Background: an optimization exercise with open tools, aiming at small area, a short achievable clock period and few clock cycles per item. Do not read the settings as production practice. Some runs may be left out. An edit can pass the tests and still lose a function that they never use. No functional check of the RTL was part of any run shown here.

File: design.v
`timescale 1ns/100ps
typedef logic [31:0] ADDR;
typedef logic [31:0] DATA;
typedef logic [4:0] REG_IDX;
typedef logic [$clog2(32)-1:0] ROB_IDX;
typedef logic [3:0] MEM_TAG;
typedef union packed {
    logic [7:0][7:0]  byte_level;
    logic [3:0][15:0] half_level;
    logic [1:0][31:0] word_level;
    logic      [63:0] dbbl_level;
} MEM_BLOCK;
typedef enum logic [1:0] {
    BYTE   = 2'h0,
    HALF   = 2'h1,
    WORD   = 2'h2,
    DOUBLE = 2'h3
} MEM_SIZE;
typedef enum logic [1:0] {
    MEM_NONE   = 2'h0,
    MEM_LOAD   = 2'h1,
    MEM_STORE  = 2'h2
} MEM_COMMAND;
typedef struct packed {
    logic [12-$clog2(32):0] tags;
    logic                          valid;
} ICACHE_TAG;
typedef enum logic [3:0] {
    INST_ADDR_MISALIGN  = 4'h0,
    INST_ACCESS_FAULT   = 4'h1,
    ILLEGAL_INST        = 4'h2,
    BREAKPOINT          = 4'h3,
    LOAD_ADDR_MISALIGN  = 4'h4,
    LOAD_ACCESS_FAULT   = 4'h5,
    STORE_ADDR_MISALIGN = 4'h6,
    STORE_ACCESS_FAULT  = 4'h7,
    ECALL_U_MODE        = 4'h8,
    ECALL_S_MODE        = 4'h9,
    NO_ERROR            = 4'ha,  
    ECALL_M_MODE        = 4'hb,
    INST_PAGE_FAULT     = 4'hc,
    LOAD_PAGE_FAULT     = 4'hd,
    HALTED_ON_WFI       = 4'he,  
    STORE_PAGE_FAULT    = 4'hf
} EXCEPTION_CODE;
typedef union packed {
    logic [31:0] inst;
    struct packed {
        logic [6:0] funct7;
        logic [4:0] rs2;  
        logic [4:0] rs1;  
        logic [2:0] funct3;
        logic [4:0] rd;  
        logic [6:0] opcode;
    } r;  
    struct packed {
        logic [11:0] imm;  
        logic [4:0]  rs1;  
        logic [2:0]  funct3;
        logic [4:0]  rd;   
        logic [6:0]  opcode;
    } i;  
    struct packed {
        logic [6:0] off;  
        logic [4:0] rs2;  
        logic [4:0] rs1;  
        logic [2:0] funct3;
        logic [4:0] set;  
        logic [6:0] opcode;
    } s;  
    struct packed {
        logic       of;   
        logic [5:0] s;    
        logic [4:0] rs2;  
        logic [4:0] rs1;  
        logic [2:0] funct3;
        logic [3:0] et;   
        logic       f;    
        logic [6:0] opcode;
    } b;  
    struct packed {
        logic [19:0] imm;  
        logic [4:0]  rd;  
        logic [6:0]  opcode;
    } u;  
    struct packed {
        logic       of;  
        logic [9:0] et;  
        logic       s;   
        logic [7:0] f;   
        logic [4:0] rd;  
        logic [6:0] opcode;
    } j;   
} INST;  
typedef enum logic [1:0] {
    OPA_IS_RS1  = 2'h0,
    OPA_IS_NPC  = 2'h1,
    OPA_IS_PC   = 2'h2,
    OPA_IS_ZERO = 2'h3
} ALU_OPA_SELECT;
typedef enum logic [2:0] {
    OPB_IS_RS2    = 3'h0,
    OPB_IS_I_IMM  = 3'h1,
    OPB_IS_S_IMM  = 3'h2,
    OPB_IS_B_IMM  = 3'h3,
    OPB_IS_U_IMM  = 3'h4,
    OPB_IS_J_IMM  = 3'h5
} ALU_OPB_SELECT;
typedef enum logic [3:0] {
    ALU_ADD     = 4'h0,
    ALU_SUB     = 4'h1,
    ALU_SLT     = 4'h2,
    ALU_SLTU    = 4'h3,
    ALU_AND     = 4'h4,
    ALU_OR      = 4'h5,
    ALU_XOR     = 4'h6,
    ALU_SLL     = 4'h7,
    ALU_SRL     = 4'h8,
    ALU_SRA     = 4'h9
} ALU_FUNC;
typedef enum logic [2:0] {
    M_MUL,
    M_MULH,
    M_MULHSU,
    M_MULHU
} MULT_FUNC;
function automatic logic is_older(ROB_IDX a, ROB_IDX b, ROB_IDX head);
    int dist_a, dist_b;
    if (a >= head) dist_a = a - head;
    else           dist_a = (a + 32) - head;
    if (b >= head) dist_b = b - head;
    else           dist_b = (b + 32) - head;
    return (dist_a < dist_b);
endfunction
typedef struct packed {
    INST  inst;
    ADDR  PC;
    ADDR  NPC;  
    logic valid;
} IF_ID_PACKET;
typedef struct packed {
    INST inst;
    ADDR PC;
    ADDR NPC;  
    DATA rs1_value;  
    DATA rs2_value;  
    ALU_OPA_SELECT opa_select;  
    ALU_OPB_SELECT opb_select;  
    REG_IDX  dest_reg_idx;   
    ALU_FUNC alu_func;       
    logic    mult;           
    logic    rd_mem;         
    logic    wr_mem;         
    logic    cond_branch;    
    logic    uncond_branch;  
    logic    halt;           
    logic    illegal;        
    logic    csr_op;         
    logic    valid;
} ID_EX_PACKET;
typedef struct packed {
    DATA alu_result;
    ADDR NPC;
    logic    take_branch;  
    DATA     rs2_value;
    logic    rd_mem;
    logic    wr_mem;
    REG_IDX  dest_reg_idx;
    logic    halt;
    logic    illegal;
    logic    csr_op;
    logic    rd_unsigned;  
    MEM_SIZE mem_size;
    logic    valid;
} EX_MEM_PACKET;
typedef struct packed {
    DATA    result;
    ADDR    NPC;
    REG_IDX dest_reg_idx;  
    logic   take_branch;
    logic   halt;     
    logic   illegal;  
    logic   valid;
} MEM_WB_PACKET;
typedef struct packed {
    ADDR    NPC;
    DATA    data;
    REG_IDX reg_idx;
    logic   halt;
    logic   illegal;
    logic   valid;
} COMMIT_PACKET;
typedef struct packed {
    INST inst;  
    ADDR PC;
    ADDR NPC;  
    ALU_OPA_SELECT opa_select;  
    ALU_OPB_SELECT opb_select;  
    REG_IDX  dest_reg_idx;   
    ALU_FUNC alu_func;       
    logic    mult;           
    logic    rd_mem;         
    logic    wr_mem;         
    logic    cond_branch;    
    logic    uncond_branch;  
    logic    halt;           
    logic    illegal;        
    logic    csr_op;         
    logic    [1:0]fu_type;
    logic    valid;
} DISP_PACKET;
typedef struct packed {
    logic                           valid;      
    logic [$clog2(32)-1:0]  rob_idx;
    logic [1:0]                     fu_type; 
    logic [$clog2(32)-1:0]  dest_arch_reg;  
    logic [$clog2(64)-1:0]  dest_tag;   
    logic [$clog2(64)-1:0]  src1_tag;   
    logic [$clog2(64)-1:0]  src2_tag;   
    logic                          src1_ready;  
    logic                          src2_ready;  
    DISP_PACKET                   disp_packet;  
} rs_entry_t;
typedef enum logic [1:0] {
    FU_ALU = 2'b00,
    FU_MUL = 2'b01,
    FU_LOAD = 2'b10,
    FU_BRANCH = 2'b11
} fu_type_e;
typedef struct packed {
    logic                          valid;
    logic [32-1:0]              value;
    logic [$clog2(64)-1:0] dest_prf;
    logic [32-1:0] sw_data;
    logic                          is_lw;
    logic                          is_sw;
    logic [$clog2(32)-1:0] rob_idx;
    logic                          exception;
    logic                          mispred;
    ADDR                           j_type_value;
    logic                          is_jtype;
    logic [2:0]                    funct3;
} fu_resp_t;
typedef struct packed {
    logic                         valid;       
    logic [$clog2(32)-1:0] dest_arch;   
    logic [$clog2(64)-1:0] phys_tag;    
    logic [32-1:0]              value;       
} cdb_entry_t;
typedef struct packed {
    logic [$clog2(64)-1:0] phys;   
    logic                         valid;  
} map_entry_t;
typedef struct packed {
    logic     valid;
    ADDR      addr;
    logic     addr_valid;  
    MEM_SIZE  size;
    ROB_IDX   rob_idx;
    logic     data_valid;
    MEM_BLOCK data;
    logic     issued;   
    logic [$clog2(64)-1:0]disp_rd_new_prf;
    logic [2:0] funct3;
} lq_entry_t;
typedef struct packed {
    logic     valid;
    ADDR      addr;
    logic     addr_valid;
    MEM_SIZE  size;
    ROB_IDX   rob_idx;
    logic     data_valid;
    MEM_BLOCK data;
    logic     commited; 
} sq_entry_t;  
typedef struct packed {
    logic                          valid;    
    fu_type_e                      fu_type;        
    logic [3:0]                    opcode;         
    logic [$clog2(64)-1:0] dest_tag;       
    logic [32-1:0]               src1_mux;
    logic [32-1:0]               src2_mux;
    logic                          src1_valid;       
    logic [32-1:0]               src1_val;       
    logic [32-1:0]               src2_val;       
    logic                           src2_valid;       
    logic [32-1:0]               imm;
    logic [$clog2(32)-1:0] rob_idx;        
    DISP_PACKET                    disp_packet;  
} issue_packet_t;
module mult (
    input clock, reset, start,
    input DATA rs1, rs2,
    input MULT_FUNC func,
    output DATA result,
    output done
);
    wire a_sign = rs1[31] & (func[1:0] != 2'd3);
    wire b_sign = rs2[31] & ~func[1];
    wire [33:0] aa = {a_sign, a_sign, rs1};
    wire s1;
    wire c2;
    wire s3;
    wire c4;
    wire s5;
    wire c6;
    wire s7;
    wire c8;
    wire s9;
    wire c10;
    wire s11;
    wire c12;
    wire s13;
    wire c14;
    wire s15;
    wire c16;
    wire s17;
    wire c18;
    wire s19;
    wire c20;
    wire s21;
    wire c22;
    wire s23;
    wire c24;
    wire s25;
    wire c26;
    wire s27;
    wire c28;
    wire s29;
    wire c30;
    wire s31;
    wire c32;
    wire s33;
    wire c34;
    wire s35;
    wire c36;
    wire s37;
    wire c38;
    wire s39;
    wire c40;
    wire s41;
    wire c42;
    wire s43;
    wire c44;
    wire s45;
    wire c46;
    wire s47;
    wire c48;
    wire s49;
    wire c50;
    wire s51;
    wire c52;
    wire s53;
    wire c54;
    wire s55;
    wire c56;
    wire s57;
    wire c58;
    wire s59;
    wire c60;
    wire s61;
    wire c62;
    wire s63;
    wire c64;
    wire s65;
    wire c66;
    wire s67;
    wire c68;
    wire s69;
    wire c70;
    wire s71;
    wire c72;
    wire s73;
    wire c74;
    wire s75;
    wire c76;
    wire s77;
    wire c78;
    wire s79;
    wire c80;
    wire s81;
    wire c82;
    wire s83;
    wire c84;
    wire s85;
    wire c86;
    wire s87;
    wire c88;
    wire s89;
    wire c90;
    wire s91;
    wire c92;
    wire s93;
    wire c94;
    wire s95;
    wire c96;
    wire s97;
    wire c98;
    wire s99;
    wire c100;
    wire s101;
    wire c102;
    wire s103;
    wire c104;
    wire s105;
    wire c106;
    wire s107;
    wire c108;
    wire s109;
    wire c110;
    wire s111;
    wire c112;
    wire s113;
    wire c114;
    wire s115;
    wire c116;
    wire s117;
    wire c118;
    wire s119;
    wire c120;
    wire s121;
    wire c122;
    wire s123;
    wire c124;
    wire s125;
    wire c126;
    wire s127;
    wire c128;
    wire s129;
    wire c130;
    wire s131;
    wire c132;
    wire s133;
    wire c134;
    wire s135;
    wire c136;
    wire s137;
    wire c138;
    wire s139;
    wire c140;
    wire s141;
    wire c142;
    wire s143;
    wire c144;
    wire s145;
    wire c146;
    wire s147;
    wire c148;
    wire s149;
    wire c150;
    wire s151;
    wire c152;
    wire s153;
    wire c154;
    wire s155;
    wire c156;
    wire s157;
    wire c158;
    wire s159;
    wire c160;
    wire s161;
    wire c162;
    wire s163;
    wire c164;
    wire s165;
    wire c166;
    wire s167;
    wire c168;
    wire s169;
    wire c170;
    wire s171;
    wire c172;
    wire s173;
    wire c174;
    wire s175;
    wire c176;
    wire s177;
    wire c178;
    wire s179;
    wire c180;
    wire s181;
    wire c182;
    wire s183;
    wire c184;
    wire s185;
    wire c186;
    wire s187;
    wire c188;
    wire s189;
    wire c190;
    wire s191;
    wire c192;
    wire s193;
    wire c194;
    wire s195;
    wire c196;
    wire s197;
    wire c198;
    wire s199;
    wire c200;
    wire s201;
    wire c202;
    wire s203;
    wire c204;
    wire s205;
    wire c206;
    wire s207;
    wire c208;
    wire s209;
    wire c210;
    wire s211;
    wire c212;
    wire s213;
    wire c214;
    wire s215;
    wire c216;
    wire s217;
    wire c218;
    wire s219;
    wire c220;
    wire s221;
    wire c222;
    wire s223;
    wire c224;
    wire s225;
    wire c226;
    wire s227;
    wire c228;
    wire s229;
    wire c230;
    wire s231;
    wire c232;
    wire s233;
    wire c234;
    wire s235;
    wire c236;
    wire s237;
    wire c238;
    wire s239;
    wire c240;
    wire s241;
    wire c242;
    wire s243;
    wire c244;
    wire s245;
    wire c246;
    wire s247;
    wire c248;
    wire s249;
    wire c250;
    wire s251;
    wire c252;
    wire s253;
    wire c254;
    wire s255;
    wire c256;
    wire s257;
    wire c258;
    wire s259;
    wire c260;
    wire s261;
    wire c262;
    wire s263;
    wire c264;
    wire s265;
    wire c266;
    wire s267;
    wire c268;
    wire s269;
    wire c270;
    wire s271;
    wire c272;
    wire s273;
    wire c274;
    wire s275;
    wire c276;
    wire s277;
    wire c278;
    wire s279;
    wire c280;
    wire s281;
    wire c282;
    wire s283;
    wire c284;
    wire s285;
    wire c286;
    wire s287;
    wire c288;
    wire s289;
    wire c290;
    wire s291;
    wire c292;
    wire s293;
    wire c294;
    wire s295;
    wire c296;
    wire s297;
    wire c298;
    wire s299;
    wire c300;
    wire s301;
    wire c302;
    wire s303;
    wire c304;
    wire s305;
    wire c306;
    wire s307;
    wire c308;
    wire s309;
    wire c310;
    wire s311;
    wire c312;
    wire s313;
    wire c314;
    wire s315;
    wire c316;
    wire s317;
    wire c318;
    wire s319;
    wire c320;
    wire s321;
    wire c322;
    wire s323;
    wire c324;
    wire s325;
    wire c326;
    wire s327;
    wire c328;
    wire s329;
    wire c330;
    wire s331;
    wire c332;
    wire s333;
    wire c334;
    wire s335;
    wire c336;
    wire s337;
    wire c338;
    wire s339;
    wire c340;
    wire s341;
    wire c342;
    wire s343;
    wire c344;
    wire s345;
    wire c346;
    wire s347;
    wire c348;
    wire s349;
    wire c350;
    wire s351;
    wire c352;
    wire s353;
    wire c354;
    wire s355;
    wire c356;
    wire s357;
    wire c358;
    wire s359;
    wire c360;
    wire s361;
    wire c362;
    wire s363;
    wire c364;
    wire s365;
    wire c366;
    wire s367;
    wire c368;
    wire s369;
    wire c370;
    wire s371;
    wire c372;
    wire s373;
    wire c374;
    wire s375;
    wire c376;
    wire s377;
    wire c378;
    wire s379;
    wire c380;
    wire s381;
    wire c382;
    wire s383;
    wire c384;
    wire s385;
    wire c386;
    wire s387;
    wire c388;
    wire s389;
    wire c390;
    wire k391;
    wire s392;
    wire c393;
    wire s394;
    wire c395;
    wire s396;
    wire c397;
    wire s398;
    wire c399;
    wire s400;
    wire c401;
    wire s402;
    wire c403;
    wire s404;
    wire c405;
    wire s406;
    wire c407;
    wire s408;
    wire c409;
    wire s410;
    wire c411;
    wire s412;
    wire c413;
    wire s414;
    wire c415;
    wire s416;
    wire c417;
    wire k418;
    wire s419;
    wire c420;
    wire s421;
    wire c422;
    wire s423;
    wire c424;
    wire s425;
    wire c426;
    wire s427;
    wire c428;
    wire s429;
    wire c430;
    wire s431;
    wire c432;
    wire s433;
    wire c434;
    wire s435;
    wire c436;
    wire s437;
    wire c438;
    wire s439;
    wire c440;
    wire s441;
    wire c442;
    wire s443;
    wire c444;
    wire s445;
    wire c446;
    wire s447;
    wire c448;
    wire s449;
    wire c450;
    wire s451;
    wire c452;
    wire s453;
    wire c454;
    wire s455;
    wire c456;
    wire s457;
    wire c458;
    wire s459;
    wire c460;
    wire s461;
    wire c462;
    wire s463;
    wire c464;
    wire s465;
    wire c466;
    wire s467;
    wire c468;
    wire s469;
    wire c470;
    wire k471;
    wire s472;
    wire c473;
    wire s474;
    wire c475;
    wire s476;
    wire c477;
    wire s478;
    wire c479;
    wire s480;
    wire c481;
    wire s482;
    wire c483;
    wire s484;
    wire c485;
    wire s486;
    wire c487;
    wire s488;
    wire c489;
    wire s490;
    wire c491;
    wire s492;
    wire c493;
    wire s494;
    wire c495;
    wire s496;
    wire c497;
    wire s498;
    wire c499;
    wire s500;
    wire c501;
    wire s502;
    wire c503;
    wire s504;
    wire c505;
    wire s506;
    wire c507;
    wire s508;
    wire c509;
    wire s510;
    wire c511;
    wire s512;
    wire c513;
    wire s514;
    wire c515;
    wire s516;
    wire c517;
    wire s518;
    wire c519;
    wire k520;
    wire s521;
    wire c522;
    wire s523;
    wire c524;
    wire s525;
    wire c526;
    wire s527;
    wire c528;
    wire s529;
    wire c530;
    wire s531;
    wire c532;
    wire s533;
    wire c534;
    wire s535;
    wire c536;
    wire s537;
    wire c538;
    wire s539;
    wire c540;
    wire s541;
    wire c542;
    wire s543;
    wire c544;
    wire s545;
    wire c546;
    wire s547;
    wire c548;
    wire s549;
    wire c550;
    wire s551;
    wire c552;
    wire s553;
    wire c554;
    wire s555;
    wire c556;
    wire s557;
    wire c558;
    wire s559;
    wire c560;
    wire s561;
    wire c562;
    wire s563;
    wire c564;
    wire k565;
    wire s566;
    wire c567;
    wire s568;
    wire c569;
    wire s570;
    wire c571;
    wire s572;
    wire c573;
    wire s574;
    wire c575;
    wire s576;
    wire c577;
    wire s578;
    wire c579;
    wire s580;
    wire c581;
    wire s582;
    wire c583;
    wire s584;
    wire c585;
    wire s586;
    wire c587;
    wire s588;
    wire c589;
    wire s590;
    wire c591;
    wire s592;
    wire c593;
    wire s594;
    wire c595;
    wire s596;
    wire c597;
    wire s598;
    wire c599;
    wire s600;
    wire c601;
    wire s602;
    wire c603;
    wire s604;
    wire c605;
    wire k606;
    wire s607;
    wire c608;
    wire s609;
    wire c610;
    wire s611;
    wire c612;
    wire s613;
    wire c614;
    wire s615;
    wire c616;
    wire s617;
    wire c618;
    wire s619;
    wire c620;
    wire s621;
    wire c622;
    wire s623;
    wire c624;
    wire s625;
    wire c626;
    wire s627;
    wire c628;
    wire s629;
    wire c630;
    wire s631;
    wire c632;
    wire s633;
    wire c634;
    wire s635;
    wire c636;
    wire s637;
    wire c638;
    wire s639;
    wire c640;
    wire s641;
    wire c642;
    wire k643;
    wire s644;
    wire c645;
    wire s646;
    wire c647;
    wire s648;
    wire c649;
    wire s650;
    wire c651;
    wire s652;
    wire c653;
    wire s654;
    wire c655;
    wire s656;
    wire c657;
    wire s658;
    wire c659;
    wire s660;
    wire c661;
    wire s662;
    wire c663;
    wire s664;
    wire c665;
    wire s666;
    wire c667;
    wire s668;
    wire c669;
    wire s670;
    wire c671;
    wire s672;
    wire c673;
    wire s674;
    wire c675;
    wire k676;
    wire s677;
    wire c678;
    wire s679;
    wire c680;
    wire s681;
    wire c682;
    wire s683;
    wire c684;
    wire s685;
    wire c686;
    wire s687;
    wire c688;
    wire s689;
    wire c690;
    wire s691;
    wire c692;
    wire s693;
    wire c694;
    wire s695;
    wire c696;
    wire s697;
    wire c698;
    wire s699;
    wire c700;
    wire s701;
    wire c702;
    wire s703;
    wire c704;
    wire k705;
    wire s706;
    wire c707;
    wire s708;
    wire c709;
    wire s710;
    wire c711;
    wire s712;
    wire c713;
    wire s714;
    wire c715;
    wire s716;
    wire c717;
    wire s718;
    wire c719;
    wire s720;
    wire c721;
    wire s722;
    wire c723;
    wire s724;
    wire c725;
    wire s726;
    wire c727;
    wire s728;
    wire c729;
    wire k730;
    wire s731;
    wire c732;
    wire s733;
    wire c734;
    wire s735;
    wire c736;
    wire s737;
    wire c738;
    wire s739;
    wire c740;
    wire s741;
    wire c742;
    wire s743;
    wire c744;
    wire s745;
    wire c746;
    wire s747;
    wire c748;
    wire s749;
    wire c750;
    wire k751;
    wire s752;
    wire c753;
    wire s754;
    wire c755;
    wire s756;
    wire c757;
    wire s758;
    wire c759;
    wire s760;
    wire c761;
    wire s762;
    wire c763;
    wire s764;
    wire c765;
    wire s766;
    wire c767;
    wire k768;
    wire s769;
    wire c770;
    wire s771;
    wire c772;
    wire s773;
    wire c774;
    wire s775;
    wire c776;
    wire s777;
    wire c778;
    wire s779;
    wire c780;
    wire k781;
    wire s782;
    wire c783;
    wire s784;
    wire c785;
    wire s786;
    wire c787;
    wire s788;
    wire c789;
    wire k790;
    wire s791;
    wire c792;
    wire s793;
    wire c794;
    wire k795;
    wire k796;
    wire bo0 = rs2[0] ^ 1'b0;
    wire bt0 = (rs2[1] & ~rs2[0] & ~1'b0) | (~rs2[1] & rs2[0] & 1'b0);
    wire bn0 = rs2[1];
    wire [33:0] pp0 = (({34{bo0}} & aa) | ({34{bt0}} & {aa[32:0], 1'b0})) ^ {34{bn0}};
    wire bo1 = rs2[2] ^ rs2[1];
    wire bt1 = (rs2[3] & ~rs2[2] & ~rs2[1]) | (~rs2[3] & rs2[2] & rs2[1]);
    wire bn1 = rs2[3];
    wire [33:0] pp1 = (({34{bo1}} & aa) | ({34{bt1}} & {aa[32:0], 1'b0})) ^ {34{bn1}};
    wire bo2 = rs2[4] ^ rs2[3];
    wire bt2 = (rs2[5] & ~rs2[4] & ~rs2[3]) | (~rs2[5] & rs2[4] & rs2[3]);
    wire bn2 = rs2[5];
    wire [33:0] pp2 = (({34{bo2}} & aa) | ({34{bt2}} & {aa[32:0], 1'b0})) ^ {34{bn2}};
    wire bo3 = rs2[6] ^ rs2[5];
    wire bt3 = (rs2[7] & ~rs2[6] & ~rs2[5]) | (~rs2[7] & rs2[6] & rs2[5]);
    wire bn3 = rs2[7];
    wire [33:0] pp3 = (({34{bo3}} & aa) | ({34{bt3}} & {aa[32:0], 1'b0})) ^ {34{bn3}};
    wire bo4 = rs2[8] ^ rs2[7];
    wire bt4 = (rs2[9] & ~rs2[8] & ~rs2[7]) | (~rs2[9] & rs2[8] & rs2[7]);
    wire bn4 = rs2[9];
    wire [33:0] pp4 = (({34{bo4}} & aa) | ({34{bt4}} & {aa[32:0], 1'b0})) ^ {34{bn4}};
    wire bo5 = rs2[10] ^ rs2[9];
    wire bt5 = (rs2[11] & ~rs2[10] & ~rs2[9]) | (~rs2[11] & rs2[10] & rs2[9]);
    wire bn5 = rs2[11];
    wire [33:0] pp5 = (({34{bo5}} & aa) | ({34{bt5}} & {aa[32:0], 1'b0})) ^ {34{bn5}};
    wire bo6 = rs2[12] ^ rs2[11];
    wire bt6 = (rs2[13] & ~rs2[12] & ~rs2[11]) | (~rs2[13] & rs2[12] & rs2[11]);
    wire bn6 = rs2[13];
    wire [33:0] pp6 = (({34{bo6}} & aa) | ({34{bt6}} & {aa[32:0], 1'b0})) ^ {34{bn6}};
    wire bo7 = rs2[14] ^ rs2[13];
    wire bt7 = (rs2[15] & ~rs2[14] & ~rs2[13]) | (~rs2[15] & rs2[14] & rs2[13]);
    wire bn7 = rs2[15];
    wire [33:0] pp7 = (({34{bo7}} & aa) | ({34{bt7}} & {aa[32:0], 1'b0})) ^ {34{bn7}};
    wire bo8 = rs2[16] ^ rs2[15];
    wire bt8 = (rs2[17] & ~rs2[16] & ~rs2[15]) | (~rs2[17] & rs2[16] & rs2[15]);
    wire bn8 = rs2[17];
    wire [33:0] pp8 = (({34{bo8}} & aa) | ({34{bt8}} & {aa[32:0], 1'b0})) ^ {34{bn8}};
    wire bo9 = rs2[18] ^ rs2[17];
    wire bt9 = (rs2[19] & ~rs2[18] & ~rs2[17]) | (~rs2[19] & rs2[18] & rs2[17]);
    wire bn9 = rs2[19];
    wire [33:0] pp9 = (({34{bo9}} & aa) | ({34{bt9}} & {aa[32:0], 1'b0})) ^ {34{bn9}};
    wire bo10 = rs2[20] ^ rs2[19];
    wire bt10 = (rs2[21] & ~rs2[20] & ~rs2[19]) | (~rs2[21] & rs2[20] & rs2[19]);
    wire bn10 = rs2[21];
    wire [33:0] pp10 = (({34{bo10}} & aa) | ({34{bt10}} & {aa[32:0], 1'b0})) ^ {34{bn10}};
    wire bo11 = rs2[22] ^ rs2[21];
    wire bt11 = (rs2[23] & ~rs2[22] & ~rs2[21]) | (~rs2[23] & rs2[22] & rs2[21]);
    wire bn11 = rs2[23];
    wire [33:0] pp11 = (({34{bo11}} & aa) | ({34{bt11}} & {aa[32:0], 1'b0})) ^ {34{bn11}};
    wire bo12 = rs2[24] ^ rs2[23];
    wire bt12 = (rs2[25] & ~rs2[24] & ~rs2[23]) | (~rs2[25] & rs2[24] & rs2[23]);
    wire bn12 = rs2[25];
    wire [33:0] pp12 = (({34{bo12}} & aa) | ({34{bt12}} & {aa[32:0], 1'b0})) ^ {34{bn12}};
    wire bo13 = rs2[26] ^ rs2[25];
    wire bt13 = (rs2[27] & ~rs2[26] & ~rs2[25]) | (~rs2[27] & rs2[26] & rs2[25]);
    wire bn13 = rs2[27];
    wire [33:0] pp13 = (({34{bo13}} & aa) | ({34{bt13}} & {aa[32:0], 1'b0})) ^ {34{bn13}};
    wire bo14 = rs2[28] ^ rs2[27];
    wire bt14 = (rs2[29] & ~rs2[28] & ~rs2[27]) | (~rs2[29] & rs2[28] & rs2[27]);
    wire bn14 = rs2[29];
    wire [33:0] pp14 = (({34{bo14}} & aa) | ({34{bt14}} & {aa[32:0], 1'b0})) ^ {34{bn14}};
    wire bo15 = rs2[30] ^ rs2[29];
    wire bt15 = (rs2[31] & ~rs2[30] & ~rs2[29]) | (~rs2[31] & rs2[30] & rs2[29]);
    wire bn15 = rs2[31];
    wire [33:0] pp15 = (({34{bo15}} & aa) | ({34{bt15}} & {aa[32:0], 1'b0})) ^ {34{bn15}};
    wire [33:0] pp16 = {34{rs2[31] & ~b_sign}} & aa;
    assign s1 = bn3 ^ pp0[6];
    assign c2 = bn3 & pp0[6];
    assign s3 = pp0[7] ^ pp1[5];
    assign c4 = pp0[7] & pp1[5];
    assign s5 = bn4 ^ pp0[8] ^ pp1[6];
    assign c6 = (bn4 & pp0[8]) | (bn4 & pp1[6]) | (pp0[8] & pp1[6]);
    assign s7 = pp2[4] ^ pp3[2];
    assign c8 = pp2[4] & pp3[2];
    assign s9 = pp0[9] ^ pp1[7] ^ pp2[5];
    assign c10 = (pp0[9] & pp1[7]) | (pp0[9] & pp2[5]) | (pp1[7] & pp2[5]);
    assign s11 = pp3[3] ^ pp4[1];
    assign c12 = pp3[3] & pp4[1];
    assign s13 = bn5 ^ pp0[10] ^ pp1[8];
    assign c14 = (bn5 & pp0[10]) | (bn5 & pp1[8]) | (pp0[10] & pp1[8]);
    assign s15 = pp2[6] ^ pp3[4] ^ pp4[2];
    assign c16 = (pp2[6] & pp3[4]) | (pp2[6] & pp4[2]) | (pp3[4] & pp4[2]);
    assign s17 = pp5[0] ^ c12;
    assign c18 = pp5[0] & c12;
    assign s19 = pp0[11] ^ pp1[9] ^ pp2[7];
    assign c20 = (pp0[11] & pp1[9]) | (pp0[11] & pp2[7]) | (pp1[9] & pp2[7]);
    assign s21 = pp3[5] ^ pp4[3] ^ pp5[1];
    assign c22 = (pp3[5] & pp4[3]) | (pp3[5] & pp5[1]) | (pp4[3] & pp5[1]);
    assign s23 = c14 ^ c16;
    assign c24 = c14 & c16;
    assign s25 = bn6 ^ pp0[12] ^ pp1[10];
    assign c26 = (bn6 & pp0[12]) | (bn6 & pp1[10]) | (pp0[12] & pp1[10]);
    assign s27 = pp2[8] ^ pp3[6] ^ pp4[4];
    assign c28 = (pp2[8] & pp3[6]) | (pp2[8] & pp4[4]) | (pp3[6] & pp4[4]);
    assign s29 = pp5[2] ^ pp6[0] ^ c20;
    assign c30 = (pp5[2] & pp6[0]) | (pp5[2] & c20) | (pp6[0] & c20);
    assign s31 = c22 ^ s25;
    assign c32 = c22 & s25;
    assign s33 = pp0[13] ^ pp1[11] ^ pp2[9];
    assign c34 = (pp0[13] & pp1[11]) | (pp0[13] & pp2[9]) | (pp1[11] & pp2[9]);
    assign s35 = pp3[7] ^ pp4[5] ^ pp5[3];
    assign c36 = (pp3[7] & pp4[5]) | (pp3[7] & pp5[3]) | (pp4[5] & pp5[3]);
    assign s37 = pp6[1] ^ c26 ^ c28;
    assign c38 = (pp6[1] & c26) | (pp6[1] & c28) | (c26 & c28);
    assign s39 = s33 ^ s35;
    assign c40 = s33 & s35;
    assign s41 = bn7 ^ pp0[14] ^ pp1[12];
    assign c42 = (bn7 & pp0[14]) | (bn7 & pp1[12]) | (pp0[14] & pp1[12]);
    assign s43 = pp2[10] ^ pp3[8] ^ pp4[6];
    assign c44 = (pp2[10] & pp3[8]) | (pp2[10] & pp4[6]) | (pp3[8] & pp4[6]);
    assign s45 = pp5[4] ^ pp6[2] ^ pp7[0];
    assign c46 = (pp5[4] & pp6[2]) | (pp5[4] & pp7[0]) | (pp6[2] & pp7[0]);
    assign s47 = c34 ^ c36 ^ s41;
    assign c48 = (c34 & c36) | (c34 & s41) | (c36 & s41);
    assign s49 = s43 ^ s45;
    assign c50 = s43 & s45;
    assign s51 = pp0[15] ^ pp1[13] ^ pp2[11];
    assign c52 = (pp0[15] & pp1[13]) | (pp0[15] & pp2[11]) | (pp1[13] & pp2[11]);
    assign s53 = pp3[9] ^ pp4[7] ^ pp5[5];
    assign c54 = (pp3[9] & pp4[7]) | (pp3[9] & pp5[5]) | (pp4[7] & pp5[5]);
    assign s55 = pp6[3] ^ pp7[1] ^ c42;
    assign c56 = (pp6[3] & pp7[1]) | (pp6[3] & c42) | (pp7[1] & c42);
    assign s57 = c44 ^ c46 ^ s51;
    assign c58 = (c44 & c46) | (c44 & s51) | (c46 & s51);
    assign s59 = s53 ^ c50;
    assign c60 = s53 & c50;
    assign s61 = bn8 ^ pp0[16] ^ pp1[14];
    assign c62 = (bn8 & pp0[16]) | (bn8 & pp1[14]) | (pp0[16] & pp1[14]);
    assign s63 = pp2[12] ^ pp3[10] ^ pp4[8];
    assign c64 = (pp2[12] & pp3[10]) | (pp2[12] & pp4[8]) | (pp3[10] & pp4[8]);
    assign s65 = pp5[6] ^ pp6[4] ^ pp7[2];
    assign c66 = (pp5[6] & pp6[4]) | (pp5[6] & pp7[2]) | (pp6[4] & pp7[2]);
    assign s67 = pp8[0] ^ c52 ^ c54;
    assign c68 = (pp8[0] & c52) | (pp8[0] & c54) | (c52 & c54);
    assign s69 = s61 ^ s63 ^ s65;
    assign c70 = (s61 & s63) | (s61 & s65) | (s63 & s65);
    assign s71 = c56 ^ s67;
    assign c72 = c56 & s67;
    assign s73 = pp0[17] ^ pp1[15] ^ pp2[13];
    assign c74 = (pp0[17] & pp1[15]) | (pp0[17] & pp2[13]) | (pp1[15] & pp2[13]);
    assign s75 = pp3[11] ^ pp4[9] ^ pp5[7];
    assign c76 = (pp3[11] & pp4[9]) | (pp3[11] & pp5[7]) | (pp4[9] & pp5[7]);
    assign s77 = pp6[5] ^ pp7[3] ^ pp8[1];
    assign c78 = (pp6[5] & pp7[3]) | (pp6[5] & pp8[1]) | (pp7[3] & pp8[1]);
    assign s79 = c62 ^ c64 ^ c66;
    assign c80 = (c62 & c64) | (c62 & c66) | (c64 & c66);
    assign s81 = s73 ^ s75 ^ s77;
    assign c82 = (s73 & s75) | (s73 & s77) | (s75 & s77);
    assign s83 = c68 ^ s79;
    assign c84 = c68 & s79;
    assign s85 = bn9 ^ pp0[18] ^ pp1[16];
    assign c86 = (bn9 & pp0[18]) | (bn9 & pp1[16]) | (pp0[18] & pp1[16]);
    assign s87 = pp2[14] ^ pp3[12] ^ pp4[10];
    assign c88 = (pp2[14] & pp3[12]) | (pp2[14] & pp4[10]) | (pp3[12] & pp4[10]);
    assign s89 = pp5[8] ^ pp6[6] ^ pp7[4];
    assign c90 = (pp5[8] & pp6[6]) | (pp5[8] & pp7[4]) | (pp6[6] & pp7[4]);
    assign s91 = pp8[2] ^ pp9[0] ^ c74;
    assign c92 = (pp8[2] & pp9[0]) | (pp8[2] & c74) | (pp9[0] & c74);
    assign s93 = c76 ^ c78 ^ s85;
    assign c94 = (c76 & c78) | (c76 & s85) | (c78 & s85);
    assign s95 = s87 ^ s89 ^ c80;
    assign c96 = (s87 & s89) | (s87 & c80) | (s89 & c80);
    assign s97 = s91 ^ c82;
    assign c98 = s91 & c82;
    assign s99 = pp0[19] ^ pp1[17] ^ pp2[15];
    assign c100 = (pp0[19] & pp1[17]) | (pp0[19] & pp2[15]) | (pp1[17] & pp2[15]);
    assign s101 = pp3[13] ^ pp4[11] ^ pp5[9];
    assign c102 = (pp3[13] & pp4[11]) | (pp3[13] & pp5[9]) | (pp4[11] & pp5[9]);
    assign s103 = pp6[7] ^ pp7[5] ^ pp8[3];
    assign c104 = (pp6[7] & pp7[5]) | (pp6[7] & pp8[3]) | (pp7[5] & pp8[3]);
    assign s105 = pp9[1] ^ c86 ^ c88;
    assign c106 = (pp9[1] & c86) | (pp9[1] & c88) | (c86 & c88);
    assign s107 = c90 ^ s101 ^ s103;
    assign c108 = (c90 & s101) | (c90 & s103) | (s101 & s103);
    assign s109 = s99 ^ c92 ^ s105;
    assign c110 = (s99 & c92) | (s99 & s105) | (c92 & s105);
    assign s111 = c94 ^ s107;
    assign c112 = c94 & s107;
    assign s113 = bn10 ^ pp0[20] ^ pp10[0];
    assign c114 = (bn10 & pp0[20]) | (bn10 & pp10[0]) | (pp0[20] & pp10[0]);
    assign s115 = pp1[18] ^ pp2[16] ^ pp3[14];
    assign c116 = (pp1[18] & pp2[16]) | (pp1[18] & pp3[14]) | (pp2[16] & pp3[14]);
    assign s117 = pp4[12] ^ pp5[10] ^ pp6[8];
    assign c118 = (pp4[12] & pp5[10]) | (pp4[12] & pp6[8]) | (pp5[10] & pp6[8]);
    assign s119 = pp7[6] ^ pp8[4] ^ pp9[2];
    assign c120 = (pp7[6] & pp8[4]) | (pp7[6] & pp9[2]) | (pp8[4] & pp9[2]);
    assign s121 = c100 ^ c102 ^ c104;
    assign c122 = (c100 & c102) | (c100 & c104) | (c102 & c104);
    assign s123 = s113 ^ s115 ^ s117;
    assign c124 = (s113 & s115) | (s113 & s117) | (s115 & s117);
    assign s125 = s119 ^ c106 ^ s121;
    assign c126 = (s119 & c106) | (s119 & s121) | (c106 & s121);
    assign s127 = c108 ^ s123;
    assign c128 = c108 & s123;
    assign s129 = pp0[21] ^ pp10[1] ^ pp1[19];
    assign c130 = (pp0[21] & pp10[1]) | (pp0[21] & pp1[19]) | (pp10[1] & pp1[19]);
    assign s131 = pp2[17] ^ pp3[15] ^ pp4[13];
    assign c132 = (pp2[17] & pp3[15]) | (pp2[17] & pp4[13]) | (pp3[15] & pp4[13]);
    assign s133 = pp5[11] ^ pp6[9] ^ pp7[7];
    assign c134 = (pp5[11] & pp6[9]) | (pp5[11] & pp7[7]) | (pp6[9] & pp7[7]);
    assign s135 = pp8[5] ^ pp9[3] ^ c114;
    assign c136 = (pp8[5] & pp9[3]) | (pp8[5] & c114) | (pp9[3] & c114);
    assign s137 = c116 ^ c118 ^ c120;
    assign c138 = (c116 & c118) | (c116 & c120) | (c118 & c120);
    assign s139 = s129 ^ s131 ^ s133;
    assign c140 = (s129 & s131) | (s129 & s133) | (s131 & s133);
    assign s141 = c122 ^ s135 ^ s137;
    assign c142 = (c122 & s135) | (c122 & s137) | (s135 & s137);
    assign s143 = c124 ^ s139;
    assign c144 = c124 & s139;
    assign s145 = bn11 ^ pp0[22] ^ pp10[2];
    assign c146 = (bn11 & pp0[22]) | (bn11 & pp10[2]) | (pp0[22] & pp10[2]);
    assign s147 = pp11[0] ^ pp1[20] ^ pp2[18];
    assign c148 = (pp11[0] & pp1[20]) | (pp11[0] & pp2[18]) | (pp1[20] & pp2[18]);
    assign s149 = pp3[16] ^ pp4[14] ^ pp5[12];
    assign c150 = (pp3[16] & pp4[14]) | (pp3[16] & pp5[12]) | (pp4[14] & pp5[12]);
    assign s151 = pp6[10] ^ pp7[8] ^ pp8[6];
    assign c152 = (pp6[10] & pp7[8]) | (pp6[10] & pp8[6]) | (pp7[8] & pp8[6]);
    assign s153 = pp9[4] ^ c130 ^ c132;
    assign c154 = (pp9[4] & c130) | (pp9[4] & c132) | (c130 & c132);
    assign s155 = c134 ^ s145 ^ s147;
    assign c156 = (c134 & s145) | (c134 & s147) | (s145 & s147);
    assign s157 = s149 ^ s151 ^ c136;
    assign c158 = (s149 & s151) | (s149 & c136) | (s151 & c136);
    assign s159 = c138 ^ s153 ^ c140;
    assign c160 = (c138 & s153) | (c138 & c140) | (s153 & c140);
    assign s161 = s155 ^ c144;
    assign c162 = s155 & c144;
    assign s163 = pp0[23] ^ pp10[3] ^ pp11[1];
    assign c164 = (pp0[23] & pp10[3]) | (pp0[23] & pp11[1]) | (pp10[3] & pp11[1]);
    assign s165 = pp1[21] ^ pp2[19] ^ pp3[17];
    assign c166 = (pp1[21] & pp2[19]) | (pp1[21] & pp3[17]) | (pp2[19] & pp3[17]);
    assign s167 = pp4[15] ^ pp5[13] ^ pp6[11];
    assign c168 = (pp4[15] & pp5[13]) | (pp4[15] & pp6[11]) | (pp5[13] & pp6[11]);
    assign s169 = pp7[9] ^ pp8[7] ^ pp9[5];
    assign c170 = (pp7[9] & pp8[7]) | (pp7[9] & pp9[5]) | (pp8[7] & pp9[5]);
    assign s171 = c146 ^ c148 ^ c150;
    assign c172 = (c146 & c148) | (c146 & c150) | (c148 & c150);
    assign s173 = c152 ^ s163 ^ s165;
    assign c174 = (c152 & s163) | (c152 & s165) | (s163 & s165);
    assign s175 = s167 ^ s169 ^ c154;
    assign c176 = (s167 & s169) | (s167 & c154) | (s169 & c154);
    assign s177 = s171 ^ c156 ^ s173;
    assign c178 = (s171 & c156) | (s171 & s173) | (c156 & s173);
    assign s179 = c158 ^ s175;
    assign c180 = c158 & s175;
    assign s181 = bn12 ^ pp0[24] ^ pp10[4];
    assign c182 = (bn12 & pp0[24]) | (bn12 & pp10[4]) | (pp0[24] & pp10[4]);
    assign s183 = pp11[2] ^ pp12[0] ^ pp1[22];
    assign c184 = (pp11[2] & pp12[0]) | (pp11[2] & pp1[22]) | (pp12[0] & pp1[22]);
    assign s185 = pp2[20] ^ pp3[18] ^ pp4[16];
    assign c186 = (pp2[20] & pp3[18]) | (pp2[20] & pp4[16]) | (pp3[18] & pp4[16]);
    assign s187 = pp5[14] ^ pp6[12] ^ pp7[10];
    assign c188 = (pp5[14] & pp6[12]) | (pp5[14] & pp7[10]) | (pp6[12] & pp7[10]);
    assign s189 = pp8[8] ^ pp9[6] ^ c164;
    assign c190 = (pp8[8] & pp9[6]) | (pp8[8] & c164) | (pp9[6] & c164);
    assign s191 = c166 ^ c168 ^ c170;
    assign c192 = (c166 & c168) | (c166 & c170) | (c168 & c170);
    assign s193 = s181 ^ s183 ^ s185;
    assign c194 = (s181 & s183) | (s181 & s185) | (s183 & s185);
    assign s195 = s187 ^ c172 ^ s189;
    assign c196 = (s187 & c172) | (s187 & s189) | (c172 & s189);
    assign s197 = s191 ^ c174 ^ s193;
    assign c198 = (s191 & c174) | (s191 & s193) | (c174 & s193);
    assign s199 = c176 ^ s195;
    assign c200 = c176 & s195;
    assign s201 = pp0[25] ^ pp10[5] ^ pp11[3];
    assign c202 = (pp0[25] & pp10[5]) | (pp0[25] & pp11[3]) | (pp10[5] & pp11[3]);
    assign s203 = pp12[1] ^ pp1[23] ^ pp2[21];
    assign c204 = (pp12[1] & pp1[23]) | (pp12[1] & pp2[21]) | (pp1[23] & pp2[21]);
    assign s205 = pp3[19] ^ pp4[17] ^ pp5[15];
    assign c206 = (pp3[19] & pp4[17]) | (pp3[19] & pp5[15]) | (pp4[17] & pp5[15]);
    assign s207 = pp6[13] ^ pp7[11] ^ pp8[9];
    assign c208 = (pp6[13] & pp7[11]) | (pp6[13] & pp8[9]) | (pp7[11] & pp8[9]);
    assign s209 = pp9[7] ^ c182 ^ c184;
    assign c210 = (pp9[7] & c182) | (pp9[7] & c184) | (c182 & c184);
    assign s211 = c186 ^ c188 ^ s201;
    assign c212 = (c186 & c188) | (c186 & s201) | (c188 & s201);
    assign s213 = s203 ^ s205 ^ s207;
    assign c214 = (s203 & s205) | (s203 & s207) | (s205 & s207);
    assign s215 = c190 ^ c192 ^ s209;
    assign c216 = (c190 & c192) | (c190 & s209) | (c192 & s209);
    assign s217 = c194 ^ s211 ^ s213;
    assign c218 = (c194 & s211) | (c194 & s213) | (s211 & s213);
    assign s219 = c196 ^ s215;
    assign c220 = c196 & s215;
    assign s221 = bn13 ^ pp0[26] ^ pp10[6];
    assign c222 = (bn13 & pp0[26]) | (bn13 & pp10[6]) | (pp0[26] & pp10[6]);
    assign s223 = pp11[4] ^ pp12[2] ^ pp13[0];
    assign c224 = (pp11[4] & pp12[2]) | (pp11[4] & pp13[0]) | (pp12[2] & pp13[0]);
    assign s225 = pp1[24] ^ pp2[22] ^ pp3[20];
    assign c226 = (pp1[24] & pp2[22]) | (pp1[24] & pp3[20]) | (pp2[22] & pp3[20]);
    assign s227 = pp4[18] ^ pp5[16] ^ pp6[14];
    assign c228 = (pp4[18] & pp5[16]) | (pp4[18] & pp6[14]) | (pp5[16] & pp6[14]);
    assign s229 = pp7[12] ^ pp8[10] ^ pp9[8];
    assign c230 = (pp7[12] & pp8[10]) | (pp7[12] & pp9[8]) | (pp8[10] & pp9[8]);
    assign s231 = c202 ^ c204 ^ c206;
    assign c232 = (c202 & c204) | (c202 & c206) | (c204 & c206);
    assign s233 = c208 ^ s221 ^ s223;
    assign c234 = (c208 & s221) | (c208 & s223) | (s221 & s223);
    assign s235 = s225 ^ s227 ^ s229;
    assign c236 = (s225 & s227) | (s225 & s229) | (s227 & s229);
    assign s237 = c210 ^ s231 ^ c212;
    assign c238 = (c210 & s231) | (c210 & c212) | (s231 & c212);
    assign s239 = c214 ^ s233 ^ s235;
    assign c240 = (c214 & s233) | (c214 & s235) | (s233 & s235);
    assign s241 = c216 ^ c218;
    assign c242 = c216 & c218;
    assign s243 = pp0[27] ^ pp10[7] ^ pp11[5];
    assign c244 = (pp0[27] & pp10[7]) | (pp0[27] & pp11[5]) | (pp10[7] & pp11[5]);
    assign s245 = pp12[3] ^ pp13[1] ^ pp1[25];
    assign c246 = (pp12[3] & pp13[1]) | (pp12[3] & pp1[25]) | (pp13[1] & pp1[25]);
    assign s247 = pp2[23] ^ pp3[21] ^ pp4[19];
    assign c248 = (pp2[23] & pp3[21]) | (pp2[23] & pp4[19]) | (pp3[21] & pp4[19]);
    assign s249 = pp5[17] ^ pp6[15] ^ pp7[13];
    assign c250 = (pp5[17] & pp6[15]) | (pp5[17] & pp7[13]) | (pp6[15] & pp7[13]);
    assign s251 = pp8[11] ^ pp9[9] ^ c222;
    assign c252 = (pp8[11] & pp9[9]) | (pp8[11] & c222) | (pp9[9] & c222);
    assign s253 = c224 ^ c226 ^ c228;
    assign c254 = (c224 & c226) | (c224 & c228) | (c226 & c228);
    assign s255 = c230 ^ s243 ^ s245;
    assign c256 = (c230 & s243) | (c230 & s245) | (s243 & s245);
    assign s257 = s247 ^ s249 ^ c232;
    assign c258 = (s247 & s249) | (s247 & c232) | (s249 & c232);
    assign s259 = s251 ^ s253 ^ c234;
    assign c260 = (s251 & s253) | (s251 & c234) | (s253 & c234);
    assign s261 = c236 ^ s255 ^ s257;
    assign c262 = (c236 & s255) | (c236 & s257) | (s255 & s257);
    assign s263 = c238 ^ c240;
    assign c264 = c238 & c240;
    assign s265 = bn14 ^ pp0[28] ^ pp10[8];
    assign c266 = (bn14 & pp0[28]) | (bn14 & pp10[8]) | (pp0[28] & pp10[8]);
    assign s267 = pp11[6] ^ pp12[4] ^ pp13[2];
    assign c268 = (pp11[6] & pp12[4]) | (pp11[6] & pp13[2]) | (pp12[4] & pp13[2]);
    assign s269 = pp14[0] ^ pp1[26] ^ pp2[24];
    assign c270 = (pp14[0] & pp1[26]) | (pp14[0] & pp2[24]) | (pp1[26] & pp2[24]);
    assign s271 = pp3[22] ^ pp4[20] ^ pp5[18];
    assign c272 = (pp3[22] & pp4[20]) | (pp3[22] & pp5[18]) | (pp4[20] & pp5[18]);
    assign s273 = pp6[16] ^ pp7[14] ^ pp8[12];
    assign c274 = (pp6[16] & pp7[14]) | (pp6[16] & pp8[12]) | (pp7[14] & pp8[12]);
    assign s275 = pp9[10] ^ c244 ^ c246;
    assign c276 = (pp9[10] & c244) | (pp9[10] & c246) | (c244 & c246);
    assign s277 = c248 ^ c250 ^ s265;
    assign c278 = (c248 & c250) | (c248 & s265) | (c250 & s265);
    assign s279 = s267 ^ s269 ^ s271;
    assign c280 = (s267 & s269) | (s267 & s271) | (s269 & s271);
    assign s281 = s273 ^ c252 ^ c254;
    assign c282 = (s273 & c252) | (s273 & c254) | (c252 & c254);
    assign s283 = s275 ^ c256 ^ s277;
    assign c284 = (s275 & c256) | (s275 & s277) | (c256 & s277);
    assign s285 = s279 ^ c258 ^ s281;
    assign c286 = (s279 & c258) | (s279 & s281) | (c258 & s281);
    assign s287 = c260 ^ s283;
    assign c288 = c260 & s283;
    assign s289 = pp0[29] ^ pp10[9] ^ pp11[7];
    assign c290 = (pp0[29] & pp10[9]) | (pp0[29] & pp11[7]) | (pp10[9] & pp11[7]);
    assign s291 = pp12[5] ^ pp13[3] ^ pp14[1];
    assign c292 = (pp12[5] & pp13[3]) | (pp12[5] & pp14[1]) | (pp13[3] & pp14[1]);
    assign s293 = pp1[27] ^ pp2[25] ^ pp3[23];
    assign c294 = (pp1[27] & pp2[25]) | (pp1[27] & pp3[23]) | (pp2[25] & pp3[23]);
    assign s295 = pp4[21] ^ pp5[19] ^ pp6[17];
    assign c296 = (pp4[21] & pp5[19]) | (pp4[21] & pp6[17]) | (pp5[19] & pp6[17]);
    assign s297 = pp7[15] ^ pp8[13] ^ pp9[11];
    assign c298 = (pp7[15] & pp8[13]) | (pp7[15] & pp9[11]) | (pp8[13] & pp9[11]);
    assign s299 = c266 ^ c268 ^ c270;
    assign c300 = (c266 & c268) | (c266 & c270) | (c268 & c270);
    assign s301 = c272 ^ c274 ^ s289;
    assign c302 = (c272 & c274) | (c272 & s289) | (c274 & s289);
    assign s303 = s291 ^ s293 ^ s295;
    assign c304 = (s291 & s293) | (s291 & s295) | (s293 & s295);
    assign s305 = s297 ^ c276 ^ s299;
    assign c306 = (s297 & c276) | (s297 & s299) | (c276 & s299);
    assign s307 = c278 ^ c280 ^ s301;
    assign c308 = (c278 & c280) | (c278 & s301) | (c280 & s301);
    assign s309 = s303 ^ c282 ^ s305;
    assign c310 = (s303 & c282) | (s303 & s305) | (c282 & s305);
    assign s311 = c284 ^ s307;
    assign c312 = c284 & s307;
    assign s313 = bn15 ^ pp0[30] ^ pp10[10];
    assign c314 = (bn15 & pp0[30]) | (bn15 & pp10[10]) | (pp0[30] & pp10[10]);
    assign s315 = pp11[8] ^ pp12[6] ^ pp13[4];
    assign c316 = (pp11[8] & pp12[6]) | (pp11[8] & pp13[4]) | (pp12[6] & pp13[4]);
    assign s317 = pp14[2] ^ pp15[0] ^ pp1[28];
    assign c318 = (pp14[2] & pp15[0]) | (pp14[2] & pp1[28]) | (pp15[0] & pp1[28]);
    assign s319 = pp2[26] ^ pp3[24] ^ pp4[22];
    assign c320 = (pp2[26] & pp3[24]) | (pp2[26] & pp4[22]) | (pp3[24] & pp4[22]);
    assign s321 = pp5[20] ^ pp6[18] ^ pp7[16];
    assign c322 = (pp5[20] & pp6[18]) | (pp5[20] & pp7[16]) | (pp6[18] & pp7[16]);
    assign s323 = pp8[14] ^ pp9[12] ^ c290;
    assign c324 = (pp8[14] & pp9[12]) | (pp8[14] & c290) | (pp9[12] & c290);
    assign s325 = c292 ^ c294 ^ c296;
    assign c326 = (c292 & c294) | (c292 & c296) | (c294 & c296);
    assign s327 = c298 ^ s313 ^ s315;
    assign c328 = (c298 & s313) | (c298 & s315) | (s313 & s315);
    assign s329 = s317 ^ s319 ^ s321;
    assign c330 = (s317 & s319) | (s317 & s321) | (s319 & s321);
    assign s331 = c300 ^ s323 ^ s325;
    assign c332 = (c300 & s323) | (c300 & s325) | (s323 & s325);
    assign s333 = c302 ^ c304 ^ s327;
    assign c334 = (c302 & c304) | (c302 & s327) | (c304 & s327);
    assign s335 = s329 ^ c306 ^ s331;
    assign c336 = (s329 & c306) | (s329 & s331) | (c306 & s331);
    assign s337 = c308 ^ s333;
    assign c338 = c308 & s333;
    assign s339 = pp0[31] ^ pp10[11] ^ pp11[9];
    assign c340 = (pp0[31] & pp10[11]) | (pp0[31] & pp11[9]) | (pp10[11] & pp11[9]);
    assign s341 = pp12[7] ^ pp13[5] ^ pp14[3];
    assign c342 = (pp12[7] & pp13[5]) | (pp12[7] & pp14[3]) | (pp13[5] & pp14[3]);
    assign s343 = pp15[1] ^ pp1[29] ^ pp2[27];
    assign c344 = (pp15[1] & pp1[29]) | (pp15[1] & pp2[27]) | (pp1[29] & pp2[27]);
    assign s345 = pp3[25] ^ pp4[23] ^ pp5[21];
    assign c346 = (pp3[25] & pp4[23]) | (pp3[25] & pp5[21]) | (pp4[23] & pp5[21]);
    assign s347 = pp6[19] ^ pp7[17] ^ pp8[15];
    assign c348 = (pp6[19] & pp7[17]) | (pp6[19] & pp8[15]) | (pp7[17] & pp8[15]);
    assign s349 = pp9[13] ^ c314 ^ c316;
    assign c350 = (pp9[13] & c314) | (pp9[13] & c316) | (c314 & c316);
    assign s351 = c318 ^ c320 ^ c322;
    assign c352 = (c318 & c320) | (c318 & c322) | (c320 & c322);
    assign s353 = s339 ^ s341 ^ s343;
    assign c354 = (s339 & s341) | (s339 & s343) | (s341 & s343);
    assign s355 = s345 ^ s347 ^ c324;
    assign c356 = (s345 & s347) | (s345 & c324) | (s347 & c324);
    assign s357 = c326 ^ s349 ^ s351;
    assign c358 = (c326 & s349) | (c326 & s351) | (s349 & s351);
    assign s359 = c328 ^ c330 ^ s353;
    assign c360 = (c328 & c330) | (c328 & s353) | (c330 & s353);
    assign s361 = c332 ^ s355 ^ s357;
    assign c362 = (c332 & s355) | (c332 & s357) | (s355 & s357);
    assign s363 = c334 ^ s359;
    assign c364 = c334 & s359;
    assign s365 = pp0[32] ^ pp10[12] ^ pp11[10];
    assign c366 = (pp0[32] & pp10[12]) | (pp0[32] & pp11[10]) | (pp10[12] & pp11[10]);
    assign s367 = pp12[8] ^ pp13[6] ^ pp14[4];
    assign c368 = (pp12[8] & pp13[6]) | (pp12[8] & pp14[4]) | (pp13[6] & pp14[4]);
    assign s369 = pp15[2] ^ pp16[0] ^ pp1[30];
    assign c370 = (pp15[2] & pp16[0]) | (pp15[2] & pp1[30]) | (pp16[0] & pp1[30]);
    assign s371 = pp2[28] ^ pp3[26] ^ pp4[24];
    assign c372 = (pp2[28] & pp3[26]) | (pp2[28] & pp4[24]) | (pp3[26] & pp4[24]);
    assign s373 = pp5[22] ^ pp6[20] ^ pp7[18];
    assign c374 = (pp5[22] & pp6[20]) | (pp5[22] & pp7[18]) | (pp6[20] & pp7[18]);
    assign s375 = pp8[16] ^ pp9[14] ^ c340;
    assign c376 = (pp8[16] & pp9[14]) | (pp8[16] & c340) | (pp9[14] & c340);
    assign s377 = c342 ^ c344 ^ c346;
    assign c378 = (c342 & c344) | (c342 & c346) | (c344 & c346);
    assign s379 = c348 ^ s365 ^ s367;
    assign c380 = (c348 & s365) | (c348 & s367) | (s365 & s367);
    assign s381 = s369 ^ s371 ^ s373;
    assign c382 = (s369 & s371) | (s369 & s373) | (s371 & s373);
    assign s383 = c350 ^ c352 ^ s375;
    assign c384 = (c350 & c352) | (c350 & s375) | (c352 & s375);
    assign s385 = s377 ^ c354 ^ s379;
    assign c386 = (s377 & c354) | (s377 & s379) | (c354 & s379);
    assign s387 = s381 ^ c356 ^ c358;
    assign c388 = (s381 & c356) | (s381 & c358) | (c356 & c358);
    assign s389 = s383 ^ c360 ^ s385;
    assign c390 = (s383 & c360) | (s383 & s385) | (c360 & s385);
    assign k391 = ~(pp10[13]);
    assign s392 = k391 ^ pp11[11] ^ pp12[9];
    assign c393 = (k391 & pp11[11]) | (k391 & pp12[9]) | (pp11[11] & pp12[9]);
    assign s394 = pp13[7] ^ pp14[5] ^ pp15[3];
    assign c395 = (pp13[7] & pp14[5]) | (pp13[7] & pp15[3]) | (pp14[5] & pp15[3]);
    assign s396 = pp16[1] ^ pp1[31] ^ pp2[29];
    assign c397 = (pp16[1] & pp1[31]) | (pp16[1] & pp2[29]) | (pp1[31] & pp2[29]);
    assign s398 = pp3[27] ^ pp4[25] ^ pp5[23];
    assign c399 = (pp3[27] & pp4[25]) | (pp3[27] & pp5[23]) | (pp4[25] & pp5[23]);
    assign s400 = pp6[21] ^ pp7[19] ^ pp8[17];
    assign c401 = (pp6[21] & pp7[19]) | (pp6[21] & pp8[17]) | (pp7[19] & pp8[17]);
    assign s402 = pp9[15] ^ ~pp0[33] ^ c366;
    assign c403 = (pp9[15] & ~pp0[33]) | (pp9[15] & c366) | (~pp0[33] & c366);
    assign s404 = c368 ^ c370 ^ c372;
    assign c405 = (c368 & c370) | (c368 & c372) | (c370 & c372);
    assign s406 = c374 ^ s392 ^ s394;
    assign c407 = (c374 & s392) | (c374 & s394) | (s392 & s394);
    assign s408 = s396 ^ s398 ^ s400;
    assign c409 = (s396 & s398) | (s396 & s400) | (s398 & s400);
    assign s410 = c376 ^ c378 ^ s402;
    assign c411 = (c376 & c378) | (c376 & s402) | (c378 & s402);
    assign s412 = s404 ^ c380 ^ c382;
    assign c413 = (s404 & c380) | (s404 & c382) | (c380 & c382);
    assign s414 = s406 ^ s408 ^ c384;
    assign c415 = (s406 & s408) | (s406 & c384) | (s408 & c384);
    assign s416 = s410 ^ c386 ^ s412;
    assign c417 = (s410 & c386) | (s410 & s412) | (c386 & s412);
    assign k418 = ~((pp10[13]));
    assign s419 = k418 ^ pp10[14] ^ pp11[12];
    assign c420 = (k418 & pp10[14]) | (k418 & pp11[12]) | (pp10[14] & pp11[12]);
    assign s421 = pp12[10] ^ pp13[8] ^ pp14[6];
    assign c422 = (pp12[10] & pp13[8]) | (pp12[10] & pp14[6]) | (pp13[8] & pp14[6]);
    assign s423 = pp15[4] ^ pp16[2] ^ pp1[32];
    assign c424 = (pp15[4] & pp16[2]) | (pp15[4] & pp1[32]) | (pp16[2] & pp1[32]);
    assign s425 = pp2[30] ^ pp3[28] ^ pp4[26];
    assign c426 = (pp2[30] & pp3[28]) | (pp2[30] & pp4[26]) | (pp3[28] & pp4[26]);
    assign s427 = pp5[24] ^ pp6[22] ^ pp7[20];
    assign c428 = (pp5[24] & pp6[22]) | (pp5[24] & pp7[20]) | (pp6[22] & pp7[20]);
    assign s429 = pp8[18] ^ pp9[16] ^ c393;
    assign c430 = (pp8[18] & pp9[16]) | (pp8[18] & c393) | (pp9[16] & c393);
    assign s431 = c395 ^ c397 ^ c399;
    assign c432 = (c395 & c397) | (c395 & c399) | (c397 & c399);
    assign s433 = c401 ^ s419 ^ s421;
    assign c434 = (c401 & s419) | (c401 & s421) | (s419 & s421);
    assign s435 = s423 ^ s425 ^ s427;
    assign c436 = (s423 & s425) | (s423 & s427) | (s425 & s427);
    assign s437 = c403 ^ c405 ^ s429;
    assign c438 = (c403 & c405) | (c403 & s429) | (c405 & s429);
    assign s439 = s431 ^ c407 ^ c409;
    assign c440 = (s431 & c407) | (s431 & c409) | (c407 & c409);
    assign s441 = s433 ^ s435 ^ c411;
    assign c442 = (s433 & s435) | (s433 & c411) | (s435 & c411);
    assign s443 = c413 ^ s437 ^ s439;
    assign c444 = (c413 & s437) | (c413 & s439) | (s437 & s439);
    assign s445 = ((pp10[13])) ^ pp10[15] ^ pp11[13];
    assign c446 = (((pp10[13])) & pp10[15]) | (((pp10[13])) & pp11[13]) | (pp10[15] & pp11[13]);
    assign s447 = pp12[11] ^ pp13[9] ^ pp14[7];
    assign c448 = (pp12[11] & pp13[9]) | (pp12[11] & pp14[7]) | (pp13[9] & pp14[7]);
    assign s449 = pp15[5] ^ pp16[3] ^ pp2[31];
    assign c450 = (pp15[5] & pp16[3]) | (pp15[5] & pp2[31]) | (pp16[3] & pp2[31]);
    assign s451 = pp3[29] ^ pp4[27] ^ pp5[25];
    assign c452 = (pp3[29] & pp4[27]) | (pp3[29] & pp5[25]) | (pp4[27] & pp5[25]);
    assign s453 = pp6[23] ^ pp7[21] ^ pp8[19];
    assign c454 = (pp6[23] & pp7[21]) | (pp6[23] & pp8[19]) | (pp7[21] & pp8[19]);
    assign s455 = pp9[17] ^ ~pp1[33] ^ c420;
    assign c456 = (pp9[17] & ~pp1[33]) | (pp9[17] & c420) | (~pp1[33] & c420);
    assign s457 = c422 ^ c424 ^ c426;
    assign c458 = (c422 & c424) | (c422 & c426) | (c424 & c426);
    assign s459 = c428 ^ s445 ^ s447;
    assign c460 = (c428 & s445) | (c428 & s447) | (s445 & s447);
    assign s461 = s449 ^ s451 ^ s453;
    assign c462 = (s449 & s451) | (s449 & s453) | (s451 & s453);
    assign s463 = c430 ^ c432 ^ s455;
    assign c464 = (c430 & c432) | (c430 & s455) | (c432 & s455);
    assign s465 = s457 ^ c434 ^ c436;
    assign c466 = (s457 & c434) | (s457 & c436) | (c434 & c436);
    assign s467 = s459 ^ s461 ^ c438;
    assign c468 = (s459 & s461) | (s459 & c438) | (s461 & c438);
    assign s469 = c440 ^ s463 ^ s465;
    assign c470 = (c440 & s463) | (c440 & s465) | (s463 & s465);
    assign k471 = ~(pp10[16]);
    assign s472 = k471 ^ pp11[14] ^ pp12[12];
    assign c473 = (k471 & pp11[14]) | (k471 & pp12[12]) | (pp11[14] & pp12[12]);
    assign s474 = pp13[10] ^ pp14[8] ^ pp15[6];
    assign c475 = (pp13[10] & pp14[8]) | (pp13[10] & pp15[6]) | (pp14[8] & pp15[6]);
    assign s476 = pp16[4] ^ pp2[32] ^ pp3[30];
    assign c477 = (pp16[4] & pp2[32]) | (pp16[4] & pp3[30]) | (pp2[32] & pp3[30]);
    assign s478 = pp4[28] ^ pp5[26] ^ pp6[24];
    assign c479 = (pp4[28] & pp5[26]) | (pp4[28] & pp6[24]) | (pp5[26] & pp6[24]);
    assign s480 = pp7[22] ^ pp8[20] ^ pp9[18];
    assign c481 = (pp7[22] & pp8[20]) | (pp7[22] & pp9[18]) | (pp8[20] & pp9[18]);
    assign s482 = c446 ^ c448 ^ c450;
    assign c483 = (c446 & c448) | (c446 & c450) | (c448 & c450);
    assign s484 = c452 ^ c454 ^ s472;
    assign c485 = (c452 & c454) | (c452 & s472) | (c454 & s472);
    assign s486 = s474 ^ s476 ^ s478;
    assign c487 = (s474 & s476) | (s474 & s478) | (s476 & s478);
    assign s488 = s480 ^ c456 ^ c458;
    assign c489 = (s480 & c456) | (s480 & c458) | (c456 & c458);
    assign s490 = s482 ^ c460 ^ c462;
    assign c491 = (s482 & c460) | (s482 & c462) | (c460 & c462);
    assign s492 = s484 ^ s486 ^ c464;
    assign c493 = (s484 & s486) | (s484 & c464) | (s486 & c464);
    assign s494 = s488 ^ c466 ^ s490;
    assign c495 = (s488 & c466) | (s488 & s490) | (c466 & s490);
    assign s496 = (pp10[16]) ^ pp10[17] ^ pp11[15];
    assign c497 = ((pp10[16]) & pp10[17]) | ((pp10[16]) & pp11[15]) | (pp10[17] & pp11[15]);
    assign s498 = pp12[13] ^ pp13[11] ^ pp14[9];
    assign c499 = (pp12[13] & pp13[11]) | (pp12[13] & pp14[9]) | (pp13[11] & pp14[9]);
    assign s500 = pp15[7] ^ pp16[5] ^ pp3[31];
    assign c501 = (pp15[7] & pp16[5]) | (pp15[7] & pp3[31]) | (pp16[5] & pp3[31]);
    assign s502 = pp4[29] ^ pp5[27] ^ pp6[25];
    assign c503 = (pp4[29] & pp5[27]) | (pp4[29] & pp6[25]) | (pp5[27] & pp6[25]);
    assign s504 = pp7[23] ^ pp8[21] ^ pp9[19];
    assign c505 = (pp7[23] & pp8[21]) | (pp7[23] & pp9[19]) | (pp8[21] & pp9[19]);
    assign s506 = ~pp2[33] ^ c473 ^ c475;
    assign c507 = (~pp2[33] & c473) | (~pp2[33] & c475) | (c473 & c475);
    assign s508 = c477 ^ c479 ^ c481;
    assign c509 = (c477 & c479) | (c477 & c481) | (c479 & c481);
    assign s510 = s496 ^ s498 ^ s500;
    assign c511 = (s496 & s498) | (s496 & s500) | (s498 & s500);
    assign s512 = s502 ^ s504 ^ c483;
    assign c513 = (s502 & s504) | (s502 & c483) | (s504 & c483);
    assign s514 = s506 ^ s508 ^ c485;
    assign c515 = (s506 & s508) | (s506 & c485) | (s508 & c485);
    assign s516 = c487 ^ s510 ^ c489;
    assign c517 = (c487 & s510) | (c487 & c489) | (s510 & c489);
    assign s518 = s512 ^ c491 ^ s514;
    assign c519 = (s512 & c491) | (s512 & s514) | (c491 & s514);
    assign k520 = ~(pp10[18]);
    assign s521 = k520 ^ pp11[16] ^ pp12[14];
    assign c522 = (k520 & pp11[16]) | (k520 & pp12[14]) | (pp11[16] & pp12[14]);
    assign s523 = pp13[12] ^ pp14[10] ^ pp15[8];
    assign c524 = (pp13[12] & pp14[10]) | (pp13[12] & pp15[8]) | (pp14[10] & pp15[8]);
    assign s525 = pp16[6] ^ pp3[32] ^ pp4[30];
    assign c526 = (pp16[6] & pp3[32]) | (pp16[6] & pp4[30]) | (pp3[32] & pp4[30]);
    assign s527 = pp5[28] ^ pp6[26] ^ pp7[24];
    assign c528 = (pp5[28] & pp6[26]) | (pp5[28] & pp7[24]) | (pp6[26] & pp7[24]);
    assign s529 = pp8[22] ^ pp9[20] ^ c497;
    assign c530 = (pp8[22] & pp9[20]) | (pp8[22] & c497) | (pp9[20] & c497);
    assign s531 = c499 ^ c501 ^ c503;
    assign c532 = (c499 & c501) | (c499 & c503) | (c501 & c503);
    assign s533 = c505 ^ s521 ^ s523;
    assign c534 = (c505 & s521) | (c505 & s523) | (s521 & s523);
    assign s535 = s525 ^ s527 ^ c507;
    assign c536 = (s525 & s527) | (s525 & c507) | (s527 & c507);
    assign s537 = c509 ^ s529 ^ s531;
    assign c538 = (c509 & s529) | (c509 & s531) | (s529 & s531);
    assign s539 = c511 ^ s533 ^ c513;
    assign c540 = (c511 & s533) | (c511 & c513) | (s533 & c513);
    assign s541 = s535 ^ c515 ^ s537;
    assign c542 = (s535 & c515) | (s535 & s537) | (c515 & s537);
    assign s543 = (pp10[18]) ^ pp10[19] ^ pp11[17];
    assign c544 = ((pp10[18]) & pp10[19]) | ((pp10[18]) & pp11[17]) | (pp10[19] & pp11[17]);
    assign s545 = pp12[15] ^ pp13[13] ^ pp14[11];
    assign c546 = (pp12[15] & pp13[13]) | (pp12[15] & pp14[11]) | (pp13[13] & pp14[11]);
    assign s547 = pp15[9] ^ pp16[7] ^ pp4[31];
    assign c548 = (pp15[9] & pp16[7]) | (pp15[9] & pp4[31]) | (pp16[7] & pp4[31]);
    assign s549 = pp5[29] ^ pp6[27] ^ pp7[25];
    assign c550 = (pp5[29] & pp6[27]) | (pp5[29] & pp7[25]) | (pp6[27] & pp7[25]);
    assign s551 = pp8[23] ^ pp9[21] ^ ~pp3[33];
    assign c552 = (pp8[23] & pp9[21]) | (pp8[23] & ~pp3[33]) | (pp9[21] & ~pp3[33]);
    assign s553 = c522 ^ c524 ^ c526;
    assign c554 = (c522 & c524) | (c522 & c526) | (c524 & c526);
    assign s555 = c528 ^ s543 ^ s545;
    assign c556 = (c528 & s543) | (c528 & s545) | (s543 & s545);
    assign s557 = s547 ^ s549 ^ s551;
    assign c558 = (s547 & s549) | (s547 & s551) | (s549 & s551);
    assign s559 = c530 ^ c532 ^ s553;
    assign c560 = (c530 & c532) | (c530 & s553) | (c532 & s553);
    assign s561 = c534 ^ s555 ^ s557;
    assign c562 = (c534 & s555) | (c534 & s557) | (s555 & s557);
    assign s563 = c536 ^ c538 ^ s559;
    assign c564 = (c536 & c538) | (c536 & s559) | (c538 & s559);
    assign k565 = ~(pp10[20]);
    assign s566 = k565 ^ pp11[18] ^ pp12[16];
    assign c567 = (k565 & pp11[18]) | (k565 & pp12[16]) | (pp11[18] & pp12[16]);
    assign s568 = pp13[14] ^ pp14[12] ^ pp15[10];
    assign c569 = (pp13[14] & pp14[12]) | (pp13[14] & pp15[10]) | (pp14[12] & pp15[10]);
    assign s570 = pp16[8] ^ pp4[32] ^ pp5[30];
    assign c571 = (pp16[8] & pp4[32]) | (pp16[8] & pp5[30]) | (pp4[32] & pp5[30]);
    assign s572 = pp6[28] ^ pp7[26] ^ pp8[24];
    assign c573 = (pp6[28] & pp7[26]) | (pp6[28] & pp8[24]) | (pp7[26] & pp8[24]);
    assign s574 = pp9[22] ^ c544 ^ c546;
    assign c575 = (pp9[22] & c544) | (pp9[22] & c546) | (c544 & c546);
    assign s576 = c548 ^ c550 ^ c552;
    assign c577 = (c548 & c550) | (c548 & c552) | (c550 & c552);
    assign s578 = s566 ^ s568 ^ s570;
    assign c579 = (s566 & s568) | (s566 & s570) | (s568 & s570);
    assign s580 = s572 ^ c554 ^ s574;
    assign c581 = (s572 & c554) | (s572 & s574) | (c554 & s574);
    assign s582 = s576 ^ c556 ^ c558;
    assign c583 = (s576 & c556) | (s576 & c558) | (c556 & c558);
    assign s584 = s578 ^ c560 ^ s580;
    assign c585 = (s578 & c560) | (s578 & s580) | (c560 & s580);
    assign s586 = (pp10[20]) ^ pp10[21] ^ pp11[19];
    assign c587 = ((pp10[20]) & pp10[21]) | ((pp10[20]) & pp11[19]) | (pp10[21] & pp11[19]);
    assign s588 = pp12[17] ^ pp13[15] ^ pp14[13];
    assign c589 = (pp12[17] & pp13[15]) | (pp12[17] & pp14[13]) | (pp13[15] & pp14[13]);
    assign s590 = pp15[11] ^ pp16[9] ^ pp5[31];
    assign c591 = (pp15[11] & pp16[9]) | (pp15[11] & pp5[31]) | (pp16[9] & pp5[31]);
    assign s592 = pp6[29] ^ pp7[27] ^ pp8[25];
    assign c593 = (pp6[29] & pp7[27]) | (pp6[29] & pp8[25]) | (pp7[27] & pp8[25]);
    assign s594 = pp9[23] ^ ~pp4[33] ^ c567;
    assign c595 = (pp9[23] & ~pp4[33]) | (pp9[23] & c567) | (~pp4[33] & c567);
    assign s596 = c569 ^ c571 ^ c573;
    assign c597 = (c569 & c571) | (c569 & c573) | (c571 & c573);
    assign s598 = s586 ^ s588 ^ s590;
    assign c599 = (s586 & s588) | (s586 & s590) | (s588 & s590);
    assign s600 = s592 ^ c575 ^ c577;
    assign c601 = (s592 & c575) | (s592 & c577) | (c575 & c577);
    assign s602 = s594 ^ s596 ^ c579;
    assign c603 = (s594 & s596) | (s594 & c579) | (s596 & c579);
    assign s604 = s598 ^ c581 ^ s600;
    assign c605 = (s598 & c581) | (s598 & s600) | (c581 & s600);
    assign k606 = ~(pp10[22]);
    assign s607 = k606 ^ pp11[20] ^ pp12[18];
    assign c608 = (k606 & pp11[20]) | (k606 & pp12[18]) | (pp11[20] & pp12[18]);
    assign s609 = pp13[16] ^ pp14[14] ^ pp15[12];
    assign c610 = (pp13[16] & pp14[14]) | (pp13[16] & pp15[12]) | (pp14[14] & pp15[12]);
    assign s611 = pp16[10] ^ pp5[32] ^ pp6[30];
    assign c612 = (pp16[10] & pp5[32]) | (pp16[10] & pp6[30]) | (pp5[32] & pp6[30]);
    assign s613 = pp7[28] ^ pp8[26] ^ pp9[24];
    assign c614 = (pp7[28] & pp8[26]) | (pp7[28] & pp9[24]) | (pp8[26] & pp9[24]);
    assign s615 = c587 ^ c589 ^ c591;
    assign c616 = (c587 & c589) | (c587 & c591) | (c589 & c591);
    assign s617 = c593 ^ s607 ^ s609;
    assign c618 = (c593 & s607) | (c593 & s609) | (s607 & s609);
    assign s619 = s611 ^ s613 ^ c595;
    assign c620 = (s611 & s613) | (s611 & c595) | (s613 & c595);
    assign s621 = c597 ^ s615 ^ c599;
    assign c622 = (c597 & s615) | (c597 & c599) | (s615 & c599);
    assign s623 = s617 ^ c601 ^ s619;
    assign c624 = (s617 & c601) | (s617 & s619) | (c601 & s619);
    assign s625 = (pp10[22]) ^ pp10[23] ^ pp11[21];
    assign c626 = ((pp10[22]) & pp10[23]) | ((pp10[22]) & pp11[21]) | (pp10[23] & pp11[21]);
    assign s627 = pp12[19] ^ pp13[17] ^ pp14[15];
    assign c628 = (pp12[19] & pp13[17]) | (pp12[19] & pp14[15]) | (pp13[17] & pp14[15]);
    assign s629 = pp15[13] ^ pp16[11] ^ pp6[31];
    assign c630 = (pp15[13] & pp16[11]) | (pp15[13] & pp6[31]) | (pp16[11] & pp6[31]);
    assign s631 = pp7[29] ^ pp8[27] ^ pp9[25];
    assign c632 = (pp7[29] & pp8[27]) | (pp7[29] & pp9[25]) | (pp8[27] & pp9[25]);
    assign s633 = ~pp5[33] ^ c608 ^ c610;
    assign c634 = (~pp5[33] & c608) | (~pp5[33] & c610) | (c608 & c610);
    assign s635 = c612 ^ c614 ^ s625;
    assign c636 = (c612 & c614) | (c612 & s625) | (c614 & s625);
    assign s637 = s627 ^ s629 ^ s631;
    assign c638 = (s627 & s629) | (s627 & s631) | (s629 & s631);
    assign s639 = c616 ^ s633 ^ c618;
    assign c640 = (c616 & s633) | (c616 & c618) | (s633 & c618);
    assign s641 = s635 ^ s637 ^ c620;
    assign c642 = (s635 & s637) | (s635 & c620) | (s637 & c620);
    assign k643 = ~(pp10[24]);
    assign s644 = k643 ^ pp11[22] ^ pp12[20];
    assign c645 = (k643 & pp11[22]) | (k643 & pp12[20]) | (pp11[22] & pp12[20]);
    assign s646 = pp13[18] ^ pp14[16] ^ pp15[14];
    assign c647 = (pp13[18] & pp14[16]) | (pp13[18] & pp15[14]) | (pp14[16] & pp15[14]);
    assign s648 = pp16[12] ^ pp6[32] ^ pp7[30];
    assign c649 = (pp16[12] & pp6[32]) | (pp16[12] & pp7[30]) | (pp6[32] & pp7[30]);
    assign s650 = pp8[28] ^ pp9[26] ^ c626;
    assign c651 = (pp8[28] & pp9[26]) | (pp8[28] & c626) | (pp9[26] & c626);
    assign s652 = c628 ^ c630 ^ c632;
    assign c653 = (c628 & c630) | (c628 & c632) | (c630 & c632);
    assign s654 = s644 ^ s646 ^ s648;
    assign c655 = (s644 & s646) | (s644 & s648) | (s646 & s648);
    assign s656 = c634 ^ s650 ^ s652;
    assign c657 = (c634 & s650) | (c634 & s652) | (s650 & s652);
    assign s658 = c636 ^ c638 ^ s654;
    assign c659 = (c636 & c638) | (c636 & s654) | (c638 & s654);
    assign s660 = (pp10[24]) ^ pp10[25] ^ pp11[23];
    assign c661 = ((pp10[24]) & pp10[25]) | ((pp10[24]) & pp11[23]) | (pp10[25] & pp11[23]);
    assign s662 = pp12[21] ^ pp13[19] ^ pp14[17];
    assign c663 = (pp12[21] & pp13[19]) | (pp12[21] & pp14[17]) | (pp13[19] & pp14[17]);
    assign s664 = pp15[15] ^ pp16[13] ^ pp7[31];
    assign c665 = (pp15[15] & pp16[13]) | (pp15[15] & pp7[31]) | (pp16[13] & pp7[31]);
    assign s666 = pp8[29] ^ pp9[27] ^ ~pp6[33];
    assign c667 = (pp8[29] & pp9[27]) | (pp8[29] & ~pp6[33]) | (pp9[27] & ~pp6[33]);
    assign s668 = c645 ^ c647 ^ c649;
    assign c669 = (c645 & c647) | (c645 & c649) | (c647 & c649);
    assign s670 = s660 ^ s662 ^ s664;
    assign c671 = (s660 & s662) | (s660 & s664) | (s662 & s664);
    assign s672 = s666 ^ c651 ^ c653;
    assign c673 = (s666 & c651) | (s666 & c653) | (c651 & c653);
    assign s674 = s668 ^ c655 ^ s670;
    assign c675 = (s668 & c655) | (s668 & s670) | (c655 & s670);
    assign k676 = ~(pp10[26]);
    assign s677 = k676 ^ pp11[24] ^ pp12[22];
    assign c678 = (k676 & pp11[24]) | (k676 & pp12[22]) | (pp11[24] & pp12[22]);
    assign s679 = pp13[20] ^ pp14[18] ^ pp15[16];
    assign c680 = (pp13[20] & pp14[18]) | (pp13[20] & pp15[16]) | (pp14[18] & pp15[16]);
    assign s681 = pp16[14] ^ pp7[32] ^ pp8[30];
    assign c682 = (pp16[14] & pp7[32]) | (pp16[14] & pp8[30]) | (pp7[32] & pp8[30]);
    assign s683 = pp9[28] ^ c661 ^ c663;
    assign c684 = (pp9[28] & c661) | (pp9[28] & c663) | (c661 & c663);
    assign s685 = c665 ^ c667 ^ s677;
    assign c686 = (c665 & c667) | (c665 & s677) | (c667 & s677);
    assign s687 = s679 ^ s681 ^ c669;
    assign c688 = (s679 & s681) | (s679 & c669) | (s681 & c669);
    assign s689 = s683 ^ c671 ^ s685;
    assign c690 = (s683 & c671) | (s683 & s685) | (c671 & s685);
    assign s691 = (pp10[26]) ^ pp10[27] ^ pp11[25];
    assign c692 = ((pp10[26]) & pp10[27]) | ((pp10[26]) & pp11[25]) | (pp10[27] & pp11[25]);
    assign s693 = pp12[23] ^ pp13[21] ^ pp14[19];
    assign c694 = (pp12[23] & pp13[21]) | (pp12[23] & pp14[19]) | (pp13[21] & pp14[19]);
    assign s695 = pp15[17] ^ pp16[15] ^ pp8[31];
    assign c696 = (pp15[17] & pp16[15]) | (pp15[17] & pp8[31]) | (pp16[15] & pp8[31]);
    assign s697 = pp9[29] ^ ~pp7[33] ^ c678;
    assign c698 = (pp9[29] & ~pp7[33]) | (pp9[29] & c678) | (~pp7[33] & c678);
    assign s699 = c680 ^ c682 ^ s691;
    assign c700 = (c680 & c682) | (c680 & s691) | (c682 & s691);
    assign s701 = s693 ^ s695 ^ c684;
    assign c702 = (s693 & s695) | (s693 & c684) | (s695 & c684);
    assign s703 = s697 ^ c686 ^ s699;
    assign c704 = (s697 & c686) | (s697 & s699) | (c686 & s699);
    assign k705 = ~(pp10[28]);
    assign s706 = k705 ^ pp11[26] ^ pp12[24];
    assign c707 = (k705 & pp11[26]) | (k705 & pp12[24]) | (pp11[26] & pp12[24]);
    assign s708 = pp13[22] ^ pp14[20] ^ pp15[18];
    assign c709 = (pp13[22] & pp14[20]) | (pp13[22] & pp15[18]) | (pp14[20] & pp15[18]);
    assign s710 = pp16[16] ^ pp8[32] ^ pp9[30];
    assign c711 = (pp16[16] & pp8[32]) | (pp16[16] & pp9[30]) | (pp8[32] & pp9[30]);
    assign s712 = c692 ^ c694 ^ c696;
    assign c713 = (c692 & c694) | (c692 & c696) | (c694 & c696);
    assign s714 = s706 ^ s708 ^ s710;
    assign c715 = (s706 & s708) | (s706 & s710) | (s708 & s710);
    assign s716 = c698 ^ s712 ^ c700;
    assign c717 = (c698 & s712) | (c698 & c700) | (s712 & c700);
    assign s718 = (pp10[28]) ^ pp10[29] ^ pp11[27];
    assign c719 = ((pp10[28]) & pp10[29]) | ((pp10[28]) & pp11[27]) | (pp10[29] & pp11[27]);
    assign s720 = pp12[25] ^ pp13[23] ^ pp14[21];
    assign c721 = (pp12[25] & pp13[23]) | (pp12[25] & pp14[21]) | (pp13[23] & pp14[21]);
    assign s722 = pp15[19] ^ pp16[17] ^ pp9[31];
    assign c723 = (pp15[19] & pp16[17]) | (pp15[19] & pp9[31]) | (pp16[17] & pp9[31]);
    assign s724 = ~pp8[33] ^ c707 ^ c709;
    assign c725 = (~pp8[33] & c707) | (~pp8[33] & c709) | (c707 & c709);
    assign s726 = c711 ^ s718 ^ s720;
    assign c727 = (c711 & s718) | (c711 & s720) | (s718 & s720);
    assign s728 = s722 ^ c713 ^ s724;
    assign c729 = (s722 & c713) | (s722 & s724) | (c713 & s724);
    assign k730 = ~(pp10[30]);
    assign s731 = k730 ^ pp11[28] ^ pp12[26];
    assign c732 = (k730 & pp11[28]) | (k730 & pp12[26]) | (pp11[28] & pp12[26]);
    assign s733 = pp13[24] ^ pp14[22] ^ pp15[20];
    assign c734 = (pp13[24] & pp14[22]) | (pp13[24] & pp15[20]) | (pp14[22] & pp15[20]);
    assign s735 = pp16[18] ^ pp9[32] ^ c719;
    assign c736 = (pp16[18] & pp9[32]) | (pp16[18] & c719) | (pp9[32] & c719);
    assign s737 = c721 ^ c723 ^ s731;
    assign c738 = (c721 & c723) | (c721 & s731) | (c723 & s731);
    assign s739 = s733 ^ c725 ^ s735;
    assign c740 = (s733 & c725) | (s733 & s735) | (c725 & s735);
    assign s741 = (pp10[30]) ^ pp10[31] ^ pp11[29];
    assign c742 = ((pp10[30]) & pp10[31]) | ((pp10[30]) & pp11[29]) | (pp10[31] & pp11[29]);
    assign s743 = pp12[27] ^ pp13[25] ^ pp14[23];
    assign c744 = (pp12[27] & pp13[25]) | (pp12[27] & pp14[23]) | (pp13[25] & pp14[23]);
    assign s745 = pp15[21] ^ pp16[19] ^ ~pp9[33];
    assign c746 = (pp15[21] & pp16[19]) | (pp15[21] & ~pp9[33]) | (pp16[19] & ~pp9[33]);
    assign s747 = c732 ^ c734 ^ s741;
    assign c748 = (c732 & c734) | (c732 & s741) | (c734 & s741);
    assign s749 = s743 ^ s745 ^ c736;
    assign c750 = (s743 & s745) | (s743 & c736) | (s745 & c736);
    assign k751 = ~(pp10[32]);
    assign s752 = k751 ^ pp11[30] ^ pp12[28];
    assign c753 = (k751 & pp11[30]) | (k751 & pp12[28]) | (pp11[30] & pp12[28]);
    assign s754 = pp13[26] ^ pp14[24] ^ pp15[22];
    assign c755 = (pp13[26] & pp14[24]) | (pp13[26] & pp15[22]) | (pp14[24] & pp15[22]);
    assign s756 = pp16[20] ^ c742 ^ c744;
    assign c757 = (pp16[20] & c742) | (pp16[20] & c744) | (c742 & c744);
    assign s758 = c746 ^ s752 ^ s754;
    assign c759 = (c746 & s752) | (c746 & s754) | (s752 & s754);
    assign s760 = (pp10[32]) ^ pp11[31] ^ pp12[29];
    assign c761 = ((pp10[32]) & pp11[31]) | ((pp10[32]) & pp12[29]) | (pp11[31] & pp12[29]);
    assign s762 = pp13[27] ^ pp14[25] ^ pp15[23];
    assign c763 = (pp13[27] & pp14[25]) | (pp13[27] & pp15[23]) | (pp14[25] & pp15[23]);
    assign s764 = pp16[21] ^ ~pp10[33] ^ c753;
    assign c765 = (pp16[21] & ~pp10[33]) | (pp16[21] & c753) | (~pp10[33] & c753);
    assign s766 = c755 ^ s760 ^ s762;
    assign c767 = (c755 & s760) | (c755 & s762) | (s760 & s762);
    assign k768 = ~(pp11[32]);
    assign s769 = k768 ^ pp12[30] ^ pp13[28];
    assign c770 = (k768 & pp12[30]) | (k768 & pp13[28]) | (pp12[30] & pp13[28]);
    assign s771 = pp14[26] ^ pp15[24] ^ pp16[22];
    assign c772 = (pp14[26] & pp15[24]) | (pp14[26] & pp16[22]) | (pp15[24] & pp16[22]);
    assign s773 = c761 ^ c763 ^ s769;
    assign c774 = (c761 & c763) | (c761 & s769) | (c763 & s769);
    assign s775 = (pp11[32]) ^ pp12[31] ^ pp13[29];
    assign c776 = ((pp11[32]) & pp12[31]) | ((pp11[32]) & pp13[29]) | (pp12[31] & pp13[29]);
    assign s777 = pp14[27] ^ pp15[25] ^ pp16[23];
    assign c778 = (pp14[27] & pp15[25]) | (pp14[27] & pp16[23]) | (pp15[25] & pp16[23]);
    assign s779 = ~pp11[33] ^ c770 ^ c772;
    assign c780 = (~pp11[33] & c770) | (~pp11[33] & c772) | (c770 & c772);
    assign k781 = ~(pp12[32]);
    assign s782 = k781 ^ pp13[30] ^ pp14[28];
    assign c783 = (k781 & pp13[30]) | (k781 & pp14[28]) | (pp13[30] & pp14[28]);
    assign s784 = pp15[26] ^ pp16[24] ^ c776;
    assign c785 = (pp15[26] & pp16[24]) | (pp15[26] & c776) | (pp16[24] & c776);
    assign s786 = (pp12[32]) ^ pp13[31] ^ pp14[29];
    assign c787 = ((pp12[32]) & pp13[31]) | ((pp12[32]) & pp14[29]) | (pp13[31] & pp14[29]);
    assign s788 = pp15[27] ^ pp16[25] ^ ~pp12[33];
    assign c789 = (pp15[27] & pp16[25]) | (pp15[27] & ~pp12[33]) | (pp16[25] & ~pp12[33]);
    assign k790 = ~(pp13[32]);
    assign s791 = k790 ^ pp14[30] ^ pp15[28];
    assign c792 = (k790 & pp14[30]) | (k790 & pp15[28]) | (pp14[30] & pp15[28]);
    assign s793 = (pp13[32]) ^ pp14[31] ^ pp15[29];
    assign c794 = ((pp13[32]) & pp14[31]) | ((pp13[32]) & pp15[29]) | (pp14[31] & pp15[29]);
    assign k795 = ~(pp14[32]);
    assign k796 = ~(pp15[32]);
    logic q0_0;
    logic q0_1;
    logic q0_2;
    logic q0_3;
    logic q0_4;
    logic q0_5;
    logic q0_6;
    logic q0_7;
    logic q0_8;
    logic q0_9;
    logic q0_10;
    logic q0_11;
    logic q0_12;
    logic q0_13;
    logic q0_14;
    logic q0_15;
    logic q0_16;
    logic q0_17;
    logic q0_18;
    logic q0_19;
    logic q0_20;
    logic q0_21;
    logic q0_22;
    logic q0_23;
    logic q0_24;
    logic q0_25;
    logic q0_26;
    logic q0_27;
    logic q0_28;
    logic q0_29;
    logic q0_30;
    logic q0_31;
    logic q0_32;
    logic q0_33;
    logic q0_34;
    logic q0_35;
    logic q0_36;
    logic q0_37;
    logic q0_38;
    logic q0_39;
    logic q0_40;
    logic q0_41;
    logic q0_42;
    logic q0_43;
    logic q0_44;
    logic q0_45;
    logic q0_46;
    logic q0_47;
    logic q0_48;
    logic q0_49;
    logic q0_50;
    logic q0_51;
    logic q0_52;
    logic q0_53;
    logic q0_54;
    logic q0_55;
    logic q0_56;
    logic q0_57;
    logic q0_58;
    logic q0_59;
    logic q0_60;
    logic q0_61;
    logic q0_62;
    logic q0_63;
    logic q1_0;
    logic q1_2;
    logic q1_3;
    logic q1_4;
    logic q1_5;
    logic q1_6;
    logic q1_7;
    logic q1_8;
    logic q1_9;
    logic q1_10;
    logic q1_11;
    logic q1_12;
    logic q1_13;
    logic q1_14;
    logic q1_15;
    logic q1_16;
    logic q1_17;
    logic q1_18;
    logic q1_19;
    logic q1_20;
    logic q1_21;
    logic q1_22;
    logic q1_23;
    logic q1_24;
    logic q1_25;
    logic q1_26;
    logic q1_27;
    logic q1_28;
    logic q1_29;
    logic q1_30;
    logic q1_31;
    logic q1_32;
    logic q1_33;
    logic q1_34;
    logic q1_35;
    logic q1_36;
    logic q1_37;
    logic q1_38;
    logic q1_39;
    logic q1_40;
    logic q1_41;
    logic q1_42;
    logic q1_43;
    logic q1_44;
    logic q1_45;
    logic q1_46;
    logic q1_47;
    logic q1_48;
    logic q1_49;
    logic q1_50;
    logic q1_51;
    logic q1_52;
    logic q1_53;
    logic q1_54;
    logic q1_55;
    logic q1_56;
    logic q1_57;
    logic q1_58;
    logic q1_59;
    logic q1_60;
    logic q1_61;
    logic q1_62;
    logic q1_63;
    logic q2_2;
    logic q2_4;
    logic q2_5;
    logic q2_6;
    logic q2_7;
    logic q2_8;
    logic q2_9;
    logic q2_10;
    logic q2_11;
    logic q2_12;
    logic q2_13;
    logic q2_14;
    logic q2_15;
    logic q2_16;
    logic q2_17;
    logic q2_18;
    logic q2_19;
    logic q2_20;
    logic q2_21;
    logic q2_22;
    logic q2_23;
    logic q2_24;
    logic q2_25;
    logic q2_26;
    logic q2_27;
    logic q2_28;
    logic q2_29;
    logic q2_30;
    logic q2_31;
    logic q2_32;
    logic q2_33;
    logic q2_34;
    logic q2_35;
    logic q2_36;
    logic q2_37;
    logic q2_38;
    logic q2_39;
    logic q2_40;
    logic q2_41;
    logic q2_42;
    logic q2_43;
    logic q2_44;
    logic q2_45;
    logic q2_46;
    logic q2_47;
    logic q2_48;
    logic q2_49;
    logic q2_50;
    logic q2_51;
    logic q2_52;
    logic q2_53;
    logic q2_54;
    logic q2_55;
    logic q2_56;
    logic q2_57;
    logic q2_58;
    logic q2_59;
    logic q2_60;
    logic q2_61;
    logic q2_63;
    logic q3_4;
    logic q3_6;
    logic q3_7;
    logic q3_8;
    logic q3_9;
    logic q3_10;
    logic q3_11;
    logic q3_12;
    logic q3_13;
    logic q3_14;
    logic q3_15;
    logic q3_16;
    logic q3_17;
    logic q3_18;
    logic q3_19;
    logic q3_20;
    logic q3_21;
    logic q3_22;
    logic q3_23;
    logic q3_24;
    logic q3_25;
    logic q3_26;
    logic q3_27;
    logic q3_28;
    logic q3_29;
    logic q3_30;
    logic q3_31;
    logic q3_32;
    logic q3_33;
    logic q3_34;
    logic q3_35;
    logic q3_36;
    logic q3_37;
    logic q3_38;
    logic q3_39;
    logic q3_40;
    logic q3_41;
    logic q3_42;
    logic q3_43;
    logic q3_44;
    logic q3_45;
    logic q3_46;
    logic q3_47;
    logic q3_48;
    logic q3_49;
    logic q3_50;
    logic q3_51;
    logic q3_52;
    logic q3_53;
    logic q3_54;
    logic q3_55;
    logic q3_56;
    logic q3_57;
    logic q3_58;
    logic q3_59;
    logic q3_60;
    logic q3_61;
    logic is_mul_q, done_q;
    always_ff @(posedge clock) begin
        q0_0 <= bn0;
        q0_1 <= pp0[1];
        q0_2 <= bn1;
        q0_3 <= pp0[3];
        q0_4 <= bn2;
        q0_5 <= pp0[5];
        q0_6 <= pp1[4];
        q0_7 <= pp2[3];
        q0_8 <= pp4[0];
        q0_9 <= c8;
        q0_10 <= c10;
        q0_11 <= s19;
        q0_12 <= s27;
        q0_13 <= c32;
        q0_14 <= c40;
        q0_15 <= s55;
        q0_16 <= c58;
        q0_17 <= c70;
        q0_18 <= s93;
        q0_19 <= c98;
        q0_20 <= c112;
        q0_21 <= c128;
        q0_22 <= c142;
        q0_23 <= c160;
        q0_24 <= c178;
        q0_25 <= c198;
        q0_26 <= s237;
        q0_27 <= s259;
        q0_28 <= c264;
        q0_29 <= c288;
        q0_30 <= c312;
        q0_31 <= c338;
        q0_32 <= c364;
        q0_33 <= c388;
        q0_34 <= c415;
        q0_35 <= c442;
        q0_36 <= c468;
        q0_37 <= c493;
        q0_38 <= c517;
        q0_39 <= s561;
        q0_40 <= c562;
        q0_41 <= c583;
        q0_42 <= c603;
        q0_43 <= c622;
        q0_44 <= c640;
        q0_45 <= c657;
        q0_46 <= c673;
        q0_47 <= c688;
        q0_48 <= s714;
        q0_49 <= c715;
        q0_50 <= c727;
        q0_51 <= c738;
        q0_52 <= s756;
        q0_53 <= c757;
        q0_54 <= s771;
        q0_55 <= s775;
        q0_56 <= c778;
        q0_57 <= c783;
        q0_58 <= pp16[26];
        q0_59 <= pp16[27];
        q0_60 <= k795;
        q0_61 <= (pp14[32]);
        q0_62 <= k796;
        q0_63 <= (pp15[32]);
        q1_0 <= pp0[0];
        q1_2 <= pp0[2];
        q1_3 <= pp1[1];
        q1_4 <= pp0[4];
        q1_5 <= pp1[3];
        q1_6 <= pp2[2];
        q1_7 <= pp3[1];
        q1_8 <= c4;
        q1_9 <= s11;
        q1_10 <= s13;
        q1_11 <= s21;
        q1_12 <= c24;
        q1_13 <= s39;
        q1_14 <= s49;
        q1_15 <= c48;
        q1_16 <= s69;
        q1_17 <= s81;
        q1_18 <= c84;
        q1_19 <= s111;
        q1_20 <= s127;
        q1_21 <= s143;
        q1_22 <= s157;
        q1_23 <= s177;
        q1_24 <= s197;
        q1_25 <= s217;
        q1_26 <= s239;
        q1_27 <= c242;
        q1_28 <= s287;
        q1_29 <= s311;
        q1_30 <= s337;
        q1_31 <= s363;
        q1_32 <= c362;
        q1_33 <= s414;
        q1_34 <= s441;
        q1_35 <= s467;
        q1_36 <= s492;
        q1_37 <= s516;
        q1_38 <= s539;
        q1_39 <= c540;
        q1_40 <= s582;
        q1_41 <= s602;
        q1_42 <= s621;
        q1_43 <= s639;
        q1_44 <= s656;
        q1_45 <= s672;
        q1_46 <= s687;
        q1_47 <= s701;
        q1_48 <= c702;
        q1_49 <= s726;
        q1_50 <= s737;
        q1_51 <= s747;
        q1_52 <= c748;
        q1_53 <= s764;
        q1_54 <= c765;
        q1_55 <= s777;
        q1_56 <= s782;
        q1_57 <= s786;
        q1_58 <= c787;
        q1_59 <= ~pp13[33];
        q1_60 <= pp15[30];
        q1_61 <= pp15[31];
        q1_62 <= pp16[30];
        q1_63 <= pp16[31];
        q2_2 <= pp1[0];
        q2_4 <= pp1[2];
        q2_5 <= pp2[1];
        q2_6 <= pp3[0];
        q2_7 <= c2;
        q2_8 <= s7;
        q2_9 <= c6;
        q2_10 <= s15;
        q2_11 <= c18;
        q2_12 <= s31;
        q2_13 <= c30;
        q2_14 <= c38;
        q2_15 <= s57;
        q2_16 <= c60;
        q2_17 <= c72;
        q2_18 <= s97;
        q2_19 <= c96;
        q2_20 <= c110;
        q2_21 <= c126;
        q2_22 <= s159;
        q2_23 <= c162;
        q2_24 <= c180;
        q2_25 <= c200;
        q2_26 <= c220;
        q2_27 <= s263;
        q2_28 <= c262;
        q2_29 <= c286;
        q2_30 <= c310;
        q2_31 <= c336;
        q2_32 <= s387;
        q2_33 <= c390;
        q2_34 <= c417;
        q2_35 <= c444;
        q2_36 <= c470;
        q2_37 <= c495;
        q2_38 <= c519;
        q2_39 <= c542;
        q2_40 <= c564;
        q2_41 <= c585;
        q2_42 <= c605;
        q2_43 <= c624;
        q2_44 <= s658;
        q2_45 <= c659;
        q2_46 <= c675;
        q2_47 <= c690;
        q2_48 <= c704;
        q2_49 <= c717;
        q2_50 <= c729;
        q2_51 <= c740;
        q2_52 <= s758;
        q2_53 <= c759;
        q2_54 <= c767;
        q2_55 <= s779;
        q2_56 <= c780;
        q2_57 <= s788;
        q2_58 <= c789;
        q2_59 <= c792;
        q2_60 <= pp16[28];
        q2_61 <= pp16[29];
        q2_63 <= ~pp15[33];
        q3_4 <= pp2[0];
        q3_6 <= s1;
        q3_7 <= s3;
        q3_8 <= s5;
        q3_9 <= s9;
        q3_10 <= s17;
        q3_11 <= s23;
        q3_12 <= s29;
        q3_13 <= s37;
        q3_14 <= s47;
        q3_15 <= s59;
        q3_16 <= s71;
        q3_17 <= s83;
        q3_18 <= s95;
        q3_19 <= s109;
        q3_20 <= s125;
        q3_21 <= s141;
        q3_22 <= s161;
        q3_23 <= s179;
        q3_24 <= s199;
        q3_25 <= s219;
        q3_26 <= s241;
        q3_27 <= s261;
        q3_28 <= s285;
        q3_29 <= s309;
        q3_30 <= s335;
        q3_31 <= s361;
        q3_32 <= s389;
        q3_33 <= s416;
        q3_34 <= s443;
        q3_35 <= s469;
        q3_36 <= s494;
        q3_37 <= s518;
        q3_38 <= s541;
        q3_39 <= s563;
        q3_40 <= s584;
        q3_41 <= s604;
        q3_42 <= s623;
        q3_43 <= s641;
        q3_44 <= c642;
        q3_45 <= s674;
        q3_46 <= s689;
        q3_47 <= s703;
        q3_48 <= s716;
        q3_49 <= s728;
        q3_50 <= s739;
        q3_51 <= s749;
        q3_52 <= c750;
        q3_53 <= s766;
        q3_54 <= s773;
        q3_55 <= c774;
        q3_56 <= s784;
        q3_57 <= c785;
        q3_58 <= s791;
        q3_59 <= s793;
        q3_60 <= c794;
        q3_61 <= ~pp14[33];
        is_mul_q <= (func[1:0] == 2'd0);
    end
    wire [63:0] row0_q = {q0_63, q0_62, q0_61, q0_60, q0_59, q0_58, q0_57, q0_56, q0_55, q0_54, q0_53, q0_52, q0_51, q0_50, q0_49, q0_48, q0_47, q0_46, q0_45, q0_44, q0_43, q0_42, q0_41, q0_40, q0_39, q0_38, q0_37, q0_36, q0_35, q0_34, q0_33, q0_32, q0_31, q0_30, q0_29, q0_28, q0_27, q0_26, q0_25, q0_24, q0_23, q0_22, q0_21, q0_20, q0_19, q0_18, q0_17, q0_16, q0_15, q0_14, q0_13, q0_12, q0_11, q0_10, q0_9, q0_8, q0_7, q0_6, q0_5, q0_4, q0_3, q0_2, q0_1, q0_0};
    wire [63:0] row1_q = {q1_63, q1_62, q1_61, q1_60, q1_59, q1_58, q1_57, q1_56, q1_55, q1_54, q1_53, q1_52, q1_51, q1_50, q1_49, q1_48, q1_47, q1_46, q1_45, q1_44, q1_43, q1_42, q1_41, q1_40, q1_39, q1_38, q1_37, q1_36, q1_35, q1_34, q1_33, q1_32, q1_31, q1_30, q1_29, q1_28, q1_27, q1_26, q1_25, q1_24, q1_23, q1_22, q1_21, q1_20, q1_19, q1_18, q1_17, q1_16, q1_15, q1_14, q1_13, q1_12, q1_11, q1_10, q1_9, q1_8, q1_7, q1_6, q1_5, q1_4, q1_3, q1_2, 1'b0, q1_0};
    wire [63:0] row2_q = {q2_63, 1'b0, q2_61, q2_60, q2_59, q2_58, q2_57, q2_56, q2_55, q2_54, q2_53, q2_52, q2_51, q2_50, q2_49, q2_48, q2_47, q2_46, q2_45, q2_44, q2_43, q2_42, q2_41, q2_40, q2_39, q2_38, q2_37, q2_36, q2_35, q2_34, q2_33, q2_32, q2_31, q2_30, q2_29, q2_28, q2_27, q2_26, q2_25, q2_24, q2_23, q2_22, q2_21, q2_20, q2_19, q2_18, q2_17, q2_16, q2_15, q2_14, q2_13, q2_12, q2_11, q2_10, q2_9, q2_8, q2_7, q2_6, q2_5, q2_4, 1'b0, q2_2, 1'b0, 1'b0};
    wire [63:0] row3_q = {1'b0, 1'b0, q3_61, q3_60, q3_59, q3_58, q3_57, q3_56, q3_55, q3_54, q3_53, q3_52, q3_51, q3_50, q3_49, q3_48, q3_47, q3_46, q3_45, q3_44, q3_43, q3_42, q3_41, q3_40, q3_39, q3_38, q3_37, q3_36, q3_35, q3_34, q3_33, q3_32, q3_31, q3_30, q3_29, q3_28, q3_27, q3_26, q3_25, q3_24, q3_23, q3_22, q3_21, q3_20, q3_19, q3_18, q3_17, q3_16, q3_15, q3_14, q3_13, q3_12, q3_11, q3_10, q3_9, q3_8, q3_7, q3_6, 1'b0, q3_4, 1'b0, 1'b0, 1'b0, 1'b0};
    always_ff @(posedge clock) begin
        if (reset) done_q <= 1'b0;
        else       done_q <= start;
    end
    wire bs797;
    wire bc798;
    wire bs799;
    wire bc800;
    wire bs801;
    wire bc802;
    wire bs803;
    wire bc804;
    wire bs805;
    wire bc806;
    wire bs807;
    wire bc808;
    wire bs809;
    wire bc810;
    wire bs811;
    wire bc812;
    wire bs813;
    wire bc814;
    wire bs815;
    wire bc816;
    wire bs817;
    wire bc818;
    wire bs819;
    wire bc820;
    wire bs821;
    wire bc822;
    wire bs823;
    wire bc824;
    wire bs825;
    wire bc826;
    wire bs827;
    wire bc828;
    wire bs829;
    wire bc830;
    wire bs831;
    wire bc832;
    wire bs833;
    wire bc834;
    wire bs835;
    wire bc836;
    wire bs837;
    wire bc838;
    wire bs839;
    wire bc840;
    wire bs841;
    wire bc842;
    wire bs843;
    wire bc844;
    wire bs845;
    wire bc846;
    wire bs847;
    wire bc848;
    wire bs849;
    wire bc850;
    wire bs851;
    wire bc852;
    wire bs853;
    wire bc854;
    wire bs855;
    wire bc856;
    wire bs857;
    wire bc858;
    wire bs859;
    wire bc860;
    wire bs861;
    wire bc862;
    wire bs863;
    wire bc864;
    wire bs865;
    wire bc866;
    wire bs867;
    wire bc868;
    wire bs869;
    wire bc870;
    wire bs871;
    wire bc872;
    wire bs873;
    wire bc874;
    wire bs875;
    wire bc876;
    wire bs877;
    wire bc878;
    wire bs879;
    wire bc880;
    wire bs881;
    wire bc882;
    wire bs883;
    wire bc884;
    wire bs885;
    wire bc886;
    wire bs887;
    wire bc888;
    wire bs889;
    wire bc890;
    wire bs891;
    wire bc892;
    wire bs893;
    wire bc894;
    wire bs895;
    wire bc896;
    wire bs897;
    wire bc898;
    wire bs899;
    wire bc900;
    wire bs901;
    wire bc902;
    wire bs903;
    wire bc904;
    wire bs905;
    wire bc906;
    wire bs907;
    wire bc908;
    wire bs909;
    wire bc910;
    wire bs911;
    wire bc912;
    wire bs913;
    wire bc914;
    wire bs915;
    wire bc916;
    wire bs917;
    wire bc918;
    wire bs919;
    wire bc920;
    wire bs921;
    wire bc922;
    wire bs923;
    wire bc924;
    wire bs925;
    wire bc926;
    wire bs927;
    wire bc928;
    wire bs929;
    wire bc930;
    wire bs931;
    wire bc932;
    wire bs933;
    wire bc934;
    wire bs935;
    wire bc936;
    wire bs937;
    wire bc938;
    wire bs939;
    wire bc940;
    wire bs941;
    wire bc942;
    wire bs943;
    wire bc944;
    wire bs945;
    wire bc946;
    wire bs947;
    wire bc948;
    wire bs949;
    wire bc950;
    wire bs951;
    wire bc952;
    wire bs953;
    wire bc954;
    wire bs955;
    wire bc956;
    wire bs957;
    wire bc958;
    wire bs959;
    wire bc960;
    wire bs961;
    wire bc962;
    wire bs963;
    wire bc964;
    wire bs965;
    wire bc966;
    wire bs967;
    wire bc968;
    wire bs969;
    wire bc970;
    wire bs971;
    wire bc972;
    wire bs973;
    wire bc974;
    wire bs975;
    wire bc976;
    wire bs977;
    wire bc978;
    wire bs979;
    wire bc980;
    wire bs981;
    wire bc982;
    wire bs983;
    wire bc984;
    wire bs985;
    wire bc986;
    wire bs987;
    wire bc988;
    wire bs989;
    wire bc990;
    wire bs991;
    wire bc992;
    wire bs993;
    wire bc994;
    wire bs995;
    wire bc996;
    wire bs997;
    wire bc998;
    wire bs999;
    wire bc1000;
    wire bs1001;
    wire bc1002;
    wire bs1003;
    wire bc1004;
    wire bs1005;
    wire bc1006;
    wire bs1007;
    wire bc1008;
    wire bs1009;
    wire bc1010;
    wire bs1011;
    wire bc1012;
    wire bs1013;
    wire bc1014;
    wire bs1015;
    wire bc1016;
    wire bs1017;
    wire bc1018;
    wire bs1019;
    wire bc1020;
    wire bs1021;
    wire bc1022;
    wire bs1023;
    wire bc1024;
    wire bs1025;
    wire bc1026;
    wire bs1027;
    wire bc1028;
    wire bs1029;
    wire bc1030;
    wire bs1031;
    wire bc1032;
    wire bs1033;
    wire bc1034;
    wire bs1035;
    wire bc1036;
    assign bs797 = q0_2 ^ q1_2 ^ q2_2;
    assign bc798 = (q0_2 & q1_2) | (q0_2 & q2_2) | (q1_2 & q2_2);
    assign bs799 = q0_3 ^ q1_3 ^ bc798;
    assign bc800 = (q0_3 & q1_3) | (q0_3 & bc798) | (q1_3 & bc798);
    assign bs801 = q0_4 ^ q1_4 ^ q2_4;
    assign bc802 = (q0_4 & q1_4) | (q0_4 & q2_4) | (q1_4 & q2_4);
    assign bs803 = q3_4 ^ bs801 ^ bc800;
    assign bc804 = (q3_4 & bs801) | (q3_4 & bc800) | (bs801 & bc800);
    assign bs805 = q0_5 ^ q1_5 ^ q2_5;
    assign bc806 = (q0_5 & q1_5) | (q0_5 & q2_5) | (q1_5 & q2_5);
    assign bs807 = bc802 ^ bs805 ^ bc804;
    assign bc808 = (bc802 & bs805) | (bc802 & bc804) | (bs805 & bc804);
    assign bs809 = q0_6 ^ q1_6 ^ q2_6;
    assign bc810 = (q0_6 & q1_6) | (q0_6 & q2_6) | (q1_6 & q2_6);
    assign bs811 = q3_6 ^ bc806 ^ bs809;
    assign bc812 = (q3_6 & bc806) | (q3_6 & bs809) | (bc806 & bs809);
    assign bs813 = q0_7 ^ q1_7 ^ q2_7;
    assign bc814 = (q0_7 & q1_7) | (q0_7 & q2_7) | (q1_7 & q2_7);
    assign bs815 = q3_7 ^ bc810 ^ bs813;
    assign bc816 = (q3_7 & bc810) | (q3_7 & bs813) | (bc810 & bs813);
    assign bs817 = q0_8 ^ q1_8 ^ q2_8;
    assign bc818 = (q0_8 & q1_8) | (q0_8 & q2_8) | (q1_8 & q2_8);
    assign bs819 = q3_8 ^ bc814 ^ bs817;
    assign bc820 = (q3_8 & bc814) | (q3_8 & bs817) | (bc814 & bs817);
    assign bs821 = q0_9 ^ q1_9 ^ q2_9;
    assign bc822 = (q0_9 & q1_9) | (q0_9 & q2_9) | (q1_9 & q2_9);
    assign bs823 = q3_9 ^ bc818 ^ bs821;
    assign bc824 = (q3_9 & bc818) | (q3_9 & bs821) | (bc818 & bs821);
    assign bs825 = q0_10 ^ q1_10 ^ q2_10;
    assign bc826 = (q0_10 & q1_10) | (q0_10 & q2_10) | (q1_10 & q2_10);
    assign bs827 = q3_10 ^ bc822 ^ bs825;
    assign bc828 = (q3_10 & bc822) | (q3_10 & bs825) | (bc822 & bs825);
    assign bs829 = q0_11 ^ q1_11 ^ q2_11;
    assign bc830 = (q0_11 & q1_11) | (q0_11 & q2_11) | (q1_11 & q2_11);
    assign bs831 = q3_11 ^ bc826 ^ bs829;
    assign bc832 = (q3_11 & bc826) | (q3_11 & bs829) | (bc826 & bs829);
    assign bs833 = q0_12 ^ q1_12 ^ q2_12;
    assign bc834 = (q0_12 & q1_12) | (q0_12 & q2_12) | (q1_12 & q2_12);
    assign bs835 = q3_12 ^ bc830 ^ bs833;
    assign bc836 = (q3_12 & bc830) | (q3_12 & bs833) | (bc830 & bs833);
    assign bs837 = q0_13 ^ q1_13 ^ q2_13;
    assign bc838 = (q0_13 & q1_13) | (q0_13 & q2_13) | (q1_13 & q2_13);
    assign bs839 = q3_13 ^ bc834 ^ bs837;
    assign bc840 = (q3_13 & bc834) | (q3_13 & bs837) | (bc834 & bs837);
    assign bs841 = q0_14 ^ q1_14 ^ q2_14;
    assign bc842 = (q0_14 & q1_14) | (q0_14 & q2_14) | (q1_14 & q2_14);
    assign bs843 = q3_14 ^ bc838 ^ bs841;
    assign bc844 = (q3_14 & bc838) | (q3_14 & bs841) | (bc838 & bs841);
    assign bs845 = q0_15 ^ q1_15 ^ q2_15;
    assign bc846 = (q0_15 & q1_15) | (q0_15 & q2_15) | (q1_15 & q2_15);
    assign bs847 = q3_15 ^ bc842 ^ bs845;
    assign bc848 = (q3_15 & bc842) | (q3_15 & bs845) | (bc842 & bs845);
    assign bs849 = q0_16 ^ q1_16 ^ q2_16;
    assign bc850 = (q0_16 & q1_16) | (q0_16 & q2_16) | (q1_16 & q2_16);
    assign bs851 = q3_16 ^ bc846 ^ bs849;
    assign bc852 = (q3_16 & bc846) | (q3_16 & bs849) | (bc846 & bs849);
    assign bs853 = q0_17 ^ q1_17 ^ q2_17;
    assign bc854 = (q0_17 & q1_17) | (q0_17 & q2_17) | (q1_17 & q2_17);
    assign bs855 = q3_17 ^ bc850 ^ bs853;
    assign bc856 = (q3_17 & bc850) | (q3_17 & bs853) | (bc850 & bs853);
    assign bs857 = q0_18 ^ q1_18 ^ q2_18;
    assign bc858 = (q0_18 & q1_18) | (q0_18 & q2_18) | (q1_18 & q2_18);
    assign bs859 = q3_18 ^ bc854 ^ bs857;
    assign bc860 = (q3_18 & bc854) | (q3_18 & bs857) | (bc854 & bs857);
    assign bs861 = q0_19 ^ q1_19 ^ q2_19;
    assign bc862 = (q0_19 & q1_19) | (q0_19 & q2_19) | (q1_19 & q2_19);
    assign bs863 = q3_19 ^ bc858 ^ bs861;
    assign bc864 = (q3_19 & bc858) | (q3_19 & bs861) | (bc858 & bs861);
    assign bs865 = q0_20 ^ q1_20 ^ q2_20;
    assign bc866 = (q0_20 & q1_20) | (q0_20 & q2_20) | (q1_20 & q2_20);
    assign bs867 = q3_20 ^ bc862 ^ bs865;
    assign bc868 = (q3_20 & bc862) | (q3_20 & bs865) | (bc862 & bs865);
    assign bs869 = q0_21 ^ q1_21 ^ q2_21;
    assign bc870 = (q0_21 & q1_21) | (q0_21 & q2_21) | (q1_21 & q2_21);
    assign bs871 = q3_21 ^ bc866 ^ bs869;
    assign bc872 = (q3_21 & bc866) | (q3_21 & bs869) | (bc866 & bs869);
    assign bs873 = q0_22 ^ q1_22 ^ q2_22;
    assign bc874 = (q0_22 & q1_22) | (q0_22 & q2_22) | (q1_22 & q2_22);
    assign bs875 = q3_22 ^ bc870 ^ bs873;
    assign bc876 = (q3_22 & bc870) | (q3_22 & bs873) | (bc870 & bs873);
    assign bs877 = q0_23 ^ q1_23 ^ q2_23;
    assign bc878 = (q0_23 & q1_23) | (q0_23 & q2_23) | (q1_23 & q2_23);
    assign bs879 = q3_23 ^ bc874 ^ bs877;
    assign bc880 = (q3_23 & bc874) | (q3_23 & bs877) | (bc874 & bs877);
    assign bs881 = q0_24 ^ q1_24 ^ q2_24;
    assign bc882 = (q0_24 & q1_24) | (q0_24 & q2_24) | (q1_24 & q2_24);
    assign bs883 = q3_24 ^ bc878 ^ bs881;
    assign bc884 = (q3_24 & bc878) | (q3_24 & bs881) | (bc878 & bs881);
    assign bs885 = q0_25 ^ q1_25 ^ q2_25;
    assign bc886 = (q0_25 & q1_25) | (q0_25 & q2_25) | (q1_25 & q2_25);
    assign bs887 = q3_25 ^ bc882 ^ bs885;
    assign bc888 = (q3_25 & bc882) | (q3_25 & bs885) | (bc882 & bs885);
    assign bs889 = q0_26 ^ q1_26 ^ q2_26;
    assign bc890 = (q0_26 & q1_26) | (q0_26 & q2_26) | (q1_26 & q2_26);
    assign bs891 = q3_26 ^ bc886 ^ bs889;
    assign bc892 = (q3_26 & bc886) | (q3_26 & bs889) | (bc886 & bs889);
    assign bs893 = q0_27 ^ q1_27 ^ q2_27;
    assign bc894 = (q0_27 & q1_27) | (q0_27 & q2_27) | (q1_27 & q2_27);
    assign bs895 = q3_27 ^ bc890 ^ bs893;
    assign bc896 = (q3_27 & bc890) | (q3_27 & bs893) | (bc890 & bs893);
    assign bs897 = q0_28 ^ q1_28 ^ q2_28;
    assign bc898 = (q0_28 & q1_28) | (q0_28 & q2_28) | (q1_28 & q2_28);
    assign bs899 = q3_28 ^ bc894 ^ bs897;
    assign bc900 = (q3_28 & bc894) | (q3_28 & bs897) | (bc894 & bs897);
    assign bs901 = q0_29 ^ q1_29 ^ q2_29;
    assign bc902 = (q0_29 & q1_29) | (q0_29 & q2_29) | (q1_29 & q2_29);
    assign bs903 = q3_29 ^ bc898 ^ bs901;
    assign bc904 = (q3_29 & bc898) | (q3_29 & bs901) | (bc898 & bs901);
    assign bs905 = q0_30 ^ q1_30 ^ q2_30;
    assign bc906 = (q0_30 & q1_30) | (q0_30 & q2_30) | (q1_30 & q2_30);
    assign bs907 = q3_30 ^ bc902 ^ bs905;
    assign bc908 = (q3_30 & bc902) | (q3_30 & bs905) | (bc902 & bs905);
    assign bs909 = q0_31 ^ q1_31 ^ q2_31;
    assign bc910 = (q0_31 & q1_31) | (q0_31 & q2_31) | (q1_31 & q2_31);
    assign bs911 = q3_31 ^ bc906 ^ bs909;
    assign bc912 = (q3_31 & bc906) | (q3_31 & bs909) | (bc906 & bs909);
    assign bs913 = q0_32 ^ q1_32 ^ q2_32;
    assign bc914 = (q0_32 & q1_32) | (q0_32 & q2_32) | (q1_32 & q2_32);
    assign bs915 = q3_32 ^ bc910 ^ bs913;
    assign bc916 = (q3_32 & bc910) | (q3_32 & bs913) | (bc910 & bs913);
    assign bs917 = q0_33 ^ q1_33 ^ q2_33;
    assign bc918 = (q0_33 & q1_33) | (q0_33 & q2_33) | (q1_33 & q2_33);
    assign bs919 = q3_33 ^ bc914 ^ bs917;
    assign bc920 = (q3_33 & bc914) | (q3_33 & bs917) | (bc914 & bs917);
    assign bs921 = q0_34 ^ q1_34 ^ q2_34;
    assign bc922 = (q0_34 & q1_34) | (q0_34 & q2_34) | (q1_34 & q2_34);
    assign bs923 = q3_34 ^ bc918 ^ bs921;
    assign bc924 = (q3_34 & bc918) | (q3_34 & bs921) | (bc918 & bs921);
    assign bs925 = q0_35 ^ q1_35 ^ q2_35;
    assign bc926 = (q0_35 & q1_35) | (q0_35 & q2_35) | (q1_35 & q2_35);
    assign bs927 = q3_35 ^ bc922 ^ bs925;
    assign bc928 = (q3_35 & bc922) | (q3_35 & bs925) | (bc922 & bs925);
    assign bs929 = q0_36 ^ q1_36 ^ q2_36;
    assign bc930 = (q0_36 & q1_36) | (q0_36 & q2_36) | (q1_36 & q2_36);
    assign bs931 = q3_36 ^ bc926 ^ bs929;
    assign bc932 = (q3_36 & bc926) | (q3_36 & bs929) | (bc926 & bs929);
    assign bs933 = q0_37 ^ q1_37 ^ q2_37;
    assign bc934 = (q0_37 & q1_37) | (q0_37 & q2_37) | (q1_37 & q2_37);
    assign bs935 = q3_37 ^ bc930 ^ bs933;
    assign bc936 = (q3_37 & bc930) | (q3_37 & bs933) | (bc930 & bs933);
    assign bs937 = q0_38 ^ q1_38 ^ q2_38;
    assign bc938 = (q0_38 & q1_38) | (q0_38 & q2_38) | (q1_38 & q2_38);
    assign bs939 = q3_38 ^ bc934 ^ bs937;
    assign bc940 = (q3_38 & bc934) | (q3_38 & bs937) | (bc934 & bs937);
    assign bs941 = q0_39 ^ q1_39 ^ q2_39;
    assign bc942 = (q0_39 & q1_39) | (q0_39 & q2_39) | (q1_39 & q2_39);
    assign bs943 = q3_39 ^ bc938 ^ bs941;
    assign bc944 = (q3_39 & bc938) | (q3_39 & bs941) | (bc938 & bs941);
    assign bs945 = q0_40 ^ q1_40 ^ q2_40;
    assign bc946 = (q0_40 & q1_40) | (q0_40 & q2_40) | (q1_40 & q2_40);
    assign bs947 = q3_40 ^ bc942 ^ bs945;
    assign bc948 = (q3_40 & bc942) | (q3_40 & bs945) | (bc942 & bs945);
    assign bs949 = q0_41 ^ q1_41 ^ q2_41;
    assign bc950 = (q0_41 & q1_41) | (q0_41 & q2_41) | (q1_41 & q2_41);
    assign bs951 = q3_41 ^ bc946 ^ bs949;
    assign bc952 = (q3_41 & bc946) | (q3_41 & bs949) | (bc946 & bs949);
    assign bs953 = q0_42 ^ q1_42 ^ q2_42;
    assign bc954 = (q0_42 & q1_42) | (q0_42 & q2_42) | (q1_42 & q2_42);
    assign bs955 = q3_42 ^ bc950 ^ bs953;
    assign bc956 = (q3_42 & bc950) | (q3_42 & bs953) | (bc950 & bs953);
    assign bs957 = q0_43 ^ q1_43 ^ q2_43;
    assign bc958 = (q0_43 & q1_43) | (q0_43 & q2_43) | (q1_43 & q2_43);
    assign bs959 = q3_43 ^ bc954 ^ bs957;
    assign bc960 = (q3_43 & bc954) | (q3_43 & bs957) | (bc954 & bs957);
    assign bs961 = q0_44 ^ q1_44 ^ q2_44;
    assign bc962 = (q0_44 & q1_44) | (q0_44 & q2_44) | (q1_44 & q2_44);
    assign bs963 = q3_44 ^ bc958 ^ bs961;
    assign bc964 = (q3_44 & bc958) | (q3_44 & bs961) | (bc958 & bs961);
    assign bs965 = q0_45 ^ q1_45 ^ q2_45;
    assign bc966 = (q0_45 & q1_45) | (q0_45 & q2_45) | (q1_45 & q2_45);
    assign bs967 = q3_45 ^ bc962 ^ bs965;
    assign bc968 = (q3_45 & bc962) | (q3_45 & bs965) | (bc962 & bs965);
    assign bs969 = q0_46 ^ q1_46 ^ q2_46;
    assign bc970 = (q0_46 & q1_46) | (q0_46 & q2_46) | (q1_46 & q2_46);
    assign bs971 = q3_46 ^ bc966 ^ bs969;
    assign bc972 = (q3_46 & bc966) | (q3_46 & bs969) | (bc966 & bs969);
    assign bs973 = q0_47 ^ q1_47 ^ q2_47;
    assign bc974 = (q0_47 & q1_47) | (q0_47 & q2_47) | (q1_47 & q2_47);
    assign bs975 = q3_47 ^ bc970 ^ bs973;
    assign bc976 = (q3_47 & bc970) | (q3_47 & bs973) | (bc970 & bs973);
    assign bs977 = q0_48 ^ q1_48 ^ q2_48;
    assign bc978 = (q0_48 & q1_48) | (q0_48 & q2_48) | (q1_48 & q2_48);
    assign bs979 = q3_48 ^ bc974 ^ bs977;
    assign bc980 = (q3_48 & bc974) | (q3_48 & bs977) | (bc974 & bs977);
    assign bs981 = q0_49 ^ q1_49 ^ q2_49;
    assign bc982 = (q0_49 & q1_49) | (q0_49 & q2_49) | (q1_49 & q2_49);
    assign bs983 = q3_49 ^ bc978 ^ bs981;
    assign bc984 = (q3_49 & bc978) | (q3_49 & bs981) | (bc978 & bs981);
    assign bs985 = q0_50 ^ q1_50 ^ q2_50;
    assign bc986 = (q0_50 & q1_50) | (q0_50 & q2_50) | (q1_50 & q2_50);
    assign bs987 = q3_50 ^ bc982 ^ bs985;
    assign bc988 = (q3_50 & bc982) | (q3_50 & bs985) | (bc982 & bs985);
    assign bs989 = q0_51 ^ q1_51 ^ q2_51;
    assign bc990 = (q0_51 & q1_51) | (q0_51 & q2_51) | (q1_51 & q2_51);
    assign bs991 = q3_51 ^ bc986 ^ bs989;
    assign bc992 = (q3_51 & bc986) | (q3_51 & bs989) | (bc986 & bs989);
    assign bs993 = q0_52 ^ q1_52 ^ q2_52;
    assign bc994 = (q0_52 & q1_52) | (q0_52 & q2_52) | (q1_52 & q2_52);
    assign bs995 = q3_52 ^ bc990 ^ bs993;
    assign bc996 = (q3_52 & bc990) | (q3_52 & bs993) | (bc990 & bs993);
    assign bs997 = q0_53 ^ q1_53 ^ q2_53;
    assign bc998 = (q0_53 & q1_53) | (q0_53 & q2_53) | (q1_53 & q2_53);
    assign bs999 = q3_53 ^ bc994 ^ bs997;
    assign bc1000 = (q3_53 & bc994) | (q3_53 & bs997) | (bc994 & bs997);
    assign bs1001 = q0_54 ^ q1_54 ^ q2_54;
    assign bc1002 = (q0_54 & q1_54) | (q0_54 & q2_54) | (q1_54 & q2_54);
    assign bs1003 = q3_54 ^ bc998 ^ bs1001;
    assign bc1004 = (q3_54 & bc998) | (q3_54 & bs1001) | (bc998 & bs1001);
    assign bs1005 = q0_55 ^ q1_55 ^ q2_55;
    assign bc1006 = (q0_55 & q1_55) | (q0_55 & q2_55) | (q1_55 & q2_55);
    assign bs1007 = q3_55 ^ bc1002 ^ bs1005;
    assign bc1008 = (q3_55 & bc1002) | (q3_55 & bs1005) | (bc1002 & bs1005);
    assign bs1009 = q0_56 ^ q1_56 ^ q2_56;
    assign bc1010 = (q0_56 & q1_56) | (q0_56 & q2_56) | (q1_56 & q2_56);
    assign bs1011 = q3_56 ^ bc1006 ^ bs1009;
    assign bc1012 = (q3_56 & bc1006) | (q3_56 & bs1009) | (bc1006 & bs1009);
    assign bs1013 = q0_57 ^ q1_57 ^ q2_57;
    assign bc1014 = (q0_57 & q1_57) | (q0_57 & q2_57) | (q1_57 & q2_57);
    assign bs1015 = q3_57 ^ bc1010 ^ bs1013;
    assign bc1016 = (q3_57 & bc1010) | (q3_57 & bs1013) | (bc1010 & bs1013);
    assign bs1017 = q0_58 ^ q1_58 ^ q2_58;
    assign bc1018 = (q0_58 & q1_58) | (q0_58 & q2_58) | (q1_58 & q2_58);
    assign bs1019 = q3_58 ^ bc1014 ^ bs1017;
    assign bc1020 = (q3_58 & bc1014) | (q3_58 & bs1017) | (bc1014 & bs1017);
    assign bs1021 = q0_59 ^ q1_59 ^ q2_59;
    assign bc1022 = (q0_59 & q1_59) | (q0_59 & q2_59) | (q1_59 & q2_59);
    assign bs1023 = q3_59 ^ bc1018 ^ bs1021;
    assign bc1024 = (q3_59 & bc1018) | (q3_59 & bs1021) | (bc1018 & bs1021);
    assign bs1025 = q0_60 ^ q1_60 ^ q2_60;
    assign bc1026 = (q0_60 & q1_60) | (q0_60 & q2_60) | (q1_60 & q2_60);
    assign bs1027 = q3_60 ^ bc1022 ^ bs1025;
    assign bc1028 = (q3_60 & bc1022) | (q3_60 & bs1025) | (bc1022 & bs1025);
    assign bs1029 = q0_61 ^ q1_61 ^ q2_61;
    assign bc1030 = (q0_61 & q1_61) | (q0_61 & q2_61) | (q1_61 & q2_61);
    assign bs1031 = q3_61 ^ bc1026 ^ bs1029;
    assign bc1032 = (q3_61 & bc1026) | (q3_61 & bs1029) | (bc1026 & bs1029);
    assign bs1033 = q0_62 ^ q1_62 ^ bc1030;
    assign bc1034 = (q0_62 & q1_62) | (q0_62 & bc1030) | (q1_62 & bc1030);
    assign bs1035 = q0_63 ^ q1_63 ^ q2_63;
    assign bc1036 = (q0_63 & q1_63) | (q0_63 & q2_63) | (q1_63 & q2_63);
    wire [63:0] sum0 = {bc1034, bc1032, bc1028, bc1024, bc1020, bc1016, bc1012, bc1008, bc1004, bc1000, bc996, bc992, bc988, bc984, bc980, bc976, bc972, bc968, bc964, bc960, bc956, bc952, bc948, bc944, bc940, bc936, bc932, bc928, bc924, bc920, bc916, bc912, bc908, bc904, bc900, bc896, bc892, bc888, bc884, bc880, bc876, bc872, bc868, bc864, bc860, bc856, bc852, bc848, bc844, bc840, bc836, bc832, bc828, bc824, bc820, bc816, bc812, bc808, bs807, bs803, bs799, bs797, q0_1, q0_0};
    wire [63:0] sum1 = {bs1035, bs1033, bs1031, bs1027, bs1023, bs1019, bs1015, bs1011, bs1007, bs1003, bs999, bs995, bs991, bs987, bs983, bs979, bs975, bs971, bs967, bs963, bs959, bs955, bs951, bs947, bs943, bs939, bs935, bs931, bs927, bs923, bs919, bs915, bs911, bs907, bs903, bs899, bs895, bs891, bs887, bs883, bs879, bs875, bs871, bs867, bs863, bs859, bs855, bs851, bs847, bs843, bs839, bs835, bs831, bs827, bs823, bs819, bs815, bs811, 1'b0, 1'b0, 1'b0, 1'b0, 1'b0, q1_0};
    wire [63:0] prod = sum0 + sum1;
    assign result = is_mul_q ? prod[31:0] : prod[63:32];
    assign done = done_q;
endmodule
File: run.sh
#!/bin/bash
# synth_recipe.tcl (not shown) runs the flow's synth.tcl, then flattens the netlist and writes it again
# the make line also repeats each setting of config.mk as NAME=value (left out here)
make -C /OpenROAD-flow-scripts/flow DESIGN_CONFIG=/design/flow/config.mk WORK_HOME=/design/flow/orfs CLKGATE_MAP_FILE= SYNTH_SCRIPT=/design/flow/synth_recipe.tcl finish
File: config.mk
export PLATFORM = sky130hd
export DESIGN_NAME = mult
export DESIGN_NICKNAME = mult
export VERILOG_FILES = /design/flow/design.v
export SDC_FILE = /design/flow/constraint.sdc
export NUM_CORES = 4
export LEC_CHECK = 0
export ABC_AREA = 1
export CAP_MARGIN = 20
export CORE_MARGIN = 2
export CORE_UTILIZATION = 40
export SETUP_SLACK_MARGIN = 4.0
export SLEW_MARGIN = 20
File: constraint.sdc
create_clock -name core_clock -period 9.0 [get_ports {clock}]
set_input_delay 1.8000 -clock core_clock [delete_from_list [all_inputs] [get_ports {clock}]]
set_output_delay 1.8000 -clock core_clock [all_outputs]
set_load 0.01 [all_outputs]
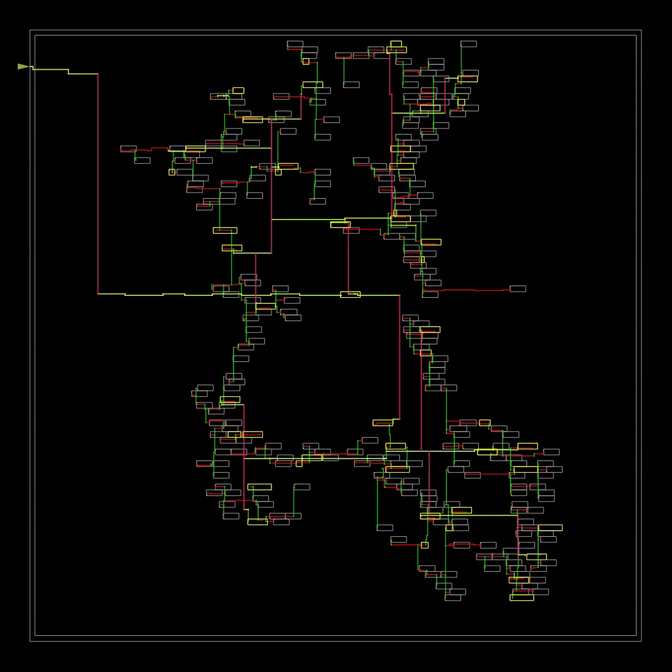
run_1/final_clocks.png
CTS Buf Count: 27
clkbuf count: 33
FFs & Latches: 246

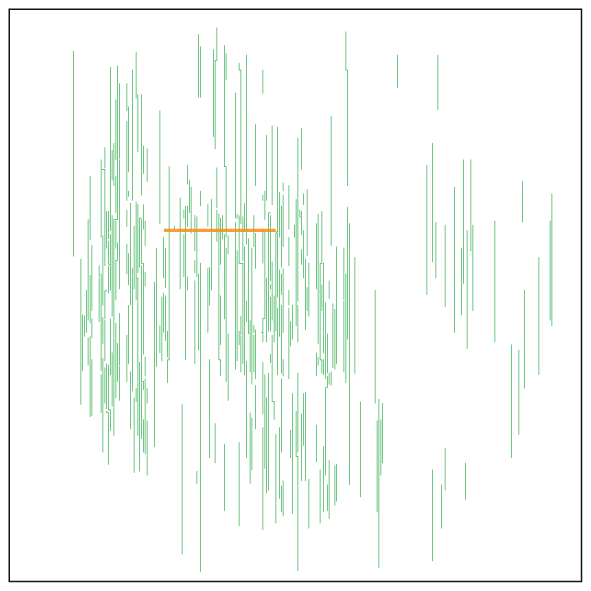
run_1/metal_stack.png
Scale: 2 px per um. Two of the layers only.
| colour | layer | wire length |
|---|---|---|
| green | met4 | 10100 um |
| orange | met5 | 54.3 um |
DR vias: 29.4k
Routed WL per cell: 26.4 um
WL final: 132 mm

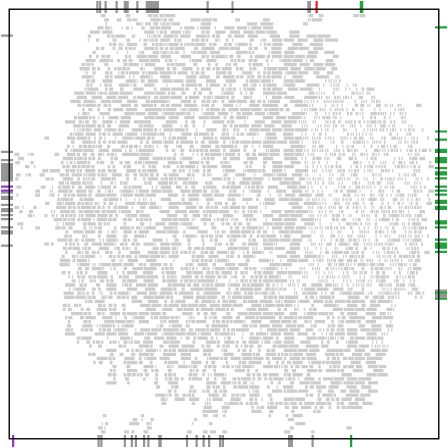
run_1/pins.png
Scale: 1.5 px per um. Pins as bars across the die edge, other pins in grey.
| colour | port | pins | direction | edge |
|---|---|---|---|---|
| green | result | 32 | output | 29 right, 2 top, 1 bottom |
| red | done | 1 | output | top |
| purple | func | 3 | input | 2 left, 1 bottom |
Die Span Y: 285 um
Die X: 285 um
port bufs: 101

==> run summary, run 1 <==
RePlAce Congestion 0.985; Cell Area, Synth between 30000 and 40000 um^2; Register Area 4930 um^2; post-CTS sizing ~500; Non-Filler Instances approximately 5k; Inverters, non-clock 650; initial drt markers 3399; core area roughly 79000 um^2; global-route wire length before repair 190 mm; dpl ws between 2 and 2.5 ns; predominant post-synthesis flop cell dfxtp_1; maximum clock path buffer count 3; footprint of the multi-input gates 24700 um^2; hold path start rs2[29]; Via density 5.87; Crit path max-delay family adder cells; Post-synth ARST share 0; sequential fraction of the synthesis area 0.156; final hold slack 1.68 ns; startpoint class of the critical path flip-flop; Syn-to-layout area delta 19.9%; Post-synth EDFFs 0; n_diodes 1; post-synthesis cell count 3851; crit path from q2_2$_DFF_P_; Worst setup endpoint result[8]; max-cap viol count 0; total die area 81400 um^2; WHS Path Cells 2; Multi-Input Combinational 2697; WP data arrival 3.84 ns; crit-path max FO 4; worst stage delay on the critical path 0.38 ns; unrepaired setup endpoints after global routing true; Clock Tree Root clkbuf_16; most common cell after layout, fill and taps aside inv_1; Detail Route Antenna Nets 0; kind of critical path flip-flop to primary output; boundary pin count 103; Fin. Hold Viols 0; Tapcells 1050; sequential cell area share 0.130; Period Utilization, post-route 0.627; Syn Area/Cell 8.22 um^2; initial core utilization 0.403; synth unique cells 35; most frequent cells in the layout inv_1, nand2_1, xor2_1; drt first pass iters 12; Req. time, crit path 7.20 ns; setup TNS 0 ns; min cycle time layout 5.64 ns; clock sink count 246; Final non-clock buffer share 0.0899; Slew HR 0.286; HP Class input pin to flip-flop; Slew Viols, Final 0; dpl hpwl 85.1 mm; hold buffer count at cts 0; syn_nets about 4.5k; H-tree Lvls 1; status no timing/DRC/antenna violations; # Post-CTS Setup Buffers 61; Worst Hold End q3_61$_DFF_P_; post-route cell area between 30000 and 40000 um^2; bufs w/o clock 313; WP depth 20; vias in the first global route 29.6k
## run 1: layer usage
metal	up-vias	routed length, um	global-route usage
met5	-	54	0
met4	2	10100	0.177
met3	679	19000	0.106
met2	2263	55200	0.477
met1	14097	47800	0.394
li1	12342	-	-
## run 1: cells in the mapped netlist, types with 4 or more instances
cell        n  area (um^2)
inv_1     634         2380
fa_1      482         9650
nand4_1     9         56.3
ha_1       85         1060
o21ai_1    16         80.1
buf_1      49          184
buf_2     110          551
nand3b_1    8         60.1
clkbuf_1  100          375
a211oi_1   11         82.6
xor2_1    537         4700
o22ai_1   511         3200
nor2_1    165          619
buf_4       4         30.0
dfxtp_1   246         4920
o21ai_0    35          175
nor3_1     11         55.1
inv_2      11         41.3
o21bai_1    5         37.5
nand2_1   633         2380
nor3_2      4         40.0
a21oi_1    78          390
nand2_2     5         31.3
nand3_1    80          400
## run 1: logic make-up after synthesis
kind of cell / synth area share
and+or+nand+nor: 0.119
buffers and inverters: 0.113
AOI/OAI and AO/OA: 0.126
adders and majority gates: 0.338
xor gates and xnor gates: 0.149
DFF: 0.156
run_1/met2.png
Scale: 1.5 px per um.
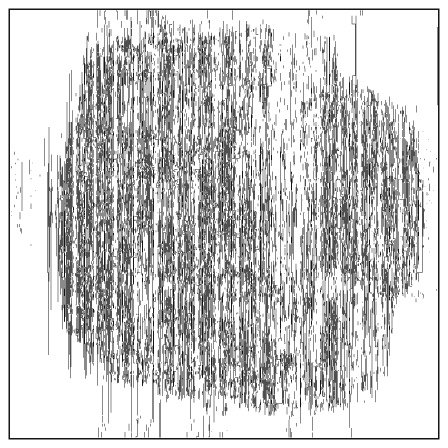

==> run 2: too many edits to list; what changed since run 1 <==
design.v: 2943 -> 2808 lines; modules unchanged: 0
  mult: edited, 2653 -> 2510 lines
  mult_fa: new, 4 lines
  mult_ha: new, 4 lines
==> module mult_ha as of run 2 <==
module mult_ha (input a, b, output s, co);
    assign s = a ^ b;
    assign co = a & b;
endmodule
==> module mult_fa as of run 2 <==
module mult_fa (input a, b, c, output s, co);
    assign s = a ^ b ^ c;
    assign co = (a & b) | (a & c) | (b & c);
endmodule
--- a/config.mk
+++ b/config.mk
@@ -9,5 +9,8 @@
 export CAP_MARGIN = 20
 export CORE_MARGIN = 2
-export CORE_UTILIZATION = 40
+export CORE_UTILIZATION = 60
+export PLACE_DENSITY = 0.7
 export SETUP_SLACK_MARGIN = 4.0
 export SLEW_MARGIN = 20
+export SYNTH_HIERARCHICAL = 1
+export TNS_END_PERCENT = 0
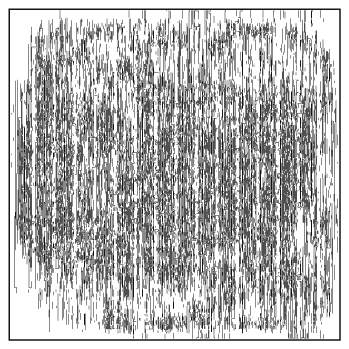
run_2/met2.png
Scale: 1.5 px per um.
nets with wire on the layer: 3389
share of all routed wire: 42%

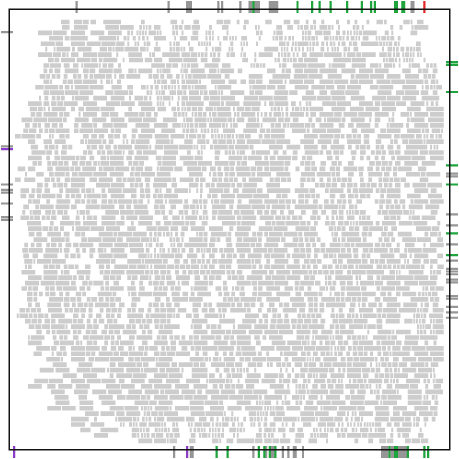
run_2/pins.png
Scale: 2 px per um. Pins as bars across the die edge, other pins in grey.
| colour | port | pins | direction | edge |
|---|---|---|---|---|
| green | result | 32 | output | 13 top, 12 bottom, 7 right |
| purple | func | 3 | input | 2 bottom, 1 left |
| red | done | 1 | output | top |
Die X: 220 um
Die Span Y: 220 um

==> run 2 against run 1 <==
Against the previous run:
- non-clock buffer count rose by 16
- setup slack improved by 0.37 ns
- global-route usage rose by 15 points
- worst hold slack got worse by 0.14 ns
- final cell count fell by 24%
- die area fell by 41%
- sequential share of layout area fell by 1.6 points
- routed wire length fell by 17%
==> run summary, run 2 <==
Req. time, crit path 9.38 ns; status no timing/DRC/antenna violations; count leader, synth xor2_1; hold buffer count at cts 0; Synth Area in Compound Gates 0.150; Top Metal Used met5; post-route cell area 33400 um^2; max-cap viol count 0; dpl ws 2.38 ns; Metal-1 WL 37.2 mm; unrepaired setup endpoints after global routing true; GR Util met2 0.676; post-synth top area share 0.337; setup TNS 0 ns; drt first pass iters 14; H-tree Lvls 4; Met2 Routed Length ~46 mm; Yosys top cell by area fa_1; Slew HR 0.344; synth unique cells 36; WP data arrival approximately 5.7 ns; DR vias approximately 27k; largest cells by area after synthesis fa_1, xor2_1, dfxtp_1; predominant post-synthesis flop cell dfxtp_1; min cycle time layout 5.27 ns; total die area slightly below 50000 um^2; clock sink count 189; Slew Viols, Final 0; met3 wire len 17.4 mm; startpoint class of the critical path input pin; Synth Area in Simple Gates 0.0947; Register Area between 3000 and 4000 um^2; Routed WL per cell approximately 29 um; Cell Area, Synth about 28000 um^2; WL final 110 mm; Via density ~7
## run 2: per-stage QoR
| stage | hold WS [ns] | utilization |
|---|---|---|
| floorplan | 1.83 | - |
| global placement | 2.22 | 0.646 |
| detailed placement | 2.23 | 0.646 |
| CTS | 1.51 | 0.720 |
| global route | 1.51 | 0.733 |
| finish | 1.54 | 0.733 |
## run 2: timing repair
item	4_1_cts	5_1_grt
cloned	16	5
gates resized for setup	446	92
pin swaps	80	34
setup endpoints to repair	157	100
buffers inserted	125	9
## run 2: worst paths after layout
| kind | from | endpoint | slack [ns] | cells past startpoint |
|---|---|---|---|---|
| setup / recovery | rs2[18] | q2_29$_DFF_P_ | 3.73 | 14 |
| hold / removal | rs2[3] | q0_2$_DFF_P_ | 1.54 | 1 |
## run 2: final cells by class
class                   instances  area share
inverters                     222      0.0287
multi-input cells            2433       0.714
clock buffers                  19      0.0136
repair buffers                329       0.102
flip-flops and latches        189       0.113
repair inverters                5    0.000974
well taps                     600      0.0225
diodes                          2    0.000150
clock inverters                13     0.00450
## run 2: Yosys stat by module (local to each module, per instance)
module	cell area, um^2	cells
mult	18000	2603
mult_fa	20.0	1
mult_ha	12.5	1

-- afterwards: timing with drivers on the ports --
The results above use ideal ports. As a check the final layouts listed here were re-extracted and re-timed, cells and wires unchanged. Step 1: set_driving_cell puts a clkbuf_16 on clock and a buf_2 on each other input, an assumption about the parent block. Step 2 moves the port delays by t, midway between the first and last clock arrival at a register: inputs arrive t later, outputs are due t later. That takes back most of the time a late clock gives input paths. Slacks: ideal ports / drivers / drivers and shift; pairs: ideal ports / drivers.
run | t, ns | setup WS [ns] | hold WS [ns] | worst setup path after step 2 | clock arrival spread, ns
run 1 | 0.622 | 3.359 / 3.292 / 3.455 | 1.683 / 1.642 / 2.264 | input to register | 0.022 / 0.022
run 2 | 0.565 | 3.726 / 3.738 / 3.174 | 1.539 / 1.514 / 2.079 | input to register | 0.017 / 0.017
After both steps every run listed still meets setup and hold. For run 2, which loses most, drivers alone change the setup slack by +0.012 ns; drivers and shift together by -0.552 ns.
